From an optimization exercise on the open Yosys and OpenROAD flow, aimed at a short achievable clock period; shortcuts taken in it are not production practice. The RTL was checked by simulation tests, not by an equivalence proof against the original design. Some runs may be left out. An edit can pass the tests and still lose a function that they never use. No activity file was given, so power comes from the tool's default toggle rates.

==> config.mk <==
export PLATFORM = sky130hd
export DESIGN_NAME = qcv_rv32i_core
export DESIGN_NICKNAME = qcv_rv32i_core
export VERILOG_FILES = /design/flow/design.v
export SDC_FILE = /design/flow/constraint.sdc
export NUM_CORES = 8
export LEC_CHECK = 0
export ABC_CLOCK_PERIOD_IN_PS = 3000
export CAP_MARGIN = 20
export CORE_MARGIN = 2
export CORE_UTILIZATION = 40
export SLEW_MARGIN = 20
export SYNTH_HIERARCHICAL = 1
export SYNTH_MINIMUM_KEEP_SIZE = 0
==> constraint.sdc <==
create_clock -name core_clock -period 13.0 [get_ports {clk_i}]
set_input_delay 2.6000 -clock core_clock [delete_from_list [all_inputs] [get_ports {clk_i}]]
set_output_delay 2.6000 -clock core_clock [all_outputs]
set_load 0.01 [all_outputs]
==> design.v <==
module qcv_alu (
    input  wire [10:0] op_i,         
    input  wire [31:0] a_i,
    input  wire [31:0] b_i,
    output wire [31:0] add_o,        
    output wire [31:0] oth_o         
);
    wire op_add = op_i[0], op_sub = op_i[1], op_sll = op_i[2], op_srl = op_i[3];
    wire op_sra = op_i[4], op_and = op_i[5], op_or = op_i[6], op_xor = op_i[7];
    wire op_slt = op_i[8], op_sltu = op_i[9], op_lui = op_i[10];
    wire [31:0] bx    = b_i ^ {32{op_sub}};
    wire [32:0] sum33 = {a_i, 1'b1} + {bx, op_sub};
    wire [31:0] add   = sum33[32:1];
    wire [31:0] sll_r = a_i << b_i[4:0];
    wire [31:0] srl_r = a_i >> b_i[4:0];
    wire [31:0] sra_r = $signed(a_i) >>> b_i[4:0];
    wire        lt_s  = $signed(a_i) < $signed(b_i);
    wire        lt_u  = a_i < b_i;
    assign add_o = add;
    assign oth_o = ({32{op_sll}} & sll_r) |
                   ({32{op_srl}} & srl_r) |
                   ({32{op_sra}} & sra_r) |
                   ({32{op_and}} & (a_i & b_i)) |
                   ({32{op_or}}  & (a_i | b_i)) |
                   ({32{op_xor}} & (a_i ^ b_i)) |
                   {31'b0, (op_slt & lt_s) | (op_sltu & lt_u)} |
                   ({32{op_lui}} & b_i);
endmodule
module qcv_eq (
    input  wire [31:0] a_i,
    input  wire [31:0] b_i,
    output wire        eq_o
);
    assign eq_o = (a_i == b_i);
endmodule
module qcv_wsel (
    input  wire [31:0] add_i,        
    input  wire [31:0] oth_i,        
    input  wire [31:0] csr_i,        
    input  wire [31:0] lrd_i,        
    input  wire [3:0]  mcd_i,        
    input  wire [5:0]  ca_i,         
    input  wire [5:0]  cb_i,
    input  wire [5:0]  cr_i,
    input  wire        fa_i, fb_i, fr_i,  
    input  wire [31:0] opa_e_i, opb_e_i, rfb_e_i,
    input  wire [31:0] opa_q_i, opb_q_i, rfb_q_i,
    output wire [31:0] cd_o,
    output wire [31:0] opa_o, opb_o, rfb_o
);
    function [31:0] sel;
        input [5:0]  m;      
        input        f;
        input [31:0] e;
        input [31:0] q;
        reg run, me;
        begin
            run = m[5];
            me  = f ? m[4] : run;
            sel = ({32{f & m[0]}} & add_i) | ({32{f & m[1]}} & oth_i) |
                  ({32{f & m[2]}} & csr_i) | ({32{f & m[3]}} & lrd_i) |
                  ({32{me}} & e) | ({32{~run}} & q);
        end
    endfunction
    assign cd_o  = ({32{mcd_i[0]}} & add_i) | ({32{mcd_i[1]}} & oth_i) |
                   ({32{mcd_i[2]}} & csr_i) | ({32{mcd_i[3]}} & lrd_i);
    assign opa_o = sel(ca_i, fa_i, opa_e_i, opa_q_i);
    assign opb_o = sel(cb_i, fb_i, opb_e_i, opb_q_i);
    assign rfb_o = sel(cr_i, fr_i, rfb_e_i, rfb_q_i);
endmodule
module qcv_lsel1 (
    input  wire ls_wr_i,       
    input  wire ls_wgwe_i,     
    input  wire data_gnt_i,
    input  wire data_rvalid_i,
    input  wire data_err_i,
    input  wire x0_i,          
    input  wire x10_i,         
    input  wire x11_i,         
    output wire y_o
);
    wire resp = ls_wr_i ? data_rvalid_i : (ls_wgwe_i & data_gnt_i);
    assign y_o = resp ? (data_err_i ? x11_i : x10_i) : x0_i;
endmodule
module qcv_lsel #(
    parameter W = 1
) (
    input  wire         ls_wr_i,
    input  wire         ls_wgwe_i,
    input  wire         data_gnt_i,
    input  wire         data_rvalid_i,
    input  wire         data_err_i,
    input  wire [W-1:0] x0_i,
    input  wire [W-1:0] x10_i,
    input  wire [W-1:0] x11_i,
    output wire [W-1:0] y_o
);
    genvar gi;
    generate
        for (gi = 0; gi < W; gi = gi + 1) begin : g_b
            qcv_lsel1 u_b (
                .ls_wr_i(ls_wr_i), .ls_wgwe_i(ls_wgwe_i),
                .data_gnt_i(data_gnt_i), .data_rvalid_i(data_rvalid_i), .data_err_i(data_err_i),
                .x0_i(x0_i[gi]), .x10_i(x10_i[gi]), .x11_i(x11_i[gi]), .y_o(y_o[gi]));
        end
    endgenerate
endmodule
module qcv_ctl (
    input  wire       v_i,           
    input  wire       vexc0_i,       
    input  wire       idf_i,         
    input  wire       rfwe_i,        
    input  wire       dreq_i,        
    input  wire       dwe_dec_i,     
    input  wire       ls_wgwe_i,     
    input  wire       ls_wgld_i,     
    input  wire       ls_wr_i,       
    input  wire       ireq_i,        
    input  wire [1:0] cnt_i,
    input  wire       wp_i,
    input  wire       rp_i,
    input  wire       fva0_i,
    input  wire       fva1_i,
    input  wire       os0_i,
    input  wire       os1_i,
    input  wire       dis0_i,
    input  wire       dis1_i,
    input  wire       f_va_i,        
    input  wire       f_exc_i,       
    input  wire       taken_i,       
    input  wire       op_add_i,      
    input  wire       wsel_i,        
    input  wire [7:0] cwr_i,         
    input  wire       data_gnt_i,
    input  wire       data_rvalid_i,
    input  wire       data_err_i,
    input  wire       instr_gnt_i,
    input  wire       instr_rvalid_i,
    output wire       run_o,         
    output wire       run_a_o,       
    output wire       run_b_o,
    output wire       run_r_o,
    output wire [2:0] fam_o,         
    output wire [7:0] cwe_o,         
    output wire       ex_o,          
    output wire       exc_o,         
    output wire       flush_o,       
    output wire       we_lsu_o,      
    output wire       cw_o,          
    output wire [3:0] mcd_o,         
    output wire [4:0] ma_o,          
    output wire [4:0] mb_o,          
    output wire [4:0] mr_o,
    output wire       lrv_o,         
    output wire       push_o,
    output wire       dofetch_o,
    output wire       shift_o,
    output wire       v_n_o,
    output wire       vexc0_n_o,
    output wire       wa_clr_o,      
    output wire       wa_ld_o,       
    output wire       idf_n_o,
    output wire [1:0] cnt_n_o,
    output wire       wp_n_o,
    output wire       rp_n_o,
    output wire       fva0_n_o,
    output wire       fva1_n_o,
    output wire       os0_n_o,
    output wire       os1_n_o,
    output wire       dis0_n_o,
    output wire       dis1_n_o,
    output wire       ireq_n_o,
    output wire       busy_n_o,
    output wire       ls_wgwe_n_o,
    output wire       ls_wgld_n_o,
    output wire       ls_wr_n_o
);
    localparam N = 53;
    wire vok   = v_i & ~vexc0_i;
    wire empty = (cnt_i == 2'd0);
    wire push    = instr_rvalid_i & ~dis0_i;
    wire dofetch = ireq_i & instr_gnt_i;
    wire shift   = instr_rvalid_i | dofetch;
    wire ls_idle   = ~ls_wgwe_i & ~ls_wgld_i & ~ls_wr_i;
    wire lsu_req   = ls_idle & vok & ~idf_i & dreq_i;
    wire ls_wgwe_n = (lsu_req & dwe_dec_i)  | (ls_wgwe_i & ~data_gnt_i);
    wire ls_wgld_n = (lsu_req & ~dwe_dec_i) | (ls_wgld_i & ~data_gnt_i);
    wire ls_wr_n   = (ls_wgld_i & data_gnt_i) | (ls_wr_i & ~data_rvalid_i);
    wire ls_busy_n = ls_wgwe_n | ls_wgld_n | ls_wr_n;
    function [N-1:0] cof;
        input [1:0] c;
        reg run, ex, exc, flush, we_lsu, cw, pop, idf_n, v_n, vexc0_n, wa_clr, wa_ld;
        reg [3:0] mcd;
        reg [1:0] cnt_n;
        reg os0_n, os1_n, ireq_n, busy_n, wp_n, rp_n, fva0_n, fva1_n, dis0_n, dis1_n;
        begin
            case (c)
                2'd0: begin
                    run    = ~vexc0_i & ~idf_i;
                    ex     = vok & ~idf_i;
                    exc    = vexc0_i;
                    flush  = vexc0_i | (vok & ~idf_i & taken_i);
                    we_lsu = 1'b0;
                    cw     = vok & ~idf_i & rfwe_i;
                    idf_n  = ~flush & ~idf_i & ex & dreq_i;
                end
                2'd1: begin
                    run    = ~vexc0_i;
                    ex     = vok;
                    exc    = vexc0_i;
                    flush  = vexc0_i | (v_i & taken_i);
                    we_lsu = ls_wr_i;
                    cw     = ls_wr_i | (vok & rfwe_i);
                    idf_n  = ~flush & (idf_i | (ex & dreq_i));
                end
                default: begin
                    run    = ~vexc0_i & ~v_i;
                    ex     = 1'b0;
                    exc    = vexc0_i | v_i;
                    flush  = vexc0_i | v_i;
                    we_lsu = 1'b0;
                    cw     = 1'b0;
                    idf_n  = ~flush & idf_i;
                end
            endcase
            pop = ~empty & run;
            v_n     = ~flush & (run ? f_va_i : v_i);
            vexc0_n = ~flush & (run ? f_exc_i : vexc0_i);
            wa_clr  = flush;
            wa_ld   = ~flush & run & f_va_i;
            case ({push, pop})
                2'b01:   cnt_n = cnt_i - 2'd1;
                2'b10:   cnt_n = cnt_i + 2'd1;
                default: cnt_n = cnt_i;
            endcase
            if (flush) cnt_n = 2'd0;
            wp_n   = ~flush & (wp_i ^ push);
            rp_n   = ~flush & (rp_i ^ pop);
            fva0_n = ~flush & ((pop & ~rp_i) ? 1'b0 : ((push & ~wp_i) ? 1'b1 : fva0_i));
            fva1_n = ~flush & ((pop &  rp_i) ? 1'b0 : ((push &  wp_i) ? 1'b1 : fva1_i));
            dis0_n = flush | (shift ? dis1_i : dis0_i);
            dis1_n = flush | (~dofetch & dis1_i);
            os1_n  = ~flush & (dofetch | (~instr_rvalid_i & os0_i & os1_i));
            os0_n  = ~flush & (shift ? os1_i : os0_i);
            ireq_n = ~(cnt_n == 2'd2) & ~os1_n;
            busy_n = os0_n | os1_n | ireq_n | ls_busy_n;
            mcd = {we_lsu, ~we_lsu & wsel_i, ~we_lsu & ~wsel_i, ~we_lsu & ~wsel_i & op_add_i};
            cof = {run, ex, exc, flush, we_lsu, cw, mcd,
                   run & ~cw, {4{run & cw}} & mcd, run & ~cw, {4{run & cw}} & mcd,
                   run & ~cw, {4{run & cw}} & mcd,
                   flush & ~exc, flush & exc, ~flush, {8{ex}} & cwr_i,
                   v_n, vexc0_n, wa_clr, wa_ld, idf_n, cnt_n, wp_n, rp_n, fva0_n, fva1_n,
                   os0_n, os1_n, dis0_n, dis1_n, ireq_n, busy_n};
        end
    endfunction
    wire [N-1:0] c0 = cof(2'd0), c1 = cof(2'd1), c2 = cof(2'd2);
    wire [5:0]  ya, yb, yr;
    wire [11:0] yd;
    wire [13:0] yf;
    wire [12:0] ys;
    qcv_lsel #(.W(6)) u_ls_a (
        .ls_wr_i(ls_wr_i), .ls_wgwe_i(ls_wgwe_i),
        .data_gnt_i(data_gnt_i), .data_rvalid_i(data_rvalid_i), .data_err_i(data_err_i),
        .x0_i({c0[52], c0[42:38]}), .x10_i({c1[52], c1[42:38]}), .x11_i({c2[52], c2[42:38]}), .y_o(ya));
    qcv_lsel #(.W(6)) u_ls_b (
        .ls_wr_i(ls_wr_i), .ls_wgwe_i(ls_wgwe_i),
        .data_gnt_i(data_gnt_i), .data_rvalid_i(data_rvalid_i), .data_err_i(data_err_i),
        .x0_i({c0[52], c0[37:33]}), .x10_i({c1[52], c1[37:33]}), .x11_i({c2[52], c2[37:33]}), .y_o(yb));
    qcv_lsel #(.W(6)) u_ls_r (
        .ls_wr_i(ls_wr_i), .ls_wgwe_i(ls_wgwe_i),
        .data_gnt_i(data_gnt_i), .data_rvalid_i(data_rvalid_i), .data_err_i(data_err_i),
        .x0_i({c0[52], c0[32:28]}), .x10_i({c1[52], c1[32:28]}), .x11_i({c2[52], c2[32:28]}), .y_o(yr));
    qcv_lsel #(.W(12)) u_ls_d (
        .ls_wr_i(ls_wr_i), .ls_wgwe_i(ls_wgwe_i),
        .data_gnt_i(data_gnt_i), .data_rvalid_i(data_rvalid_i), .data_err_i(data_err_i),
        .x0_i({c0[52], c0[48:47], c0[46:43], c0[51:50], c0[49], c0[16:15]}),
        .x10_i({c1[52], c1[48:47], c1[46:43], c1[51:50], c1[49], c1[16:15]}),
        .x11_i({c2[52], c2[48:47], c2[46:43], c2[51:50], c2[49], c2[16:15]}), .y_o(yd));
    qcv_lsel #(.W(14)) u_ls_f (
        .ls_wr_i(ls_wr_i), .ls_wgwe_i(ls_wgwe_i),
        .data_gnt_i(data_gnt_i), .data_rvalid_i(data_rvalid_i), .data_err_i(data_err_i),
        .x0_i({c0[49], c0[27:17], c0[14:13]}), .x10_i({c1[49], c1[27:17], c1[14:13]}),
        .x11_i({c2[49], c2[27:17], c2[14:13]}), .y_o(yf));
    qcv_lsel #(.W(13)) u_ls_s (
        .ls_wr_i(ls_wr_i), .ls_wgwe_i(ls_wgwe_i),
        .data_gnt_i(data_gnt_i), .data_rvalid_i(data_rvalid_i), .data_err_i(data_err_i),
        .x0_i(c0[12:0]), .x10_i(c1[12:0]), .x11_i(c2[12:0]), .y_o(ys));
    assign run_a_o = ya[5];
    assign ma_o    = ya[4:0];
    assign run_b_o = yb[5];
    assign mb_o    = yb[4:0];
    assign run_r_o = yr[5];
    assign mr_o    = yr[4:0];
    assign {run_o, we_lsu_o, cw_o, mcd_o, ex_o, exc_o, flush_o, v_n_o, vexc0_n_o} = yd;
    wire   flush_f;
    assign {flush_f, fam_o, cwe_o, wa_clr_o, wa_ld_o} = yf;
    assign {idf_n_o, cnt_n_o, wp_n_o, rp_n_o, fva0_n_o, fva1_n_o,
            os0_n_o, os1_n_o, dis0_n_o, dis1_n_o, ireq_n_o, busy_n_o} = ys;
    assign lrv_o       = ls_wr_i & data_rvalid_i;
    assign push_o      = push;
    assign dofetch_o   = dofetch;
    assign shift_o     = shift;
    assign ls_wgwe_n_o = ls_wgwe_n;
    assign ls_wgld_n_o = ls_wgld_n;
    assign ls_wr_n_o   = ls_wr_n;
endmodule
module qcv_decoder (
    input  wire [31:0] instr_rdata_i,
    output wire        illegal_insn_o,
    output wire        ebrk_insn_o,           
    output wire        mret_insn_o,           
    output wire        dret_insn_o,           
    output wire        ecall_insn_o,          
    output wire        wfi_insn_o,            
    output wire        jump_set_o,            
    output wire        imm_a_mux_sel_o,       
    output wire [2:0]  imm_b_mux_sel_o,       
    output wire [31:0] imm_i_type_o,
    output wire [31:0] imm_s_type_o,
    output wire [31:0] imm_b_type_o,
    output wire [31:0] imm_u_type_o,
    output wire [31:0] imm_j_type_o,
    output wire [31:0] zimm_rs1_type_o,       
    output wire        rf_wdata_sel_o,        
    output wire        rf_we_o,               
    output wire [4:0]  rf_raddr_a_o,          
    output wire [4:0]  rf_raddr_b_o,          
    output wire [4:0]  rf_waddr_o,            
    output wire        rf_ren_a_o,            
    output wire        rf_ren_b_o,            
    output wire [3:0]  alu_operator_o,        
    output wire [1:0]  alu_op_a_mux_sel_o,    
    output wire        alu_op_b_mux_sel_o,    
    output wire        csr_access_o,          
    output wire [1:0]  csr_op_o,              
    output wire        data_req_o,            
    output wire        data_we_o,             
    output wire [1:0]  data_type_o,           
    output wire        data_sign_extension_o, 
    output wire        jump_in_dec_o,         
    output wire        branch_in_dec_o        
);
    wire [6:0] opcode = instr_rdata_i[6:0];
    wire [4:0] rd     = instr_rdata_i[11:7];
    wire [2:0] funct3 = instr_rdata_i[14:12];
    wire [4:0] rs1    = instr_rdata_i[19:15];
    wire [4:0] rs2    = instr_rdata_i[24:20];
    wire [6:0] funct7 = instr_rdata_i[31:25];
    wire [11:0] imm_i_raw = instr_rdata_i[31:20];
    wire [11:0] imm_s_raw = {instr_rdata_i[31:25], instr_rdata_i[11:7]};
    wire [12:0] imm_b_raw = {instr_rdata_i[31], instr_rdata_i[7], instr_rdata_i[30:25], instr_rdata_i[11:8], 1'b0};
    wire [31:12] imm_u_raw = instr_rdata_i[31:12];
    wire [20:0] imm_j_raw = {instr_rdata_i[31], instr_rdata_i[19:12], instr_rdata_i[20], instr_rdata_i[30:21], 1'b0};
    assign imm_i_type_o = {{20{imm_i_raw[11]}}, imm_i_raw};
    assign imm_s_type_o = {{20{imm_s_raw[11]}}, imm_s_raw};
    assign imm_b_type_o = {{19{imm_b_raw[12]}}, imm_b_raw};
    assign imm_u_type_o = {imm_u_raw, 12'b0};
    assign imm_j_type_o = {{11{imm_j_raw[20]}}, imm_j_raw};
    assign zimm_rs1_type_o = {27'b0, rs1};
    localparam ALU_ADD  = 4'b0000;
    localparam ALU_SUB  = 4'b1000;
    localparam ALU_SLL  = 4'b0001;
    localparam ALU_SLT  = 4'b0010;
    localparam ALU_SLTU = 4'b0011;
    localparam ALU_XOR  = 4'b0100;
    localparam ALU_SRL  = 4'b0101;
    localparam ALU_SRA  = 4'b1101;
    localparam ALU_OR   = 4'b0110;
    localparam ALU_AND  = 4'b0111;
    localparam ALU_LUI  = 4'b1111;  
    localparam CSR_OP_READ  = 2'b00;  
    localparam CSR_OP_WRITE = 2'b01;
    localparam CSR_OP_SET   = 2'b10;
    localparam CSR_OP_CLEAR = 2'b11;
    reg        illegal_insn_int;
    reg        ebrk_insn_int;
    reg        mret_insn_int;
    reg        dret_insn_int;
    reg        ecall_insn_int;
    reg        wfi_insn_int;
    reg        jump_set_int;
    reg        imm_a_mux_sel_int;
    reg [2:0]  imm_b_mux_sel_int;
    reg        rf_wdata_sel_int;
    reg        rf_we_int;
    reg [4:0]  rf_raddr_a_int;
    reg [4:0]  rf_raddr_b_int;
    reg [4:0]  rf_waddr_int;
    reg        rf_ren_a_int;
    reg        rf_ren_b_int;
    reg [3:0]  alu_operator_int;
    reg [1:0]  alu_op_a_mux_sel_int;
    reg        alu_op_b_mux_sel_int;
    reg        csr_access_int;
    reg [1:0]  csr_op_int;
    reg        data_req_int;
    reg        data_we_int;
    reg [1:0]  data_type_int;
    reg        data_sign_extension_int;
    reg        jump_in_dec_int;
    reg        branch_in_dec_int;
    always @(*) begin
        illegal_insn_int        = 1'b0;
        ebrk_insn_int           = 1'b0;
        mret_insn_int           = 1'b0;
        dret_insn_int           = 1'b0;
        ecall_insn_int          = 1'b0;
        wfi_insn_int            = 1'b0;
        jump_set_int            = 1'b0;
        imm_a_mux_sel_int       = 1'b0;  
        imm_b_mux_sel_int       = 3'b000;  
        rf_wdata_sel_int        = 1'b0;  
        rf_we_int               = 1'b0;
        rf_raddr_a_int          = 5'b0;
        rf_raddr_b_int          = 5'b0;
        rf_waddr_int            = 5'b0;
        rf_ren_a_int            = 1'b0;
        rf_ren_b_int            = 1'b0;
        alu_operator_int        = ALU_ADD;  
        alu_op_a_mux_sel_int    = 2'b00;  
        alu_op_b_mux_sel_int    = 1'b0;  
        csr_access_int          = 1'b0;
        csr_op_int              = CSR_OP_READ;  
        data_req_int            = 1'b0;
        data_we_int             = 1'b0;
        data_type_int           = 2'b00;  
        data_sign_extension_int = 1'b0;
        jump_in_dec_int         = 1'b0;
        branch_in_dec_int       = 1'b0;
        case (opcode)
            7'b0110111: begin  
                rf_we_int            = 1'b1;
                rf_waddr_int         = rd;
                alu_operator_int     = ALU_LUI;  
                alu_op_b_mux_sel_int = 1'b1;  
                imm_b_mux_sel_int    = 3'b011;  
            end
            7'b0010111: begin  
                rf_we_int            = 1'b1;
                rf_waddr_int         = rd;
                alu_operator_int     = ALU_ADD;
                alu_op_a_mux_sel_int = 2'b01;  
                alu_op_b_mux_sel_int = 1'b1;  
                imm_b_mux_sel_int    = 3'b011;  
            end
            7'b1101111: begin  
                rf_we_int            = 1'b1;
                rf_waddr_int         = rd;
                alu_operator_int     = ALU_ADD;  
                alu_op_a_mux_sel_int = 2'b01;  
                alu_op_b_mux_sel_int = 1'b1;  
                imm_b_mux_sel_int    = 3'b100;  
                jump_in_dec_int      = 1'b1;
                jump_set_int         = 1'b1;  
            end
            7'b1100111: begin  
                rf_we_int            = 1'b1;
                rf_waddr_int         = rd;
                rf_ren_a_int         = 1'b1;  
                rf_raddr_a_int       = rs1;
                alu_operator_int     = ALU_ADD;  
                alu_op_a_mux_sel_int = 2'b01;  
                alu_op_b_mux_sel_int = 1'b1;  
                imm_b_mux_sel_int    = 3'b000;  
                jump_in_dec_int      = 1'b1;
                jump_set_int         = 1'b1;  
            end
            7'b1100011: begin  
                rf_ren_a_int         = 1'b1;  
                rf_raddr_a_int       = rs1;
                rf_ren_b_int         = 1'b1;  
                rf_raddr_b_int       = rs2;
                alu_operator_int     = ALU_SUB;  
                alu_op_a_mux_sel_int = 2'b00;  
                alu_op_b_mux_sel_int = 1'b0;  
                imm_b_mux_sel_int    = 3'b010;  
                branch_in_dec_int    = 1'b1;
            end
            7'b0000011: begin  
                rf_we_int            = 1'b1;
                rf_waddr_int         = rd;
                rf_ren_a_int         = 1'b1;  
                rf_raddr_a_int       = rs1;
                alu_operator_int     = ALU_ADD;  
                alu_op_a_mux_sel_int = 2'b00;  
                alu_op_b_mux_sel_int = 1'b1;  
                imm_b_mux_sel_int    = 3'b000;  
                data_req_int         = 1'b1;
                data_we_int          = 1'b0;  
                rf_wdata_sel_int     = 1'b1;  
                case (funct3)
                    3'b000: begin  
                        data_type_int           = 2'b01;  
                        data_sign_extension_int = 1'b1;
                    end
                    3'b001: begin  
                        data_type_int           = 2'b10;  
                        data_sign_extension_int = 1'b1;
                    end
                    3'b010: begin  
                        data_type_int           = 2'b11;  
                        data_sign_extension_int = 1'b0;  
                    end
                    3'b100: begin  
                        data_type_int           = 2'b01;  
                        data_sign_extension_int = 1'b0;
                    end
                    3'b101: begin  
                        data_type_int           = 2'b10;  
                        data_sign_extension_int = 1'b0;
                    end
                    default: illegal_insn_int = 1'b1;
                endcase
            end
            7'b0100011: begin  
                rf_ren_a_int         = 1'b1;  
                rf_raddr_a_int       = rs1;
                rf_ren_b_int         = 1'b1;  
                rf_raddr_b_int       = rs2;
                alu_operator_int     = ALU_ADD;  
                alu_op_a_mux_sel_int = 2'b00;  
                alu_op_b_mux_sel_int = 1'b1;  
                imm_b_mux_sel_int    = 3'b001;  
                data_req_int         = 1'b1;
                data_we_int          = 1'b1;  
                case (funct3)
                    3'b000: data_type_int = 2'b01;  
                    3'b001: data_type_int = 2'b10;  
                    3'b010: data_type_int = 2'b11;  
                    default: illegal_insn_int = 1'b1;
                endcase
            end
            7'b0010011: begin  
                rf_we_int            = 1'b1;
                rf_waddr_int         = rd;
                rf_ren_a_int         = 1'b1;  
                rf_raddr_a_int       = rs1;
                alu_op_a_mux_sel_int = 2'b00;  
                alu_op_b_mux_sel_int = 1'b1;  
                imm_b_mux_sel_int    = 3'b000;  
                case (funct3)
                    3'b000: alu_operator_int = ALU_ADD;   
                    3'b010: alu_operator_int = ALU_SLT;   
                    3'b011: alu_operator_int = ALU_SLTU;  
                    3'b100: alu_operator_int = ALU_XOR;   
                    3'b110: alu_operator_int = ALU_OR;    
                    3'b111: alu_operator_int = ALU_AND;   
                    3'b001: begin  
                        alu_operator_int = ALU_SLL;
                        if (funct7 != 7'b0000000) illegal_insn_int = 1'b1;
                    end
                    3'b101: begin  
                        if (funct7 == 7'b0000000) alu_operator_int = ALU_SRL;  
                        else if (funct7 == 7'b0100000) alu_operator_int = ALU_SRA;  
                        else illegal_insn_int = 1'b1;
                    end
                    default: illegal_insn_int = 1'b1;
                endcase
            end
            7'b0110011: begin  
                rf_we_int            = 1'b1;
                rf_waddr_int         = rd;
                rf_ren_a_int         = 1'b1;  
                rf_raddr_a_int       = rs1;
                rf_ren_b_int         = 1'b1;  
                rf_raddr_b_int       = rs2;
                alu_op_a_mux_sel_int = 2'b00;  
                alu_op_b_mux_sel_int = 1'b0;  
                case (funct3)
                    3'b000: begin  
                        if (funct7 == 7'b0000000) alu_operator_int = ALU_ADD;  
                        else if (funct7 == 7'b0100000) alu_operator_int = ALU_SUB;  
                        else illegal_insn_int = 1'b1;
                    end
                    3'b001: begin  
                        alu_operator_int = ALU_SLL;
                        if (funct7 != 7'b0000000) illegal_insn_int = 1'b1;
                    end
                    3'b010: begin  
                        alu_operator_int = ALU_SLT;
                        if (funct7 != 7'b0000000) illegal_insn_int = 1'b1;
                    end
                    3'b011: begin  
                        alu_operator_int = ALU_SLTU;
                        if (funct7 != 7'b0000000) illegal_insn_int = 1'b1;
                    end
                    3'b100: begin  
                        alu_operator_int = ALU_XOR;
                        if (funct7 != 7'b0000000) illegal_insn_int = 1'b1;
                    end
                    3'b101: begin  
                        if (funct7 == 7'b0000000) alu_operator_int = ALU_SRL;  
                        else if (funct7 == 7'b0100000) alu_operator_int = ALU_SRA;  
                        else illegal_insn_int = 1'b1;
                    end
                    3'b110: begin  
                        alu_operator_int = ALU_OR;
                        if (funct7 != 7'b0000000) illegal_insn_int = 1'b1;
                    end
                    3'b111: begin  
                        alu_operator_int = ALU_AND;
                        if (funct7 != 7'b0000000) illegal_insn_int = 1'b1;
                    end
                    default: illegal_insn_int = 1'b1;
                endcase
            end
            7'b0001111: begin  
                jump_in_dec_int = (funct3 == 3'b001);  
                jump_set_int    = (funct3 == 3'b001);  
            end
            7'b1110011: begin  
                csr_access_int = 1'b1;
                case (funct3)
                    3'b000: begin  
                        casex (instr_rdata_i[31:20])
                            12'b000000000000: ecall_insn_int = 1'b1;  
                            12'b000000000001: ebrk_insn_int  = 1'b1;  
                            12'b001100000010: mret_insn_int  = 1'b1;  
                            12'b011110110010: dret_insn_int  = 1'b1;  
                            12'b000100000101: wfi_insn_int   = 1'b1;  
                            default: illegal_insn_int = 1'b1;
                        endcase
                    end
                    3'b001: begin  
                        rf_we_int            = (rd != 5'b0);  
                        rf_waddr_int         = rd;
                        rf_ren_a_int         = 1'b1;  
                        rf_raddr_a_int       = rs1;
                        alu_op_a_mux_sel_int = 2'b00;  
                        csr_op_int           = CSR_OP_WRITE;
                        rf_wdata_sel_int     = 1'b1;  
                    end
                    3'b010: begin  
                        rf_we_int            = (rd != 5'b0);
                        rf_waddr_int         = rd;
                        rf_ren_a_int         = (rs1 != 5'b0);  
                        rf_raddr_a_int       = rs1;
                        alu_op_a_mux_sel_int = 2'b00;  
                        csr_op_int           = (rs1 == 5'b0) ? CSR_OP_READ : CSR_OP_SET;  
                        rf_wdata_sel_int     = 1'b1;  
                    end
                    3'b011: begin  
                        rf_we_int            = (rd != 5'b0);
                        rf_waddr_int         = rd;
                        rf_ren_a_int         = (rs1 != 5'b0);  
                        rf_raddr_a_int       = rs1;
                        alu_op_a_mux_sel_int = 2'b00;  
                        csr_op_int           = (rs1 == 5'b0) ? CSR_OP_READ : CSR_OP_CLEAR;  
                        rf_wdata_sel_int     = 1'b1;  
                    end
                    3'b101: begin  
                        rf_we_int            = (rd != 5'b0);
                        rf_waddr_int         = rd;
                        alu_op_a_mux_sel_int = 2'b10;  
                        imm_a_mux_sel_int    = 1'b1;  
                        csr_op_int           = CSR_OP_WRITE;
                        rf_wdata_sel_int     = 1'b1;  
                    end
                    3'b110: begin  
                        rf_we_int            = (rd != 5'b0);
                        rf_waddr_int         = rd;
                        alu_op_a_mux_sel_int = 2'b10;  
                        imm_a_mux_sel_int    = 1'b1;  
                        csr_op_int           = (rs1 == 5'b0) ? CSR_OP_READ : CSR_OP_SET;  
                        rf_wdata_sel_int     = 1'b1;  
                    end
                    3'b111: begin  
                        rf_we_int            = (rd != 5'b0);
                        rf_waddr_int         = rd;
                        alu_op_a_mux_sel_int = 2'b10;  
                        imm_a_mux_sel_int    = 1'b1;  
                        csr_op_int           = (rs1 == 5'b0) ? CSR_OP_READ : CSR_OP_CLEAR;  
                        rf_wdata_sel_int     = 1'b1;  
                    end
                    default: illegal_insn_int = 1'b1;
                endcase
            end
            default: illegal_insn_int = 1'b1;  
        endcase
        if (rf_waddr_int == 5'b0) begin
            rf_we_int = 1'b0;
        end
    end  
    assign illegal_insn_o        = illegal_insn_int;
    assign ebrk_insn_o           = ebrk_insn_int;
    assign mret_insn_o           = mret_insn_int;
    assign dret_insn_o           = dret_insn_int;
    assign ecall_insn_o          = ecall_insn_int;
    assign wfi_insn_o            = wfi_insn_int;
    assign jump_set_o            = jump_set_int;
    assign imm_a_mux_sel_o       = imm_a_mux_sel_int;
    assign imm_b_mux_sel_o       = imm_b_mux_sel_int;
    assign rf_wdata_sel_o        = rf_wdata_sel_int;
    assign rf_we_o               = rf_we_int;
    assign rf_raddr_a_o          = rf_raddr_a_int;
    assign rf_raddr_b_o          = rf_raddr_b_int;
    assign rf_waddr_o            = rf_waddr_int;
    assign rf_ren_a_o            = rf_ren_a_int;
    assign rf_ren_b_o            = rf_ren_b_int;
    assign alu_operator_o        = alu_operator_int;
    assign alu_op_a_mux_sel_o    = alu_op_a_mux_sel_int;
    assign alu_op_b_mux_sel_o    = alu_op_b_mux_sel_int;
    assign csr_access_o          = csr_access_int;
    assign csr_op_o              = csr_op_int;
    assign data_req_o            = data_req_int;
    assign data_we_o             = data_we_int;
    assign data_type_o           = data_type_int;
    assign data_sign_extension_o = data_sign_extension_int;
    assign jump_in_dec_o         = jump_in_dec_int;
    assign branch_in_dec_o       = branch_in_dec_int;
endmodule
module qcv_mux2 #(
    parameter W = 32
) (
    input  wire         s_i,
    input  wire [W-1:0] a_i,         
    input  wire [W-1:0] b_i,         
    output wire [W-1:0] y_o
);
    assign y_o = s_i ? b_i : a_i;
endmodule
module qcv_inc4 (
    input  wire [31:0] a_i,
    output wire [31:0] y_o
);
    assign y_o = a_i + 32'd4;
endmodule
module qcv_fasel (
    input  wire [2:0]  m_i,          
    input  wire [31:0] add_i,
    input  wire [31:0] mtvec_i,
    input  wire [31:0] f_i,
    output wire [31:0] y_o
);
    assign y_o = ({32{m_i[2]}} & add_i) | ({32{m_i[1]}} & mtvec_i) | ({32{m_i[0]}} & f_i);
endmodule
module qcv_predec (
    input  wire [31:0] instr_i,
    output wire        ill_o,
    output wire        dreq_o,
    output wire        dwe_o,
    output wire [1:0]  dtype_o,
    output wire        dsext_o,
    output wire        rfwe_o,        
    output wire        wsel_o,        
    output wire        jmp_o,
    output wire        br_eq_o,
    output wire        br_ne_o,
    output wire        br_al_o,
    output wire [10:0] op_o,          
    output wire [1:0]  csr_op_o,
    output wire [9:0]  csel_o,
    output wire [7:0]  cwr_o,
    output wire [4:0]  wa_o,
    output wire [31:1] wa_oh_o,
    output wire [4:0]  ra_o,          
    output wire [4:0]  rb_o,          
    output wire        rena_o,        
    output wire        renb_o,        
    output wire        a_rf_o,        
    output wire        a_pc_o,        
    output wire [4:0]  a_const_o,     
    output wire        b_imm_o,       
    output wire [31:0] imm_o
);
    localparam [3:0] ALU_ADD  = 4'b0000;
    localparam [3:0] ALU_SUB  = 4'b1000;
    localparam [3:0] ALU_SLL  = 4'b0001;
    localparam [3:0] ALU_SLT  = 4'b0010;
    localparam [3:0] ALU_SLTU = 4'b0011;
    localparam [3:0] ALU_XOR  = 4'b0100;
    localparam [3:0] ALU_SRL  = 4'b0101;
    localparam [3:0] ALU_SRA  = 4'b1101;
    localparam [3:0] ALU_OR   = 4'b0110;
    localparam [3:0] ALU_AND  = 4'b0111;
    localparam [3:0] ALU_LUI  = 4'b1111;
    wire        d_ill, d_imm_a;
    wire [2:0]  d_imm_b_sel;
    wire [31:0] d_imm_i, d_imm_s, d_imm_b, d_imm_u, d_imm_j, d_zimm;
    wire        d_wsel, d_rfwe;
    wire [4:0]  d_ra, d_rb, d_wa;
    wire [3:0]  d_aluop;
    wire [1:0]  d_sel_a;
    wire        d_sel_b;
    wire        d_csr_acc;
    wire [1:0]  d_csr_op;
    wire        d_dreq, d_dwe, d_dsext;
    wire [1:0]  d_dtype;
    wire        d_jump, d_branch;
    qcv_decoder u_decoder (
        .instr_rdata_i          (instr_i),
        .illegal_insn_o         (d_ill),
        .ebrk_insn_o            (),
        .mret_insn_o            (),
        .dret_insn_o            (),
        .ecall_insn_o           (),
        .wfi_insn_o             (),
        .jump_set_o             (),
        .imm_a_mux_sel_o        (d_imm_a),
        .imm_b_mux_sel_o        (d_imm_b_sel),
        .imm_i_type_o           (d_imm_i),
        .imm_s_type_o           (d_imm_s),
        .imm_b_type_o           (d_imm_b),
        .imm_u_type_o           (d_imm_u),
        .imm_j_type_o           (d_imm_j),
        .zimm_rs1_type_o        (d_zimm),
        .rf_wdata_sel_o         (d_wsel),
        .rf_we_o                (d_rfwe),
        .rf_raddr_a_o           (d_ra),
        .rf_raddr_b_o           (d_rb),
        .rf_waddr_o             (d_wa),
        .rf_ren_a_o             (),
        .rf_ren_b_o             (),
        .alu_operator_o         (d_aluop),
        .alu_op_a_mux_sel_o     (d_sel_a),
        .alu_op_b_mux_sel_o     (d_sel_b),
        .csr_access_o           (d_csr_acc),
        .csr_op_o               (d_csr_op),
        .data_req_o             (d_dreq),
        .data_we_o              (d_dwe),
        .data_type_o            (d_dtype),
        .data_sign_extension_o  (d_dsext),
        .jump_in_dec_o          (d_jump),
        .branch_in_dec_o        (d_branch)
    );
    wire [2:0] f3 = instr_i[14:12];
    assign ill_o   = d_ill;
    assign dreq_o  = d_dreq;
    assign dwe_o   = d_dwe;
    assign dtype_o = d_dtype;
    assign dsext_o = d_dsext;
    assign rfwe_o  = d_rfwe & ~d_dreq;
    assign wsel_o  = d_wsel;
    assign jmp_o   = d_jump;
    assign br_eq_o = d_branch & (f3 == 3'b000);
    assign br_ne_o = d_branch & (f3 == 3'b001);
    assign br_al_o = d_branch & ((f3 == 3'b101) | (f3 == 3'b111));
    assign op_o[0]  = (d_aluop == ALU_ADD) | (d_aluop == ALU_SUB);
    assign op_o[1]  = (d_aluop == ALU_SUB) | (d_aluop == ALU_SLT) | (d_aluop == ALU_SLTU);
    assign op_o[2]  = (d_aluop == ALU_SLL);
    assign op_o[3]  = (d_aluop == ALU_SRL);
    assign op_o[4]  = (d_aluop == ALU_SRA);
    assign op_o[5]  = (d_aluop == ALU_AND);
    assign op_o[6]  = (d_aluop == ALU_OR);
    assign op_o[7]  = (d_aluop == ALU_XOR);
    assign op_o[8]  = (d_aluop == ALU_SLT);
    assign op_o[9]  = (d_aluop == ALU_SLTU);
    assign op_o[10] = (d_aluop == ALU_LUI);
    assign csr_op_o = d_csr_op;
    wire [11:0] caddr = instr_i[31:20];
    assign csel_o[0] = (caddr == 12'h300);
    assign csel_o[1] = (caddr == 12'h301);
    assign csel_o[2] = (caddr == 12'h304);
    assign csel_o[3] = (caddr == 12'h305);
    assign csel_o[4] = (caddr == 12'h340);
    assign csel_o[5] = (caddr == 12'h341);
    assign csel_o[6] = (caddr == 12'h342);
    assign csel_o[7] = (caddr == 12'h343);
    assign csel_o[8] = (caddr == 12'h344);
    assign csel_o[9] = (caddr == 12'hF14);
    wire cwr_any = d_csr_acc & (d_csr_op != 2'b00);
    assign cwr_o = {8{cwr_any}} & {csel_o[8], csel_o[7], csel_o[6], csel_o[5],
                                   csel_o[4], csel_o[3], csel_o[2], csel_o[0]};
    assign wa_o = d_wa;
    genvar gi;
    generate
        for (gi = 1; gi < 32; gi = gi + 1) begin : g_oh
            assign wa_oh_o[gi] = (d_wa == gi);
        end
    endgenerate
    assign ra_o   = instr_i[19:15];
    assign rb_o   = instr_i[24:20];
    assign rena_o = (d_ra != 5'd0);
    assign renb_o = (d_rb != 5'd0);
    assign a_rf_o    = (d_sel_a == 2'b00);
    assign a_pc_o    = (d_sel_a == 2'b01);
    assign a_const_o = (d_sel_a == 2'b10) ? d_zimm[4:0] : 5'b0;
    assign b_imm_o   = d_sel_b;
    assign imm_o     = (d_imm_b_sel == 3'b000) ? d_imm_i :
                       (d_imm_b_sel == 3'b001) ? d_imm_s :
                       (d_imm_b_sel == 3'b010) ? d_imm_b :
                       (d_imm_b_sel == 3'b011) ? d_imm_u :
                       (d_imm_b_sel == 3'b100) ? d_imm_j : 32'b0;
endmodule
module qcv_rfrd (
    input  wire [31:1]  oh_i,        
    input  wire         en_i,        
    input  wire [991:0] rf_i,        
    input  wire [31:1]  rfv_i,
    input  wire [31:1]  pwo_i,       
    input  wire [31:0]  pd_i,        
    input  wire [31:1]  wa_oh_i,     
    output wire [31:0]  val_o,       
    output wire         chit_o       
);
    wire [31:1] sel = oh_i & rfv_i;
    reg  [31:0] arr;
    integer ri;
    always @(*) begin
        arr = 32'b0;
        for (ri = 1; ri < 32; ri = ri + 1)
            arr = arr | ({32{sel[ri]}} & rf_i[ri*32-32 +: 32]);
    end
    wire phit = |(pwo_i & oh_i);
    assign val_o  = {32{en_i}} & (phit ? pd_i : arr);
    assign chit_o = en_i & |(wa_oh_i & oh_i);
endmodule
module qcv_dec5 (
    input  wire [4:0]  a_i,
    output wire [31:1] oh_o
);
    genvar gi;
    generate
        for (gi = 1; gi < 32; gi = gi + 1) begin : g_oh
            assign oh_o[gi] = (a_i == gi);
        end
    endgenerate
endmodule
module qcv_rv32i_core (
    input  wire        clk_i,
    input  wire        rst_ni,
    input  wire [31:0] hart_id_i,
    input  wire [31:0] boot_addr_i,
    output wire        instr_req_o,
    input  wire        instr_gnt_i,
    input  wire        instr_rvalid_i,
    output wire [31:0] instr_addr_o,
    input  wire [31:0] instr_rdata_i,
    input  wire        instr_err_i,
    output wire        data_req_o,
    input  wire        data_gnt_i,
    input  wire        data_rvalid_i,
    output wire        data_we_o,
    output wire [3:0]  data_be_o,
    output wire [31:0] data_addr_o,
    output wire [31:0] data_wdata_o,
    input  wire [31:0] data_rdata_i,
    input  wire        data_err_i,
    output wire        irq_pending_o,
    output wire        core_busy_o
);
    localparam [31:0] MISA_VALUE = 32'h40000100;
    reg [31:0] frd0_q, frd1_q;      
    reg [31:0] fad0_q, fad1_q;      
    reg        fer0_q, fer1_q;      
    reg        fva0_q, fva1_q;      
    reg        wp_q, rp_q;
    reg [1:0]  cnt_q;
    reg [31:0] fa_q;                
    reg [31:0] sa0_q, sa1_q;        
    reg        sav0_q, sav1_q;      
    reg        os0_q, os1_q;        
    reg        dis0_q, dis1_q;      
    reg        ireqn_q;             
    reg        busyn_q;             
    reg [31:1] oa0_q, oa1_q;        
    reg [31:1] ob0_q, ob1_q;        
    reg        v_q;                 
    reg        vexc0_q;             
    reg [31:1] wa_oh_q;             
    reg        fe_q;                
    reg [31:0] pc_q;                
    reg        ill_q;
    reg        dreq_q;
    reg        dwe_dec_q;
    reg [1:0]  dtype_dec_q;
    reg        dsext_dec_q;
    reg        rfwe_q;
    reg        wsel_q;
    reg        jmp_q, br_eq_q, br_ne_q, br_al_q;
    reg [10:0] op_q;
    reg [1:0]  csr_op_q;
    reg [9:0]  csel_q;
    reg [7:0]  cwr_q;
    reg [31:0] opa_q, opb_q, rfb_q;
    reg        idf_q;               
    reg        rst_req_q;
    reg        ls_wg_q;             
    reg        ls_wgwe_q, ls_wgld_q, ls_wr_q;  
    reg        dwe_q;
    reg [3:0]  dbe_q;
    reg [29:0] daddr_q;
    reg [31:0] dwdata_q;
    reg [1:0]  dtype_q;
    reg        dsext_q;
    reg [1:0]  doff_q;
    reg [31:0] lrd_q;
    reg        lrdv_q;
    reg [31:0] rf_q [1:31];
    reg [31:1] rfv_q;
    reg [31:1] pwo_q;               
    reg [31:0] pd_q;
    reg [31:0] mstatus_q, mie_q, mip_q, mtvec_q, mscratch_q, mepc_q, mcause_q, mtval_q;
    reg [6:0]  cv_q;                
    reg [31:0] hart_q;
    reg        exc_q;               
    reg [2:0]  cause_q;
    wire        p0_ill, p0_dreq, p0_dwe, p0_dsext, p0_rfwe, p0_wsel, p0_jmp, p0_beq, p0_bne, p0_bal;
    wire        p1_ill, p1_dreq, p1_dwe, p1_dsext, p1_rfwe, p1_wsel, p1_jmp, p1_beq, p1_bne, p1_bal;
    wire [1:0]  p0_dtype, p1_dtype, p0_cop, p1_cop;
    wire [10:0] p0_op, p1_op;
    wire [9:0]  p0_csel, p1_csel;
    wire [7:0]  p0_cwr, p1_cwr;
    wire [4:0]  p0_wa, p1_wa;
    wire [31:1] p0_waoh, p1_waoh;
    wire [4:0]  p0_ra, p1_ra, p0_rb, p1_rb;    
    wire        p0_rena, p1_rena, p0_renb, p1_renb;
    wire        p0_arf, p1_arf, p0_apc, p1_apc, p0_bimm, p1_bimm;
    wire [4:0]  p0_ac, p1_ac;
    wire [31:0] p0_imm, p1_imm;
    qcv_predec u_pd0 (
        .instr_i(frd0_q), .ill_o(p0_ill), .dreq_o(p0_dreq), .dwe_o(p0_dwe), .dtype_o(p0_dtype),
        .dsext_o(p0_dsext), .rfwe_o(p0_rfwe), .wsel_o(p0_wsel), .jmp_o(p0_jmp), .br_eq_o(p0_beq),
        .br_ne_o(p0_bne), .br_al_o(p0_bal), .op_o(p0_op), .csr_op_o(p0_cop), .csel_o(p0_csel),
        .cwr_o(p0_cwr), .wa_o(p0_wa), .wa_oh_o(p0_waoh), .ra_o(p0_ra), .rb_o(p0_rb), .rena_o(p0_rena), .renb_o(p0_renb),
        .a_rf_o(p0_arf), .a_pc_o(p0_apc), .a_const_o(p0_ac), .b_imm_o(p0_bimm), .imm_o(p0_imm));
    qcv_predec u_pd1 (
        .instr_i(frd1_q), .ill_o(p1_ill), .dreq_o(p1_dreq), .dwe_o(p1_dwe), .dtype_o(p1_dtype),
        .dsext_o(p1_dsext), .rfwe_o(p1_rfwe), .wsel_o(p1_wsel), .jmp_o(p1_jmp), .br_eq_o(p1_beq),
        .br_ne_o(p1_bne), .br_al_o(p1_bal), .op_o(p1_op), .csr_op_o(p1_cop), .csel_o(p1_csel),
        .cwr_o(p1_cwr), .wa_o(p1_wa), .wa_oh_o(p1_waoh), .ra_o(p1_ra), .rb_o(p1_rb), .rena_o(p1_rena), .renb_o(p1_renb),
        .a_rf_o(p1_arf), .a_pc_o(p1_apc), .a_const_o(p1_ac), .b_imm_o(p1_bimm), .imm_o(p1_imm));
    wire        empty  = (cnt_q == 2'd0);
    wire        f_va   = (rp_q ? fva1_q : fva0_q) & ~empty;
    wire [31:0] f_ad   = rp_q ? fad1_q  : fad0_q;
    wire        f_er   = rp_q ? fer1_q  : fer0_q;
    wire        h_ill  = rp_q ? p1_ill  : p0_ill;
    wire        h_dreq = rp_q ? p1_dreq : p0_dreq;
    wire        h_dwe  = rp_q ? p1_dwe  : p0_dwe;
    wire [1:0]  h_dtype= rp_q ? p1_dtype: p0_dtype;
    wire        h_dsext= rp_q ? p1_dsext: p0_dsext;
    wire        h_rfwe = rp_q ? p1_rfwe : p0_rfwe;
    wire        h_wsel = rp_q ? p1_wsel : p0_wsel;
    wire        h_jmp  = rp_q ? p1_jmp  : p0_jmp;
    wire        h_beq  = rp_q ? p1_beq  : p0_beq;
    wire        h_bne  = rp_q ? p1_bne  : p0_bne;
    wire        h_bal  = rp_q ? p1_bal  : p0_bal;
    wire [10:0] h_op   = rp_q ? p1_op   : p0_op;
    wire [1:0]  h_cop  = rp_q ? p1_cop  : p0_cop;
    wire [9:0]  h_csel = rp_q ? p1_csel : p0_csel;
    wire [7:0]  h_cwr  = rp_q ? p1_cwr  : p0_cwr;
    wire [31:1] h_waoh = rp_q ? p1_waoh : p0_waoh;
    wire [31:0] add, alu_oth;
    wire        eq;
    qcv_alu u_alu (.op_i(op_q), .a_i(opa_q), .b_i(opb_q), .add_o(add), .oth_o(alu_oth));
    qcv_eq  u_eq  (.a_i(opa_q), .b_i(opb_q), .eq_o(eq));
    wire        taken = jmp_q | br_al_q | (br_eq_q & eq) | (br_ne_q & ~eq);
    wire        run, ex, exc, flush, we_lsu, cw, lrv, push, dofetch, shift;
    wire [3:0]  mcd;
    wire        run_a, run_b, run_r;
    wire [2:0]  fam;
    wire [7:0]  cwe;
    wire [4:0]  ma, mb, mr;
    wire        v_n, vexc0_n, wa_clr, wa_ld, idf_n, wp_n, rp_n, fva0_n, fva1_n;
    wire        os0_n, os1_n, dis0_n, dis1_n, ireq_n, busy_n, ls_wgwe_n, ls_wgld_n, ls_wr_n;
    wire [1:0]  cnt_n;
    wire        ls_idle = ~ls_wgwe_q & ~ls_wgld_q & ~ls_wr_q;
    wire        h_fa, h_fb, h_fr;
    qcv_ctl u_ctl (
        .v_i(v_q), .vexc0_i(vexc0_q), .idf_i(idf_q), .rfwe_i(rfwe_q), .dreq_i(dreq_q),
        .dwe_dec_i(dwe_dec_q), .ls_wgwe_i(ls_wgwe_q), .ls_wgld_i(ls_wgld_q), .ls_wr_i(ls_wr_q),
        .ireq_i(~ireqn_q), .cnt_i(cnt_q), .wp_i(wp_q), .rp_i(rp_q), .fva0_i(fva0_q), .fva1_i(fva1_q),
        .os0_i(os0_q), .os1_i(os1_q), .dis0_i(dis0_q), .dis1_i(dis1_q),
        .f_va_i(f_va), .f_exc_i(f_va & (f_er | h_ill)), .taken_i(taken),
        .op_add_i(op_q[0]), .wsel_i(wsel_q), .cwr_i(cwr_q),
        .data_gnt_i(data_gnt_i), .data_rvalid_i(data_rvalid_i), .data_err_i(data_err_i),
        .instr_gnt_i(instr_gnt_i), .instr_rvalid_i(instr_rvalid_i),
        .run_o(run), .run_a_o(run_a), .run_b_o(run_b), .run_r_o(run_r), .fam_o(fam), .cwe_o(cwe), .ex_o(ex), .exc_o(exc), .flush_o(flush), .we_lsu_o(we_lsu), .cw_o(cw),
        .mcd_o(mcd), .ma_o(ma), .mb_o(mb), .mr_o(mr), .lrv_o(lrv), .push_o(push), .dofetch_o(dofetch),
        .shift_o(shift),
        .v_n_o(v_n), .vexc0_n_o(vexc0_n), .wa_clr_o(wa_clr), .wa_ld_o(wa_ld), .idf_n_o(idf_n),
        .cnt_n_o(cnt_n), .wp_n_o(wp_n), .rp_n_o(rp_n), .fva0_n_o(fva0_n), .fva1_n_o(fva1_n),
        .os0_n_o(os0_n), .os1_n_o(os1_n), .dis0_n_o(dis0_n), .dis1_n_o(dis1_n),
        .ireq_n_o(ireq_n), .busy_n_o(busy_n),
        .ls_wgwe_n_o(ls_wgwe_n), .ls_wgld_n_o(ls_wgld_n), .ls_wr_n_o(ls_wr_n));
    wire [31:0] mstatus_v  = {32{cv_q[0]}} & mstatus_q;
    wire [31:0] mie_v      = {32{cv_q[1]}} & mie_q;
    wire [31:0] mscratch_v = {32{cv_q[2]}} & mscratch_q;
    wire [31:0] mepc_v     = {32{cv_q[3]}} & mepc_q;
    wire [31:0] mcause_v   = {32{cv_q[4]}} & mcause_q;
    wire [31:0] mtval_v    = {32{cv_q[5]}} & mtval_q;
    wire [31:0] mip_v      = {32{cv_q[6]}} & mip_q;
    wire [31:0] csr_rdata = ({32{csel_q[0]}} & mstatus_v) |
                            ({32{csel_q[1]}} & MISA_VALUE) |
                            ({32{csel_q[2]}} & mie_v) |
                            ({32{csel_q[3]}} & mtvec_q) |
                            ({32{csel_q[4]}} & mscratch_v) |
                            ({32{csel_q[5]}} & mepc_v) |
                            ({32{csel_q[6]}} & mcause_v) |
                            ({32{csel_q[7]}} & mtval_v) |
                            ({32{csel_q[8]}} & mip_v) |
                            ({32{csel_q[9]}} & hart_q);
    wire [31:0] csr_wd = (csr_op_q == 2'b01) ? opa_q :
                         (csr_op_q == 2'b10) ? (csr_rdata | opa_q) :
                         (csr_op_q == 2'b11) ? (csr_rdata & ~opa_q) : csr_rdata;
    wire [31:0] lrd_v  = {32{lrdv_q}} & lrd_q;
    wire [31:0] cd, opa_n, opb_n, rfb_n;
    wire [991:0] rf_flat;
    genvar gj;
    generate
        for (gj = 1; gj < 32; gj = gj + 1) begin : g_flat
            assign rf_flat[gj*32-32 +: 32] = rf_q[gj];
        end
    endgenerate
    wire [31:1] h_oa   = rp_q ? oa1_q   : oa0_q;
    wire [31:1] h_ob   = rp_q ? ob1_q   : ob0_q;
    wire        h_rena = rp_q ? p1_rena : p0_rena;
    wire        h_renb = rp_q ? p1_renb : p0_renb;
    wire        h_arf  = rp_q ? p1_arf  : p0_arf;
    wire        h_apc  = rp_q ? p1_apc  : p0_apc;
    wire [4:0]  h_ac   = rp_q ? p1_ac   : p0_ac;
    wire        h_bimm = rp_q ? p1_bimm : p0_bimm;
    wire [31:0] h_imm  = rp_q ? p1_imm  : p0_imm;
    wire [31:0] va, vb;
    wire        ca, cb;    
    wire ca0 = p0_rena & |(wa_oh_q & oa0_q);
    wire ca1 = p1_rena & |(wa_oh_q & oa1_q);
    wire cb0 = p0_renb & |(wa_oh_q & ob0_q);
    wire cb1 = p1_renb & |(wa_oh_q & ob1_q);
    qcv_rfrd u_rd_a (.oh_i(h_oa), .en_i(h_rena), .rf_i(rf_flat), .rfv_i(rfv_q), .pwo_i(pwo_q),
                     .pd_i(pd_q), .wa_oh_i(wa_oh_q), .val_o(va), .chit_o(ca));
    qcv_rfrd u_rd_b (.oh_i(h_ob), .en_i(h_renb), .rf_i(rf_flat), .rfv_i(rfv_q), .pwo_i(pwo_q),
                     .pd_i(pd_q), .wa_oh_i(wa_oh_q), .val_o(vb), .chit_o(cb));
    wire [31:0] opa_e = h_arf ? va : h_apc ? f_ad : {27'b0, h_ac};
    wire [31:0] opb_e = h_bimm ? h_imm : vb;
    wire [31:0] rfb_e = vb;
    assign h_fa = rp_q ? (p1_arf & ca1) : (p0_arf & ca0);
    assign h_fb = rp_q ? (~p1_bimm & cb1) : (~p0_bimm & cb0);
    assign h_fr = rp_q ? cb1 : cb0;
    qcv_wsel u_wsel (
        .add_i(add), .oth_i(alu_oth), .csr_i(csr_rdata), .lrd_i(lrd_v),
        .mcd_i(mcd), .ca_i({run_a, ma}), .cb_i({run_b, mb}), .cr_i({run_r, mr}),
        .fa_i(h_fa), .fb_i(h_fb), .fr_i(h_fr),
        .opa_q_i(opa_q), .opb_q_i(opb_q), .rfb_q_i(rfb_q),
        .opa_e_i(opa_e), .opb_e_i(opb_e), .rfb_e_i(rfb_e),
        .cd_o(cd), .opa_o(opa_n), .opb_o(opb_n), .rfb_o(rfb_n));
    always @(posedge clk_i or negedge rst_ni) begin
        if (!rst_ni) begin
            v_q     <= 1'b0;
            vexc0_q <= 1'b0;
            wa_oh_q <= 31'b0;
        end else begin
            v_q     <= v_n;
            vexc0_q <= vexc0_n;
            if (wa_clr)     wa_oh_q <= 31'b0;
            else if (wa_ld) wa_oh_q <= h_waoh;
        end
    end
    always @(posedge clk_i) begin
        if (run) begin
            fe_q        <= f_er;
            pc_q        <= f_ad;
            ill_q       <= h_ill;
            dreq_q      <= h_dreq;
            dwe_dec_q   <= h_dwe;
            dtype_dec_q <= h_dtype;
            dsext_dec_q <= h_dsext;
            rfwe_q      <= h_rfwe;
            wsel_q      <= h_wsel;
            jmp_q       <= h_jmp;
            br_eq_q     <= h_beq;
            br_ne_q     <= h_bne;
            br_al_q     <= h_bal;
            op_q        <= h_op;
            csr_op_q    <= h_cop;
            csel_q      <= h_csel;
            cwr_q       <= h_cwr;
        end
    end
    always @(posedge clk_i) begin
        opa_q <= opa_n;
        opb_q <= opb_n;
        rfb_q <= rfb_n;
    end
    always @(posedge clk_i or negedge rst_ni) begin
        if (!rst_ni) idf_q <= 1'b0;
        else         idf_q <= idf_n;
    end
    always @(posedge clk_i or negedge rst_ni) begin
        if (!rst_ni) rst_req_q <= 1'b1;
        else         rst_req_q <= 1'b0;
    end
    wire [31:0] fa4, fa_f, fa_n;
    qcv_inc4 u_inc4 (.a_i(fa_q), .y_o(fa4));
    qcv_mux2 #(.W(32)) u_faf (.s_i(dofetch), .a_i(fa_q), .b_i(fa4), .y_o(fa_f));
    qcv_fasel u_fan (.m_i(fam), .add_i(add), .mtvec_i(mtvec_q), .f_i(fa_f), .y_o(fa_n));
    always @(posedge clk_i or negedge rst_ni) begin
        if (!rst_ni) begin
            fva0_q <= 1'b0;
            fva1_q <= 1'b0;
            wp_q   <= 1'b0;
            rp_q   <= 1'b0;
            cnt_q  <= 2'd0;
            fa_q   <= 32'b0;
            os0_q  <= 1'b0;
            os1_q  <= 1'b0;
            dis0_q <= 1'b0;
            dis1_q <= 1'b0;
            sav0_q <= 1'b0;
            sav1_q <= 1'b0;
            ireqn_q <= 1'b0;
            busyn_q <= 1'b0;
        end else begin
            cnt_q  <= cnt_n;
            ireqn_q <= ~ireq_n;
            busyn_q <= ~busy_n;
            os0_q  <= os0_n;
            os1_q  <= os1_n;
            fva0_q <= fva0_n;
            fva1_q <= fva1_n;
            wp_q   <= wp_n;
            rp_q   <= rp_n;
            dis0_q <= dis0_n;
            dis1_q <= dis1_n;
            fa_q   <= fa_n;
            if (shift)   sav0_q <= sav1_q;
            if (dofetch) sav1_q <= 1'b1;
        end
    end
    always @(posedge clk_i) begin
        if (shift)   sa0_q <= sa1_q;
        if (dofetch) sa1_q <= fa_q;
    end
    wire [31:0] sa0_v = {32{sav0_q}} & sa0_q;
    wire [31:1] in_oa, in_ob;
    qcv_dec5 u_dia (.a_i(instr_rdata_i[19:15]), .oh_o(in_oa));
    qcv_dec5 u_dib (.a_i(instr_rdata_i[24:20]), .oh_o(in_ob));
    always @(posedge clk_i) begin
        if (push && !wp_q) begin
            oa0_q  <= in_oa;
            ob0_q  <= in_ob;
            frd0_q <= instr_rdata_i;
            fad0_q <= sa0_v;
            fer0_q <= instr_err_i;
        end
        if (push && wp_q) begin
            oa1_q  <= in_oa;
            ob1_q  <= in_ob;
            frd1_q <= instr_rdata_i;
            fad1_q <= sa0_v;
            fer1_q <= instr_err_i;
        end
    end
    wire [1:0] aoff = add[1:0];
    wire [3:0] be_calc = (dtype_dec_q == 2'b01) ? (4'b0001 << aoff) :
                         (dtype_dec_q == 2'b10) ? (4'b0011 << aoff) :
                         (dtype_dec_q == 2'b11) ? 4'b1111 : 4'b0000;
    always @(posedge clk_i or negedge rst_ni) begin
        if (!rst_ni) begin
            ls_wg_q   <= 1'b0;
            ls_wgwe_q <= 1'b0;
            ls_wgld_q <= 1'b0;
            ls_wr_q   <= 1'b0;
        end else begin
            ls_wg_q   <= ls_wgwe_n | ls_wgld_n;
            ls_wgwe_q <= ls_wgwe_n;
            ls_wgld_q <= ls_wgld_n;
            ls_wr_q   <= ls_wr_n;
        end
    end
    always @(posedge clk_i or negedge rst_ni) begin
        if (!rst_ni) begin
            daddr_q  <= 30'b0;
            dbe_q    <= 4'b0;
            dwdata_q <= 32'b0;
            dwe_q    <= 1'b0;
        end else if (ls_idle) begin
            daddr_q  <= add[31:2];
            dbe_q    <= be_calc;
            dwdata_q <= rfb_q << {aoff, 3'b000};
            dwe_q    <= dwe_dec_q;
        end
    end
    always @(posedge clk_i) begin
        if (ls_idle) begin
            dtype_q  <= dtype_dec_q;
            dsext_q  <= dsext_dec_q;
            doff_q   <= aoff;
        end
    end
    wire [31:0] rd_sh = data_rdata_i >> {doff_q, 3'b000};
    reg  [31:0] lrd_n;
    always @(*) begin
        case (dtype_q)
            2'b01:   lrd_n = dsext_q ? {{24{rd_sh[7]}}, rd_sh[7:0]} : {24'b0, rd_sh[7:0]};
            2'b10:   lrd_n = dsext_q ? {{16{rd_sh[15]}}, rd_sh[15:0]} : {16'b0, rd_sh[15:0]};
            2'b11:   lrd_n = data_rdata_i;
            default: lrd_n = 32'b0;
        endcase
    end
    always @(posedge clk_i) begin
        if (lrv) lrd_q <= lrd_n;
    end
    always @(posedge clk_i or negedge rst_ni) begin
        if (!rst_ni)  lrdv_q <= 1'b0;
        else if (lrv) lrdv_q <= 1'b1;
    end
    always @(posedge clk_i or negedge rst_ni) begin
        if (!rst_ni) pwo_q <= 31'b0;
        else         pwo_q <= {31{cw}} & wa_oh_q;
    end
    always @(posedge clk_i) pd_q <= cd;
    genvar gi;
    generate
        for (gi = 1; gi < 32; gi = gi + 1) begin : g_rf
            always @(posedge clk_i) begin
                if (pwo_q[gi]) rf_q[gi] <= pd_q;
            end
            always @(posedge clk_i or negedge rst_ni) begin
                if (!rst_ni)        rfv_q[gi] <= 1'b0;
                else if (pwo_q[gi]) rfv_q[gi] <= 1'b1;
            end
        end
    endgenerate
    always @(posedge clk_i) hart_q <= hart_id_i;
    always @(posedge clk_i or negedge rst_ni) begin
        if (!rst_ni) begin
            exc_q   <= 1'b0;
            cause_q <= 3'd0;
            cv_q    <= 7'b0;
        end else begin
            exc_q   <= exc;
            cause_q <= fe_q   ? 3'd1 :
                       ill_q  ? 3'd2 :
                       ls_wr_q ? 3'd5 : 3'd7;
            if (exc_q | cwe[0]) cv_q[0] <= 1'b1;
            if (cwe[1])         cv_q[1] <= 1'b1;
            if (cwe[3])         cv_q[2] <= 1'b1;
            if (exc_q | cwe[4]) cv_q[3] <= 1'b1;
            if (exc_q | cwe[5]) cv_q[4] <= 1'b1;
            if (exc_q | cwe[6]) cv_q[5] <= 1'b1;
            if (cwe[7])         cv_q[6] <= 1'b1;
        end
    end
    always @(posedge clk_i) begin
        if (exc_q)
            mstatus_q <= {mstatus_v[31:13], 2'b11, mstatus_v[10:8], mstatus_v[3],
                          mstatus_v[6:4], 1'b0, mstatus_v[2:0]};
        else if (cwe[0])
            mstatus_q <= csr_wd;
        if (cwe[1]) mie_q <= csr_wd;
        if (rst_req_q)
            mtvec_q <= {boot_addr_i[31:2], 2'b00};
        else if (cwe[2])
            mtvec_q <= {csr_wd[31:2], 1'b0, csr_wd[0]};
        if (cwe[3]) mscratch_q <= csr_wd;
        if (exc_q)
            mepc_q <= {pc_q[31:1], 1'b0};
        else if (cwe[4])
            mepc_q <= {csr_wd[31:1], 1'b0};
        if (exc_q)
            mcause_q <= {29'b0, cause_q};
        else if (cwe[5])
            mcause_q <= csr_wd;
        if (exc_q)
            mtval_q <= pc_q;
        else if (cwe[6])
            mtval_q <= csr_wd;
        if (cwe[7]) mip_q <= csr_wd;
    end
    assign instr_req_o   = ~ireqn_q;
    assign instr_addr_o  = fa_q;
    assign data_req_o    = ls_wg_q;
    assign data_we_o     = dwe_q;
    assign data_be_o     = dbe_q;
    assign data_addr_o   = {daddr_q, 2'b00};
    assign data_wdata_o  = dwdata_q;
    assign irq_pending_o = 1'b0;
    assign core_busy_o   = ~busyn_q;
endmodule
==> flow/run.sh <==
#!/bin/bash
# Layout flow: the standard ORFS flow (standard.sh: its synthesis,
# floorplan, placement, CTS and routing, all at the design's SDC), with
#  - the resizer's repair_timing asked to keep extra setup margin, so that it
#    keeps working on timing after the design meets the design's period;
#  - the port buffers inserted as plain buffers (buf_4) instead of delay cells.
# The full make output goes to flow_make.log in this folder.
set -euo pipefail
bash standard.sh SETUP_SLACK_MARGIN=10 "BUFFER_PORTS_ARGS=-buffer_cell sky130_fd_sc_hd__buf_4" finish > flow_make.log 2>&1
==> standard.sh <==
#!/bin/bash
# synth_recipe.tcl (not shown) runs the flow's synth.tcl, then flattens the netlist and writes it again
# the make line also repeats each setting of config.mk as NAME=value (left out here)
make -C /OpenROAD-flow-scripts/flow DESIGN_CONFIG=/design/flow/config.mk WORK_HOME=/design/flow/orfs CLKGATE_MAP_FILE= SYNTH_SCRIPT=/design/flow/synth_recipe.tcl "${@:-finish}"
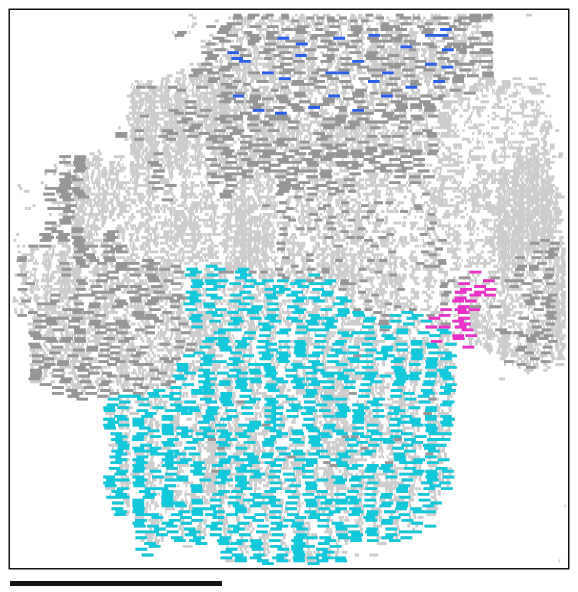
*Where the registers sit, run 1*
The bar under the picture is 200 um long. Other sequential cells in the stronger grey, the rest of the logic in the fainter grey.
mepc_q -> blue  # placed flops 31
rf_q -> cyan  # placed flops 992
lrd_q -> magenta  # placed flops 32, where right middle
not coloured = 1,008
flip-flop and latch power: 10.7 mW
share of the final layout cell area in sequential cells: 0.429
Final Util: 0.509
FF/Latch Area: 59,100 um^2

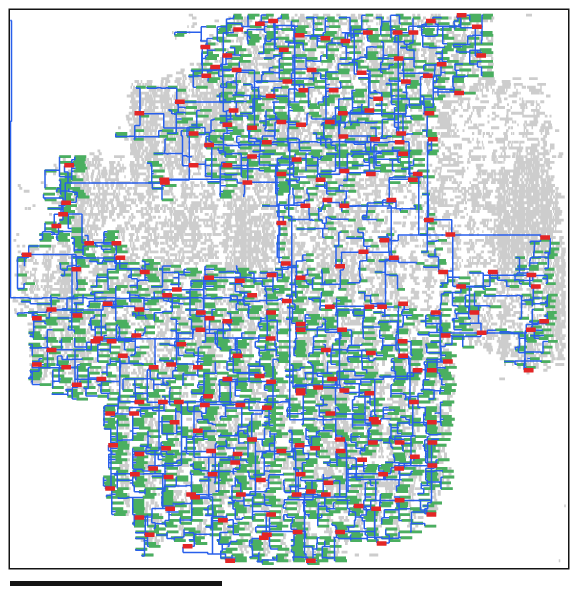
*Clock distribution, run 1*
The bar under the picture is 200 um long.
flip-flops -> green  # count 2,063
clock-net drivers -> red  # count 223
clock wires -> blue  # length 26.0 mm
routed clock nets = 224

==> summary.txt, run 1 <==
The run finished, with violations left. The violated checks flagged are capacitance limit, slew limit. The clock network power share was 0.170.

After clock tree synthesis, the repair step resized 1,358 gates. The number of cells on the worst reg-to-reg path is 17. The internal power of the cells totals 20.2 mW. The via count of the first global-routing pass was 89,300; the clock skew was 0.137 ns. In the routed design, unresolved DRC markers number 0. For the global-route track usage on met2, the log shows 0.491. The biggest slice of the total power is consumed by combinational cells. For the remaining antenna violation count, the log shows 0.

The filler-free cell count of the finished design was 13,700; the fraction of met3 tracks used by global routing was 0.166. For this run, the top clock speed supported by timing is 239 MHz. Initial antenna violation count: 29. The logs give 1 for the reported max-cap violation count and 0.361 for the total global routing track utilization. The critical path starts at dwdata_q[17]. The number of buffers inserted by port buffering is 235, and the register share of total power is 0.282. The detailed router finished its first iteration with 19,400 violations. For the normalized max-slew margin, the log shows -0.00799. The number of max-slew violations in the final report came out at 6. Row generation in the floorplan step produced 191 rows. Walking the worst path, the cells encountered are buf_6. The clock slew seen by the registers of the worst setup and hold paths works out to 0.06 ns. The required time of the critical path was 10.40 ns; the maximum single-stage delay on the critical path was 0.50 ns. The final period utilization is 0.321.

On the critical path, the stage with the largest delay is an instance of sky130_fd_sc_hd__dfrtp_2. Along the worst path, the maximum fanout reaches 2. The worst setup path is captured at a primary output. The clock latency at the later pin of the worst-skew pair is 0.98 ns, and the number of buffers inserted for hold repair after clock tree synthesis is 0.

The tools report the detailed placer's ending HPWL as 292 mm. Dividing the detail-routed wire length by the instance count gives 38.7 um. The die extent in x was 526 um. In the layout the commonest cells are sky130_fd_sc_hd__edfxtp_1, sky130_fd_sc_hd__a22oi_1, sky130_fd_sc_hd__nand2_1, sky130_fd_sc_hd__buf_4, sky130_fd_sc_hd__buf_6. After global routing, the most crowded layer is met2.

From bottom edge to top edge, the die measures 526 um. The leakage power was 50.7 nW; the final-stage net count was 10,200. Summed over all layers, the routed wires come to 528 mm.

The worst flop-to-flop path endpoint is opa_q[31]. For the arrival time of the worst setup path, the log shows 1.58 ns. 241 I/O pins were placed. TritonCTS built the clock tree. The average cell area after synthesis works out to 11.7 um^2.
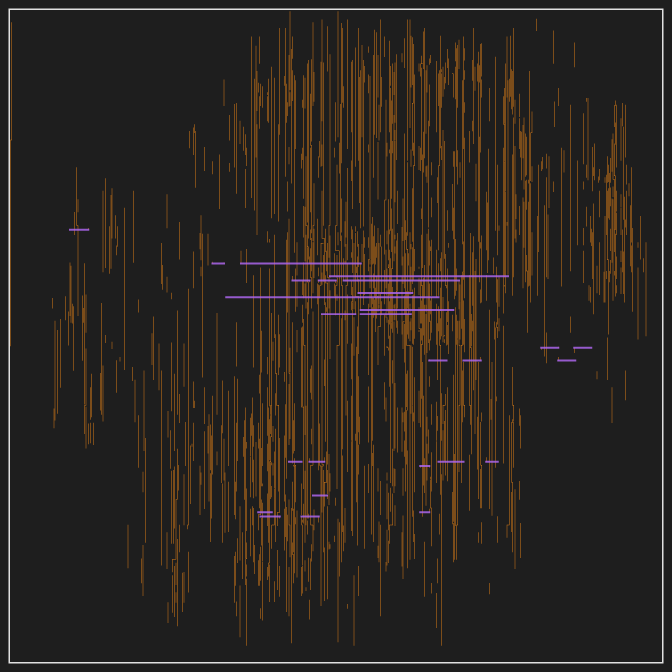
*Metal layers overlaid, run 1*
Only two layers are drawn.
M5 -> purple  # wire length 927 um
M4 -> orange  # wire length 42.5 mm

==> run 1: per-layer routing <==
metal  part of all wire  vias to the layer above
met5             0.0018                        -
met1               0.35                    47700
li1                   -                    37300
met2               0.39                     8985
met3               0.17                     2193
met4              0.080                       54
==> run 1: area by class of cell <==
| class | count | area [um^2] |
|---|---|---|
| Antenna cell | 17 | 42.5 |
| Clock inverter | 114 | 1080 |
| Timing Repair Buffer | 1222 | 14100 |
| Multi-Input combinational cell | 6147 | 51800 |
| Clock buffer | 293 | 6170 |
| Fill cell | 22700 | 133000 |
| Tap cell | 3570 | 4470 |
| Timing Repair inverter | 2 | 15.0 |
| Inverter | 226 | 895 |
| Sequential cell | 2063 | 59100 |
==> run 1: how the worst min path moves through the flow <==
stage | cells after the start | start | slack, ns | end
final | 0 | sa1_q[21] | 0.42 | sa0_q[21]
after global routing | 0 | sa1_q[20] | 0.43 | sa0_q[20]
after global placement | 0 | sa1_q[17] | 0.40 | sa0_q[17]
after CTS | 0 | sa1_q[4] | 0.42 | sa0_q[4]
after detailed placement | 0 | sa1_q[14] | 0.41 | sa0_q[14]
after floorplan | 0 | dsext_dec_q | 0.40 | dsext_q
==> run 1 -> run 2 <==
--- a/design.v
+++ b/design.v
@@ -1218,10 +1218,13 @@
         end
     end
     always @(posedge clk_i) begin
-        if (shift)   sa0_q <= sa1_q;
-        if (dofetch) sa1_q <= fa_q;
+        sa0_q <= sa0_n;
+        sa1_q <= sa1_n;
     end
     wire [31:0] sa0_v = {32{sav0_q}} & sa0_q;
+    wire [31:0] sa0_n, sa1_n;
+    qcv_mux2 #(.W(32)) u_sa0 (.s_i(shift),   .a_i(sa0_q), .b_i(sa1_q), .y_o(sa0_n));
+    qcv_mux2 #(.W(32)) u_sa1 (.s_i(dofetch), .a_i(sa1_q), .b_i(fa_q),  .y_o(sa1_n));
     wire [31:1] in_oa, in_ob;
     qcv_dec5 u_dia (.a_i(instr_rdata_i[19:15]), .oh_o(in_oa));
     qcv_dec5 u_dib (.a_i(instr_rdata_i[24:20]), .oh_o(in_ob));
@@ -1258,19 +1261,12 @@
             ls_wr_q   <= ls_wr_n;
         end
     end
-    always @(posedge clk_i or negedge rst_ni) begin
-        if (!rst_ni) begin
-            daddr_q  <= 30'b0;
-            dbe_q    <= 4'b0;
-            dwdata_q <= 32'b0;
-            dwe_q    <= 1'b0;
-        end else if (ls_idle) begin
-            daddr_q  <= add[31:2];
-            dbe_q    <= be_calc;
-            dwdata_q <= rfb_q << {aoff, 3'b000};
-            dwe_q    <= dwe_dec_q;
-        end
-    end
+    wire [66:0] dreq_n;
+    qcv_mux2 #(.W(67)) u_dreq (.s_i(ls_idle),
+        .a_i({daddr_q, dbe_q, dwdata_q, dwe_q}),
+        .b_i({add[31:2], be_calc, rfb_q << {aoff, 3'b000}, dwe_dec_q}),
+        .y_o(dreq_n));
+    always @(posedge clk_i) {daddr_q, dbe_q, dwdata_q, dwe_q} <= dreq_n;
     always @(posedge clk_i) begin
         if (ls_idle) begin
             dtype_q  <= dtype_dec_q;
--- a/config.mk
+++ b/config.mk
@@ -6,9 +6,9 @@
 export NUM_CORES = 8
 export LEC_CHECK = 0
 export ABC_CLOCK_PERIOD_IN_PS = 3000
-export CAP_MARGIN = 20
+export CAP_MARGIN = 40
 export CORE_MARGIN = 2
 export CORE_UTILIZATION = 40
-export SLEW_MARGIN = 20
+export SLEW_MARGIN = 40
 export SYNTH_HIERARCHICAL = 1
 export SYNTH_MINIMUM_KEEP_SIZE = 0
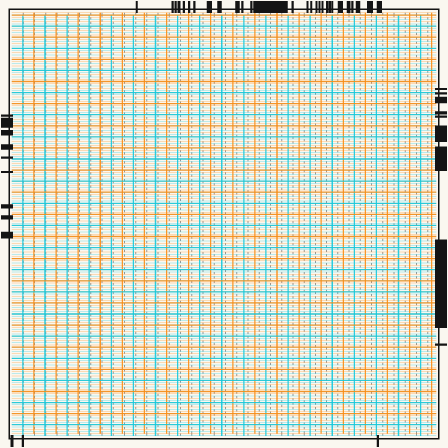
*Supply network, run 2*
Pins as bars on the die edge. Tap cells in grey.
VDD -> orange
VSS -> cyan
met4 straps = 38
signal pins = 241
tap cells = 3,570

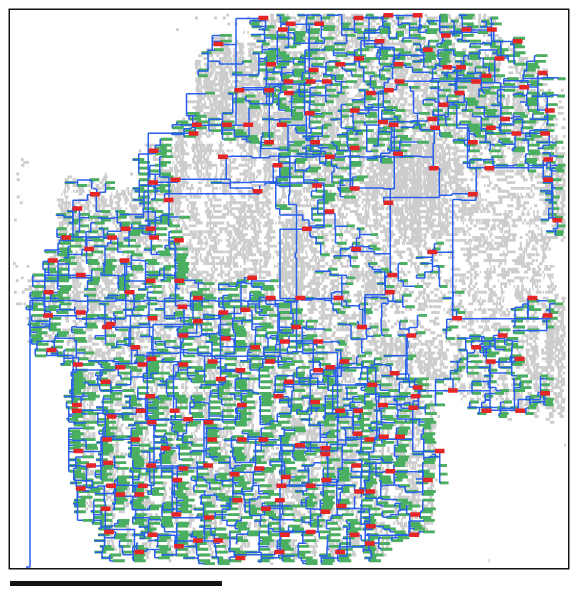
*Clock distribution, run 2*
The bar under the picture is 200 um long.
clock-net drivers -> red  # count 227
clock wires -> blue  # length 26.8 mm
flip-flops -> green  # count 2,063
routed clock nets = 228
flops lie = all over the die

==> run 2 against run 1 <==
- the run now finishes clean
- count of clock-buffer cells in the layout up 11
- largest cell class unchanged
- critical endpoint is now instr_addr_o[29]
- sequential share of layout area is 0.65 points lower
- critical path type unchanged
- sequential power is essentially flat
==> summary.txt, run 2 <==
The reported max-cap violation count is 0 (-1), and the final routed wire length divided by cell count is 38.6 um (-0.16%). The group with the largest share of power was combinational cells. The total routed wirelength was 527 mm (-0.22%).

The tools report the combined area of the multi-input logic cells as 52,400 um^2 (+1.1%). The clock root buffer was sky130_fd_sc_hd__clkbuf_16. The run finished with no timing, DRC or antenna violations. The run gives 18,400 (-5.4%) as the number of design-rule violations left by the first detailed-router iteration. The endpoint identified for the worst register-to-register timing path is pd_q[30]. The required time of the critical path was 10.40 ns (about the same); the clock latency at the later pin of the worst-skew pair was 0.95 ns (-0.03 ns). For hold timing, the worst endpoint is dsext_q. Traced cell by cell, the critical path runs through buf_6. Once placement completed, the tool counted placed cells totaling 12,400.

In this run, CTS created clock tree buffers numbering 227. The arrival time of the worst setup path was 1.56 ns (-0.02 ns). The logs give 301 mm (+3.0%) for the detailed placer's ending HPWL and 0.170 (about the same) for the clock network power share.

Internal power: 21.0 mW (+4.0%). The maximum single-stage delay on the critical path works out to 0.48 ns (-0.02 ns). Critical-path cell with the highest stage delay: sky130_fd_sc_hd__dfrtp_2.

The fill cell total of the finished layout is 22,900 (+0.76%). The die extent in x works out to 526 um (about the same). The startpoint identified for the worst hold timing path is dsext_dec_q. The clock slew seen by the registers of the worst setup and hold paths was 0.07 ns (about the same); the internal reg-to-reg setup slack was 9.10 ns.

The initial antenna violation count is 49 (+69%), and the maximum operating frequency is 240 MHz (+0.29%). TritonCTS built the clock tree. The number of top-level pins was 241 (unchanged). The normalized max-slew margin is 0.256 (+0.263), and the total number of placement rows is 191 (unchanged).

For the count of unresolved DRC violations after routing, the log shows 0 (unchanged). In the layout the commonest cells are sky130_fd_sc_hd__edfxtp_1, sky130_fd_sc_hd__a22oi_1, sky130_fd_sc_hd__buf_4, sky130_fd_sc_hd__nand2_1, sky130_fd_sc_hd__mux2_4. The run gives 10.7 mW (about the same) as the power of the sequential group.

The clock skew is 0.108 ns (-0.0295 ns). The vertical extent of the die is 526 um (about the same), and the final period utilization is 0.320 (-0.000932). The worst setup path is captured at a primary output. The register share of total power is 0.274 (-0.008). The cell count of the worst reg-to-reg path was 16 (-1); the number of max-slew violations in the final report was 0 (-6). The number of buffers inserted by port buffering came out at 235 (unchanged). The total global routing track utilization was 0.359 (-0.00178). The average cell area after synthesis came out at 11.8 um^2 (+0.51%).

The run gives 0 (unchanged) as the remaining antenna violation count.
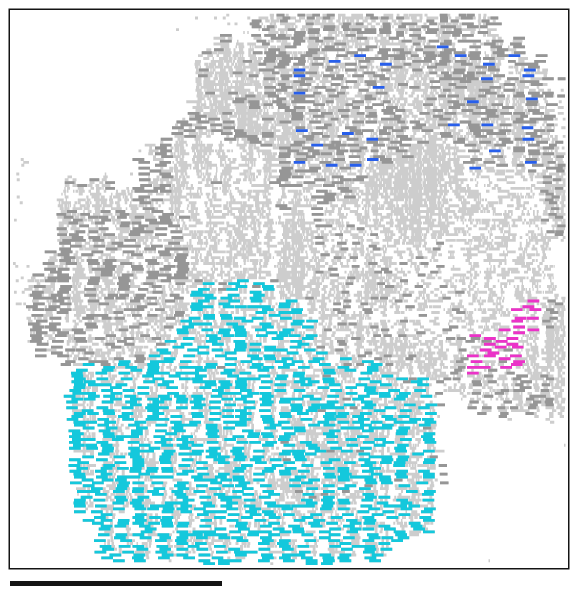
*Where the registers sit, run 2*
The bar under the picture is 200 um long. Other sequential cells in the stronger grey, the rest of the logic in the fainter grey.
rf_q -> cyan  # placed flops 992
mepc_q -> blue  # placed flops 31
lrd_q -> magenta  # placed flops 32, where right middle
not coloured = 1,008
share of the final layout cell area in sequential cells: 0.422
FF/Latch Area: 58,300 um^2
Final Util: 0.509

==> run 2: worst max-delay path by stage <==
stage	start	to	slack [ns]	depth (start not counted)
finish	fa_q[29]	instr_addr_o[29]	8.84	1
global route	fa_q[29]	instr_addr_o[29]	8.83	1
CTS	fa_q[17]	instr_addr_o[17]	8.82	1
detailed placement	rp_q	opb_q[2]	7.43	13
global placement	rp_q	opb_q[2]	7.47	13
floorplan	instr_rvalid_i	fad0_q[0]	7.81	4
==> run 2: layer usage <==
layer / GRT usage / share of wire
met2: 0.496 / 0.40
met1: 0.457 / 0.35
met5: 0.00831 / 0.0011
met3: 0.150 / 0.16
met4: 0.233 / 0.082
==> run 2: final cells by class <==
class                           count  share of cell area
Inverter                          221             0.00632
Tap cell                         3570              0.0324
Multi-Input combinational cell   6107               0.380
Sequential cell                  2063               0.422
Timing Repair Buffer             1236               0.104
Antenna cell                       32            0.000581
Clock inverter                    113             0.00838
Clock buffer                      304              0.0461
==> run 2: what timing repair did <==
item / 4_1_cts / 5_1_grt
hold buffers: 0 / 0
endpoints found under the setup margin: 1320 / 920
setup buffers: 491 / 165
cloned: 137 / 30
hold endpoints to repair: 0 / 0
gates resized for setup: 1339 / 455
pin swaps: 277 / 273
==> run 2 -> run 3 <==
--- a/design.v
+++ b/design.v
@@ -42,31 +42,26 @@
     input  wire [5:0]  ca_i,         
     input  wire [5:0]  cb_i,
     input  wire [5:0]  cr_i,
-    input  wire        fa_i, fb_i, fr_i,  
     input  wire [31:0] opa_e_i, opb_e_i, rfb_e_i,
     input  wire [31:0] opa_q_i, opb_q_i, rfb_q_i,
     output wire [31:0] cd_o,
     output wire [31:0] opa_o, opb_o, rfb_o
 );
     function [31:0] sel;
-        input [5:0]  m;      
-        input        f;
+        input [5:0]  m;
         input [31:0] e;
         input [31:0] q;
-        reg run, me;
         begin
-            run = m[5];
-            me  = f ? m[4] : run;
-            sel = ({32{f & m[0]}} & add_i) | ({32{f & m[1]}} & oth_i) |
-                  ({32{f & m[2]}} & csr_i) | ({32{f & m[3]}} & lrd_i) |
-                  ({32{me}} & e) | ({32{~run}} & q);
+            sel = ({32{m[0]}} & add_i) | ({32{m[1]}} & oth_i) |
+                  ({32{m[2]}} & csr_i) | ({32{m[3]}} & lrd_i) |
+                  ({32{m[4]}} & e) | ({32{~m[5]}} & q);
         end
     endfunction
     assign cd_o  = ({32{mcd_i[0]}} & add_i) | ({32{mcd_i[1]}} & oth_i) |
                    ({32{mcd_i[2]}} & csr_i) | ({32{mcd_i[3]}} & lrd_i);
-    assign opa_o = sel(ca_i, fa_i, opa_e_i, opa_q_i);
-    assign opb_o = sel(cb_i, fb_i, opb_e_i, opb_q_i);
-    assign rfb_o = sel(cr_i, fr_i, rfb_e_i, rfb_q_i);
+    assign opa_o = sel(ca_i, opa_e_i, opa_q_i);
+    assign opb_o = sel(cb_i, opb_e_i, opb_q_i);
+    assign rfb_o = sel(cr_i, rfb_e_i, rfb_q_i);
 endmodule
 module qcv_lsel1 (
     input  wire ls_wr_i,       
@@ -128,6 +123,9 @@
     input  wire       f_va_i,        
     input  wire       f_exc_i,       
     input  wire       taken_i,       
+    input  wire       fa_i,          
+    input  wire       fb_i,          
+    input  wire       fr_i,          
     input  wire       op_add_i,      
     input  wire       wsel_i,        
     input  wire [7:0] cwr_i,         
@@ -170,6 +168,7 @@
     output wire       dis0_n_o,
     output wire       dis1_n_o,
     output wire       ireq_n_o,
+    output wire       ireq2_n_o,     
     output wire       busy_n_o,
     output wire       ls_wgwe_n_o,
     output wire       ls_wgld_n_o,
@@ -246,8 +245,9 @@
             busy_n = os0_n | os1_n | ireq_n | ls_busy_n;
             mcd = {we_lsu, ~we_lsu & wsel_i, ~we_lsu & ~wsel_i, ~we_lsu & ~wsel_i & op_add_i};
             cof = {run, ex, exc, flush, we_lsu, cw, mcd,
-                   run & ~cw, {4{run & cw}} & mcd, run & ~cw, {4{run & cw}} & mcd,
-                   run & ~cw, {4{run & cw}} & mcd,
+                   run & ~(cw & fa_i), {4{run & cw & fa_i}} & mcd,
+                   run & ~(cw & fb_i), {4{run & cw & fb_i}} & mcd,
+                   run & ~(cw & fr_i), {4{run & cw & fr_i}} & mcd,
                    flush & ~exc, flush & exc, ~flush, {8{ex}} & cwr_i,
                    v_n, vexc0_n, wa_clr, wa_ld, idf_n, cnt_n, wp_n, rp_n, fva0_n, fva1_n,
                    os0_n, os1_n, dis0_n, dis1_n, ireq_n, busy_n};
@@ -285,6 +285,10 @@
         .ls_wr_i(ls_wr_i), .ls_wgwe_i(ls_wgwe_i),
         .data_gnt_i(data_gnt_i), .data_rvalid_i(data_rvalid_i), .data_err_i(data_err_i),
         .x0_i(c0[12:0]), .x10_i(c1[12:0]), .x11_i(c2[12:0]), .y_o(ys));
+    qcv_lsel #(.W(1)) u_ls_i (
+        .ls_wr_i(ls_wr_i), .ls_wgwe_i(ls_wgwe_i),
+        .data_gnt_i(data_gnt_i), .data_rvalid_i(data_rvalid_i), .data_err_i(data_err_i),
+        .x0_i(c0[1]), .x10_i(c1[1]), .x11_i(c2[1]), .y_o(ireq2_n_o));
     assign run_a_o = ya[5];
     assign ma_o    = ya[4:0];
     assign run_b_o = yb[5];
@@ -886,14 +890,13 @@
     input  wire [31:1]  oh_i,        
     input  wire         en_i,        
     input  wire [991:0] rf_i,        
-    input  wire [31:1]  rfv_i,
     input  wire [31:1]  pwo_i,       
     input  wire [31:0]  pd_i,        
     input  wire [31:1]  wa_oh_i,     
     output wire [31:0]  val_o,       
     output wire         chit_o       
 );
-    wire [31:1] sel = oh_i & rfv_i;
+    wire [31:1] sel = oh_i;
     reg  [31:0] arr;
     integer ri;
     always @(*) begin
@@ -952,9 +955,12 @@
     reg        os0_q, os1_q;        
     reg        dis0_q, dis1_q;      
     reg        ireqn_q;             
+    reg        ireqo_q;             
+    reg [31:0] fao_q;               
     reg        busyn_q;             
     reg [31:1] oa0_q, oa1_q;        
     reg [31:1] ob0_q, ob1_q;        
+    reg [31:1] hoa_q, hob_q;        
     reg        v_q;                 
     reg        vexc0_q;             
     reg [31:1] wa_oh_q;             
@@ -987,7 +993,6 @@
     reg [31:0] lrd_q;
     reg        lrdv_q;
     reg [31:0] rf_q [1:31];
-    reg [31:1] rfv_q;
     reg [31:1] pwo_q;               
     reg [31:0] pd_q;
     reg [31:0] mstatus_q, mie_q, mip_q, mtvec_q, mscratch_q, mepc_q, mcause_q, mtval_q;
@@ -1052,7 +1057,7 @@
     wire [7:0]  cwe;
     wire [4:0]  ma, mb, mr;
     wire        v_n, vexc0_n, wa_clr, wa_ld, idf_n, wp_n, rp_n, fva0_n, fva1_n;
-    wire        os0_n, os1_n, dis0_n, dis1_n, ireq_n, busy_n, ls_wgwe_n, ls_wgld_n, ls_wr_n;
+    wire        os0_n, os1_n, dis0_n, dis1_n, ireq_n, ireq2_n, busy_n, ls_wgwe_n, ls_wgld_n, ls_wr_n;
     wire [1:0]  cnt_n;
     wire        ls_idle = ~ls_wgwe_q & ~ls_wgld_q & ~ls_wr_q;
     wire        h_fa, h_fb, h_fr;
@@ -1062,7 +1067,7 @@
         .ireq_i(~ireqn_q), .cnt_i(cnt_q), .wp_i(wp_q), .rp_i(rp_q), .fva0_i(fva0_q), .fva1_i(fva1_q),
         .os0_i(os0_q), .os1_i(os1_q), .dis0_i(dis0_q), .dis1_i(dis1_q),
         .f_va_i(f_va), .f_exc_i(f_va & (f_er | h_ill)), .taken_i(taken),
-        .op_add_i(op_q[0]), .wsel_i(wsel_q), .cwr_i(cwr_q),
+        .fa_i(h_fa), .fb_i(h_fb), .fr_i(h_fr), .op_add_i(op_q[0]), .wsel_i(wsel_q), .cwr_i(cwr_q),
         .data_gnt_i(data_gnt_i), .data_rvalid_i(data_rvalid_i), .data_err_i(data_err_i),
         .instr_gnt_i(instr_gnt_i), .instr_rvalid_i(instr_rvalid_i),
         .run_o(run), .run_a_o(run_a), .run_b_o(run_b), .run_r_o(run_r), .fam_o(fam), .cwe_o(cwe), .ex_o(ex), .exc_o(exc), .flush_o(flush), .we_lsu_o(we_lsu), .cw_o(cw),
@@ -1071,7 +1076,7 @@
         .v_n_o(v_n), .vexc0_n_o(vexc0_n), .wa_clr_o(wa_clr), .wa_ld_o(wa_ld), .idf_n_o(idf_n),
         .cnt_n_o(cnt_n), .wp_n_o(wp_n), .rp_n_o(rp_n), .fva0_n_o(fva0_n), .fva1_n_o(fva1_n),
         .os0_n_o(os0_n), .os1_n_o(os1_n), .dis0_n_o(dis0_n), .dis1_n_o(dis1_n),
-        .ireq_n_o(ireq_n), .busy_n_o(busy_n),
+        .ireq_n_o(ireq_n), .ireq2_n_o(ireq2_n), .busy_n_o(busy_n),
         .ls_wgwe_n_o(ls_wgwe_n), .ls_wgld_n_o(ls_wgld_n), .ls_wr_n_o(ls_wr_n));
     wire [31:0] mstatus_v  = {32{cv_q[0]}} & mstatus_q;
     wire [31:0] mie_v      = {32{cv_q[1]}} & mie_q;
@@ -1102,8 +1107,8 @@
             assign rf_flat[gj*32-32 +: 32] = rf_q[gj];
         end
     endgenerate
-    wire [31:1] h_oa   = rp_q ? oa1_q   : oa0_q;
-    wire [31:1] h_ob   = rp_q ? ob1_q   : ob0_q;
+    wire [31:1] h_oa   = hoa_q;
+    wire [31:1] h_ob   = hob_q;
     wire        h_rena = rp_q ? p1_rena : p0_rena;
     wire        h_renb = rp_q ? p1_renb : p0_renb;
     wire        h_arf  = rp_q ? p1_arf  : p0_arf;
@@ -1117,9 +1122,9 @@
     wire ca1 = p1_rena & |(wa_oh_q & oa1_q);
     wire cb0 = p0_renb & |(wa_oh_q & ob0_q);
     wire cb1 = p1_renb & |(wa_oh_q & ob1_q);
-    qcv_rfrd u_rd_a (.oh_i(h_oa), .en_i(h_rena), .rf_i(rf_flat), .rfv_i(rfv_q), .pwo_i(pwo_q),
+    qcv_rfrd u_rd_a (.oh_i(h_oa), .en_i(h_rena), .rf_i(rf_flat), .pwo_i(pwo_q),
                      .pd_i(pd_q), .wa_oh_i(wa_oh_q), .val_o(va), .chit_o(ca));
-    qcv_rfrd u_rd_b (.oh_i(h_ob), .en_i(h_renb), .rf_i(rf_flat), .rfv_i(rfv_q), .pwo_i(pwo_q),
+    qcv_rfrd u_rd_b (.oh_i(h_ob), .en_i(h_renb), .rf_i(rf_flat), .pwo_i(pwo_q),
                      .pd_i(pd_q), .wa_oh_i(wa_oh_q), .val_o(vb), .chit_o(cb));
     wire [31:0] opa_e = h_arf ? va : h_apc ? f_ad : {27'b0, h_ac};
     wire [31:0] opb_e = h_bimm ? h_imm : vb;
@@ -1130,7 +1135,6 @@
     qcv_wsel u_wsel (
         .add_i(add), .oth_i(alu_oth), .csr_i(csr_rdata), .lrd_i(lrd_v),
         .mcd_i(mcd), .ca_i({run_a, ma}), .cb_i({run_b, mb}), .cr_i({run_r, mr}),
-        .fa_i(h_fa), .fb_i(h_fb), .fr_i(h_fr),
         .opa_q_i(opa_q), .opb_q_i(opb_q), .rfb_q_i(rfb_q),
         .opa_e_i(opa_e), .opb_e_i(opb_e), .rfb_e_i(rfb_e),
         .cd_o(cd), .opa_o(opa_n), .opb_o(opb_n), .rfb_o(rfb_n));
@@ -1184,6 +1188,17 @@
     qcv_inc4 u_inc4 (.a_i(fa_q), .y_o(fa4));
     qcv_mux2 #(.W(32)) u_faf (.s_i(dofetch), .a_i(fa_q), .b_i(fa4), .y_o(fa_f));
     qcv_fasel u_fan (.m_i(fam), .add_i(add), .mtvec_i(mtvec_q), .f_i(fa_f), .y_o(fa_n));
+    wire [31:0] fao_n;
+    qcv_fasel u_fano (.m_i(fam), .add_i(add), .mtvec_i(mtvec_q), .f_i(fa_f), .y_o(fao_n));
+    always @(posedge clk_i or negedge rst_ni) begin
+        if (!rst_ni) begin
+            fao_q   <= 32'b0;
+            ireqo_q <= 1'b0;
+        end else begin
+            fao_q   <= fao_n;
+            ireqo_q <= ~ireq2_n;
+        end
+    end
     always @(posedge clk_i or negedge rst_ni) begin
         if (!rst_ni) begin
             fva0_q <= 1'b0;
@@ -1228,17 +1243,20 @@
     wire [31:1] in_oa, in_ob;
     qcv_dec5 u_dia (.a_i(instr_rdata_i[19:15]), .oh_o(in_oa));
     qcv_dec5 u_dib (.a_i(instr_rdata_i[24:20]), .oh_o(in_ob));
+    wire [123:0] oab_n;
+    qcv_mux2 #(.W(62)) u_oab0 (.s_i(push & ~wp_q), .a_i({oa0_q, ob0_q}), .b_i({in_oa, in_ob}), .y_o(oab_n[61:0]));
+    qcv_mux2 #(.W(62)) u_oab1 (.s_i(push &  wp_q), .a_i({oa1_q, ob1_q}), .b_i({in_oa, in_ob}), .y_o(oab_n[123:62]));
+    wire [61:0] hoab_n;
+    qcv_mux2 #(.W(62)) u_hoab (.s_i(rp_n), .a_i(oab_n[61:0]), .b_i(oab_n[123:62]), .y_o(hoab_n));
+    always @(posedge clk_i) {hoa_q, hob_q} <= hoab_n;
+    always @(posedge clk_i) {oa1_q, ob1_q, oa0_q, ob0_q} <= oab_n;
     always @(posedge clk_i) begin
         if (push && !wp_q) begin
-            oa0_q  <= in_oa;
-            ob0_q  <= in_ob;
             frd0_q <= instr_rdata_i;
             fad0_q <= sa0_v;
             fer0_q <= instr_err_i;
         end
         if (push && wp_q) begin
-            oa1_q  <= in_oa;
-            ob1_q  <= in_ob;
             frd1_q <= instr_rdata_i;
             fad1_q <= sa0_v;
             fer1_q <= instr_err_i;
@@ -1299,12 +1317,9 @@
     genvar gi;
     generate
         for (gi = 1; gi < 32; gi = gi + 1) begin : g_rf
-            always @(posedge clk_i) begin
-                if (pwo_q[gi]) rf_q[gi] <= pd_q;
-            end
             always @(posedge clk_i or negedge rst_ni) begin
-                if (!rst_ni)        rfv_q[gi] <= 1'b0;
-                else if (pwo_q[gi]) rfv_q[gi] <= 1'b1;
+                if (!rst_ni)         rf_q[gi] <= 32'b0;
+                else if (pwo_q[gi])  rf_q[gi] <= pd_q;
             end
         end
     endgenerate
@@ -1354,8 +1369,8 @@
             mtval_q <= csr_wd;
         if (cwe[7]) mip_q <= csr_wd;
     end
-    assign instr_req_o   = ~ireqn_q;
-    assign instr_addr_o  = fa_q;
+    assign instr_req_o   = ~ireqo_q;
+    assign instr_addr_o  = fao_q;
     assign data_req_o    = ls_wg_q;
     assign data_we_o     = dwe_q;
     assign data_be_o     = dbe_q;
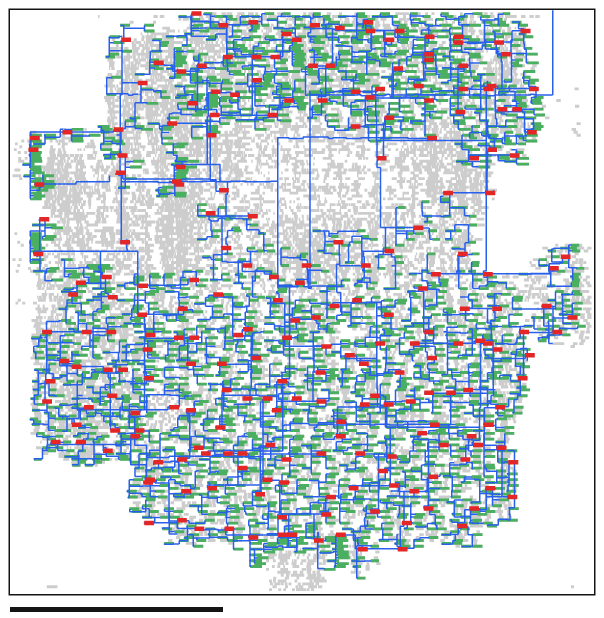
*Clock distribution, run 3*
The bar under the picture is 200 um long.
flip-flops -> green  # count 2,127
clock-net drivers -> red  # count 234
clock wires -> blue  # length 28.3 mm
flops lie = all over the die

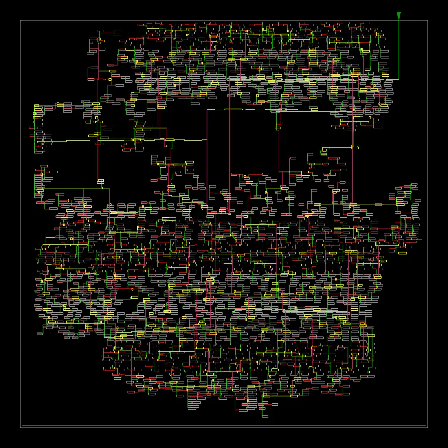
*The clock network, run 3*
FFs & Latches: 2,127
TritonCTS Sinks: 2,127
number of buffers created by CTS: 234

==> run 3 against run 2 <==
- maximum frequency rose by 1.7%
- setup slack gained 0.070 ns
- sequential cell count grew 64
- worst hold slack improved by 0.0035 ns
- critical path type unchanged
==> summary.txt, run 3 <==
The total global routing track utilization is 0.346 (-0.0130), and the total setup violations reported at the end of the flow is 0. The critical-path cell with the highest stage delay is sky130_fd_sc_hd__dfrtp_1. IR analysis of the VDD net gives a maximum drop of 0.191 mV.

The number of buffers inserted for hold repair after clock tree synthesis came out at 0 (unchanged). The total number of placement rows is 200 (+4.7%). The logs give 0 (unchanged) for the reported max-cap violation count and 12 for the number of synthesis warnings. The die extent in x was 549 um (+4.4%). TritonCTS built the clock tree.

Number of max-slew violations in the final report: 0 (unchanged). The worst setup path is launched from a flip-flop. The run gives 13,900 (+12%) as the placed instance count.

The critical path starts at fao_q[0]. The met1 track demand over resource in global routing came out at 0.439 (-0.0180). The number of buffers inserted by port buffering is 235 (unchanged). The total routed wirelength was 550 mm (+4.3%); the maximum single-stage delay on the critical path was 0.42 ns (-0.06 ns). The average cell area after synthesis is 11.2 um^2 (-5.1%). The worst min-delay path startpoint was dsext_dec_q. Setup repair after global routing could not meet its margin everywhere. The remaining antenna violation count is 0 (unchanged), and the slew at the pin with the worst max-slew slack is 1.03 ns. The run finished with no timing, DRC or antenna violations.

The commonest non-fill, non-tap cell in the layout was sky130_fd_sc_hd__mux2_2. Fraction of met3 tracks used by global routing: 0.153 (+0.00345). In the layout the commonest cells are sky130_fd_sc_hd__mux2_2, sky130_fd_sc_hd__dfrtp_1, sky130_fd_sc_hd__a22oi_1, sky130_fd_sc_hd__buf_4, sky130_fd_sc_hd__nand2_1.

The number of top-level pins was 241 (unchanged); the number of design-rule violations left by the first detailed-router iteration was 16,800 (-8.5%). met2 is the most crowded layer. The maximum operating frequency is 244 MHz (+1.7%), and the clock skew is 0.0890 ns (-0.0189 ns). The clock slew seen by the registers of the worst setup and hold paths is 0.06 ns (about the same), and the clock latency at the later pin of the worst-skew pair is 0.99 ns (+0.04 ns).

The final period utilization is 0.315 (-0.00539), and the arrival time of the worst setup path is 1.49 ns (-0.07 ns). The final routed wire length divided by cell count works out to 36.5 um (-5.5%). Signal routing reaches up to met5. The count of unresolved DRC violations after routing came out at 0 (unchanged). The normalized max-slew margin is 0.315 (+0.0600).

The global-route track usage on met2 was 0.473 (-0.0233). The final non-filler cell area is 145,000 um^2. The clock root buffer was sky130_fd_sc_hd__clkbuf_16. The routed length on met3 is 85.0 mm (-0.34%). The vertical extent of the die was 549 um (+4.4%); the count of mapped cells out of synthesis was 10,600. The detailed placer's ending HPWL was 304 mm (+0.98%); the required time of the critical path was 10.40 ns (about the same). The sort of element at the end of the critical path was a primary output.

Routed length on met2: 220 mm (+3.7%). The run gives 203 mm (+8.5%) as the detailed-route wire length on metal 1. The internal reg-to-reg setup slack was 9.11 ns (about the same). Walking the worst path, the cells encountered are buf_6. For the wire length of the first global-routing pass, the log shows 751 mm. For the worst-case clock buffer depth, the log shows 4. The total power divided by cell area was 278 nW/um^2. Count of H-tree levels built during CTS: 4.

The initial antenna violation count was 48 (-2.0%). The analysis attributes to cell leakage a power of 60.0 nW.
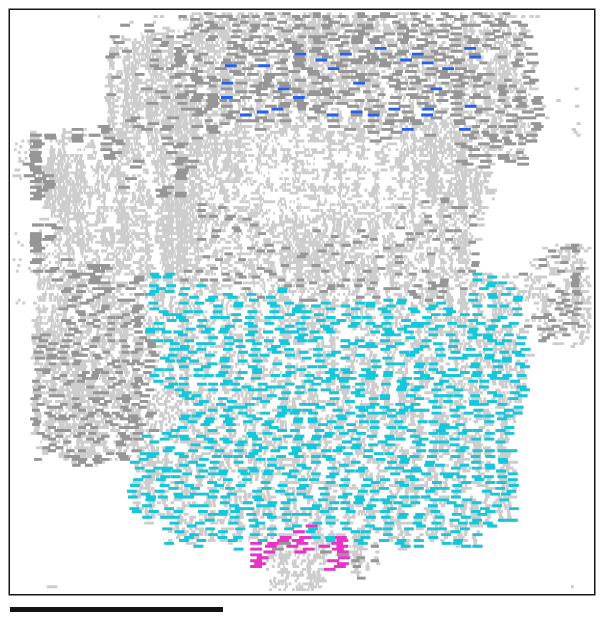
*Where the registers sit, run 3*
The bar under the picture is 200 um long. Other sequential cells in the stronger grey, the rest of the logic in the fainter grey.
mepc_q -> blue  # placed flops 31
rf_q -> cyan  # placed flops 992
lrd_q -> magenta  # placed flops 32, where bottom middle
not coloured = 1,072

## run 3: area by class of cell
class,instances,area (um^2)
tap,3939,4930
timing repair inverter,2,20.0
sequential,2127,53400
antenna,97,243
fill,25700,151000
multi-input combinational,7179,65200
timing repair buffer,1025,11900
inverter,253,1000
clock inverter,93,1210
clock buffer,348,6950
## run 3: stage by stage
step | util | power [mW] | setup WS [ns]
floorplan | - | 21.1 | 8.12
global placement | 0.413 | 26.7 | 7.49
detailed placement | 0.415 | 27.3 | 7.49
CTS | 0.480 | 38.0 | 8.90
global route | 0.489 | 40.9 | 8.90
finish | 0.489 | 40.3 | 8.91
## run 3: report_power, final
group          internal [mW]  switching, mW
clock                   4.11           2.99
sequential              9.43           2.60
combinational           8.36           12.8
## run 3: timing repair
item                                     CTS  global route
endpoints found under the setup margin  2042          1166
endpoints found under the hold margin      0             0
pin swaps                                281           176
cloned                                   172            17
resized for setup                       1119           288
buffers inserted                         364           117
## run 3: final timing paths
check	cells after the start	to
worst min-delay path	0	dsext_q
worst max register to register	14	fao_q[3]
max in group asynchronous	5	rf_q[1][5]
worst max-delay path	1	instr_addr_o[0]
min in group asynchronous	1	wa_oh_q[13]
worst min register to register	0	dsext_q
==> run 3 -> run 4 <==
--- a/config.mk
+++ b/config.mk
@@ -8,7 +8,7 @@
 export ABC_CLOCK_PERIOD_IN_PS = 3000
 export CAP_MARGIN = 40
 export CORE_MARGIN = 2
-export CORE_UTILIZATION = 40
+export CORE_UTILIZATION = 35
 export SLEW_MARGIN = 40
 export SYNTH_HIERARCHICAL = 1
 export SYNTH_MINIMUM_KEEP_SIZE = 0
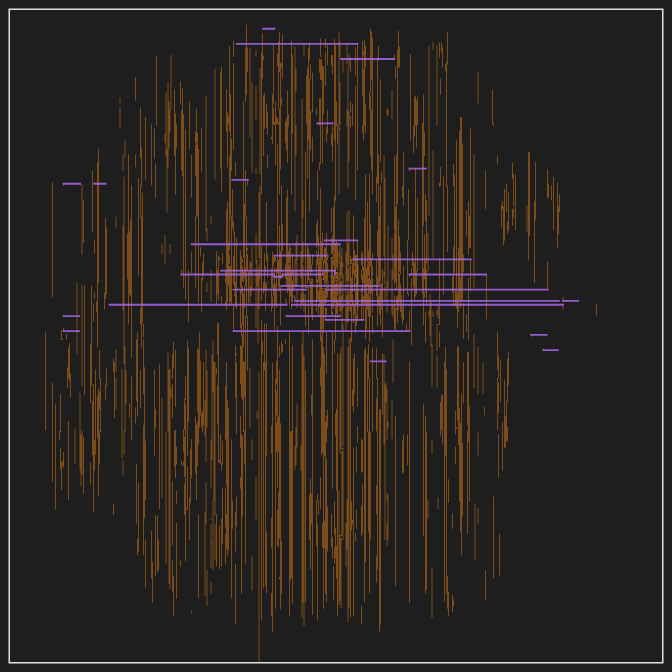
*Metal layers overlaid, run 4*
Only two layers are drawn.
M5 -> purple  # wire length 2,170 um
M4 -> orange  # wire length 46.0 mm

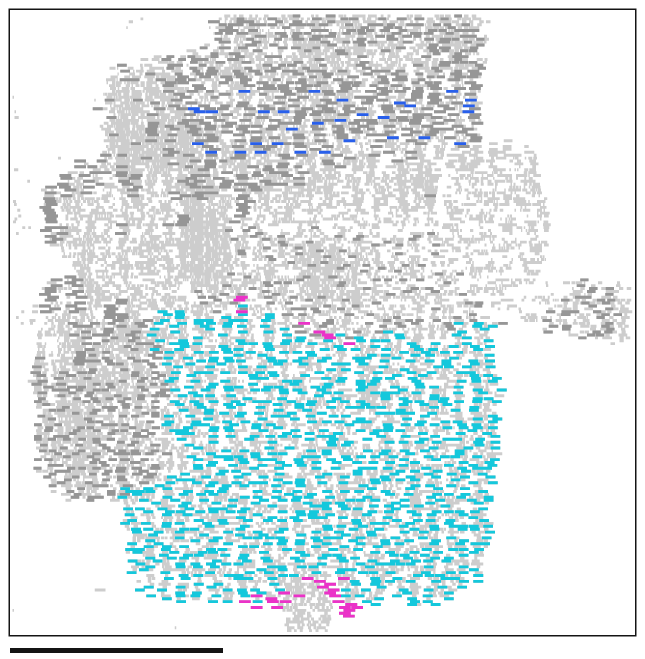
*Where the registers sit, run 4*
The bar under the picture is 200 um long. Other sequential cells in the stronger grey, the rest of the logic in the fainter grey.
rf_q -> cyan  # placed flops 992
mepc_q -> blue  # placed flops 31, where top middle
lrd_q -> magenta  # placed flops 32
not coloured = 1,072

==> run 4 against run 3 <==
- utilization shrank 5.6 points
- register-to-register slack is essentially flat
- sequential power is essentially flat
- first-iteration DRC count grew 13%
- global-route usage shrank 3.6 points
- clock skew grew 0.011 ns
- worst hold slack gained 0.031 ns
- non-clock buffer count shrank 4
- largest cell class unchanged
- highest routed layer unchanged
==> summary.txt, run 4 <==
Remaining antenna violation count: 0 (unchanged). The global-route layer with the greatest usage was met2. The maximum single-stage delay on the critical path was 0.42 ns (about the same).

The critical path goes through buf_6. The logs give 0.327 (+0.0111) for the normalized max-slew margin and 0.434 (-0.0556) for the utilization of the core after routing. The logs give 0.298 (about the same) for the register share of total power and 21.6 mW (-1.4%) for the internal power. The total setup violations reported at the end of the flow came out at 0 (unchanged).

The tools report the combined area of the multi-input logic cells as 65,700 um^2 (+0.63%). The biggest slice of the area belongs to multi-input combinational cells. Clock skew: 0.101 ns (+0.0115 ns). TritonCTS built the clock tree. For the clock latency at the later pin of the worst-skew pair, the log shows 1.00 ns (about the same). The biggest slice of the total power is consumed by combinational cells. The total routed wirelength was 559 mm (+1.7%); the number of tap cells inserted was 4,515 (+15%). The final routed wire length divided by cell count works out to 35.8 um (-2.0%). The wire length of the first global-routing pass is 765 mm (+1.9%), and the switching power as a share of total power is 0.462 (+0.00593). For the number of sinks on the clock net, the log shows 2,127 (unchanged).

The clock distribution area overhead in the final layout is 0.0546 (-0.00165), and the power of the sequential group is 12.0 mW (about the same). Slew at the pin with the worst max-slew slack: 1.01 ns (-0.0178 ns). The tools report the initial antenna violation count as 46 (-4.2%). The final period utilization is 0.313 (-0.00182), and the number of top-level pins is 241 (unchanged). The power attributed to the clock group was 7.03 mW (-1%); the met1 track demand over resource in global routing was 0.390 (-0.0494). The cell count of the worst reg-to-reg path is 16 (+2), and the number of buffers inserted for hold repair after clock tree synthesis is 0 (unchanged). The tools report the maximum operating frequency as 246 MHz (+0.58%). The fill cell total of the finished layout is 30,400 (+18%). The total of plain and repair buffers excluding clock buffers came out at 1,021 (-0.39%). In the layout the commonest cells are sky130_fd_sc_hd__mux2_2, sky130_fd_sc_hd__dfrtp_1, sky130_fd_sc_hd__a22oi_1, sky130_fd_sc_hd__mux2_4, sky130_fd_sc_hd__nand2_1. The run gives 0.175 (about the same) as the clock network power share. The worst setup path is captured at a primary output.

The count of inverters not on the clock network in the layout is 255 (unchanged). The proportion of final cell area spent on non-clock buffers works out to 0.0848 (+0.00251). The multi-input gate share of total cell area came out at 0.449 (-0.00139). Fraction of met3 tracks used by global routing: 0.131 (-0.0224). The run finished with no timing, DRC or antenna violations. Average cell area after synthesis: 11.2 um^2 (unchanged). The total number of multi-input combinational cells was 7,195 (+0.22%); the sequential cell area was 53,300 um^2 (about the same). The tools report the clock root buffer as sky130_fd_sc_hd__clkbuf_16.
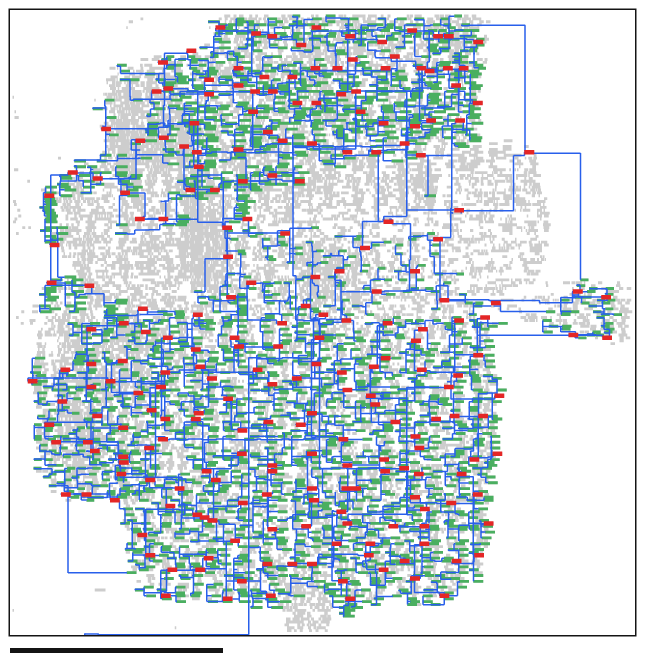
*Clock distribution, run 4*
The bar under the picture is 200 um long.
clock wires -> blue  # length 29.3 mm
flip-flops -> green  # count 2,127
clock-net drivers -> red  # count 233
routed clock nets = 234

## run 4: layer usage
layer,wire [um],part of all wire
met5,2170,0.0039
met4,46000,0.082
met3,80700,0.14
met2,223000,0.40
met1,208000,0.37
## run 4: stage by stage
stage                     area (um^2)  total power, mW  worst slack, ns  hold WS [ns]  std cells
final                          146000             40.2             8.93         0.469      15600
after detailed placement       124000             27.5             7.59         0.443      14400
after CTS                      143000             38.1             8.87         0.451      15400
after global routing           146000             40.8             8.87         0.492      15600
after floorplan                121000             21.1             8.12         0.400      10700
after global placement         123000             27.0             7.48         0.437      14400
## run 4: what timing repair did
item,4_1_cts,5_1_grt
buffers inserted,360,90
cloned,201,18
endpoints found under the setup margin,2171,1310
resized for setup,1119,315
pin swaps,315,170
## run 4: path summary, 6_finish.rpt
kind | slack, ns | end | start
worst max-delay path | 8.93 | instr_addr_o[22] | fao_q[22]
worst min-delay path | 0.47 | cause_q[1] | fe_q
worst max register to register | 9.12 | wa_oh_q[10] | opb_q[3]
worst min register to register | 0.47 | cause_q[1] | fe_q
max in group asynchronous | 10.08 | rf_q[15][15] | rst_ni
min in group asynchronous | 1.50 | rf_q[14][31] | rst_ni

==> layout pictures side by side <==
The clock network.
(a)
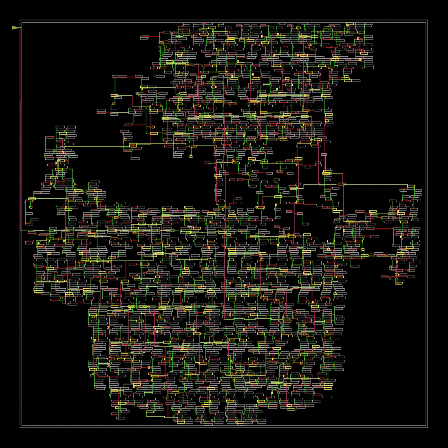
(b)
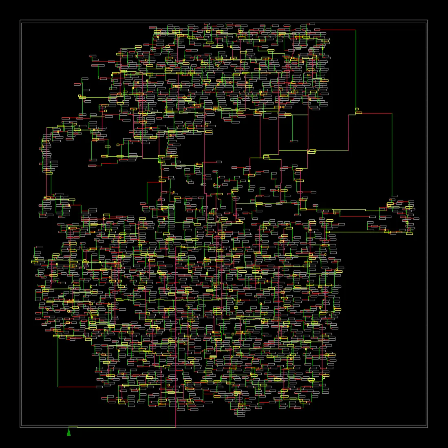
run 1 -> (a)
run 4 -> (b)

static timing again, ports no longer ideal:
Ports are ideal in the flow. The routed layouts listed here were re-timed in OpenROAD. Step 1 assumes that a clkbuf_16 drives the clock port and a buf_2 every other input. Step 2 adds t to the input delays and takes it off the output delays; t is the mean of the earliest and latest rising clock arrival at the registers after step 1. Input paths then give back, and output paths get back, about the clock's delay inside the block. Three values: ideal, step 1, step 2; two values: the first two.
run	shift t [ns]	setup slack, ns	hold WS [ns]	latest minus earliest clock arrival (ns)	slew at the worst register clock pin (ns)
run 1	1.008	8.824 / 8.724 / 7.868	0.423 / 0.423 / 0.423	0.147 / 0.147	0.07 / 0.07
run 2	1.008	8.836 / 8.728 / 8.041	0.435 / 0.435 / 0.435	0.108 / 0.108	0.08 / 0.08
run 3	1.055	8.906 / 8.800 / 8.186	0.439 / 0.439 / 0.439	0.096 / 0.096	0.07 / 0.07
run 4	1.045	8.930 / 8.826 / 8.280	0.469 / 0.469 / 0.469	0.119 / 0.120	0.08 / 0.08
The setup slack of run 1, which loses most, moves by -0.100 ns with the drivers and by -0.956 ns with both steps.
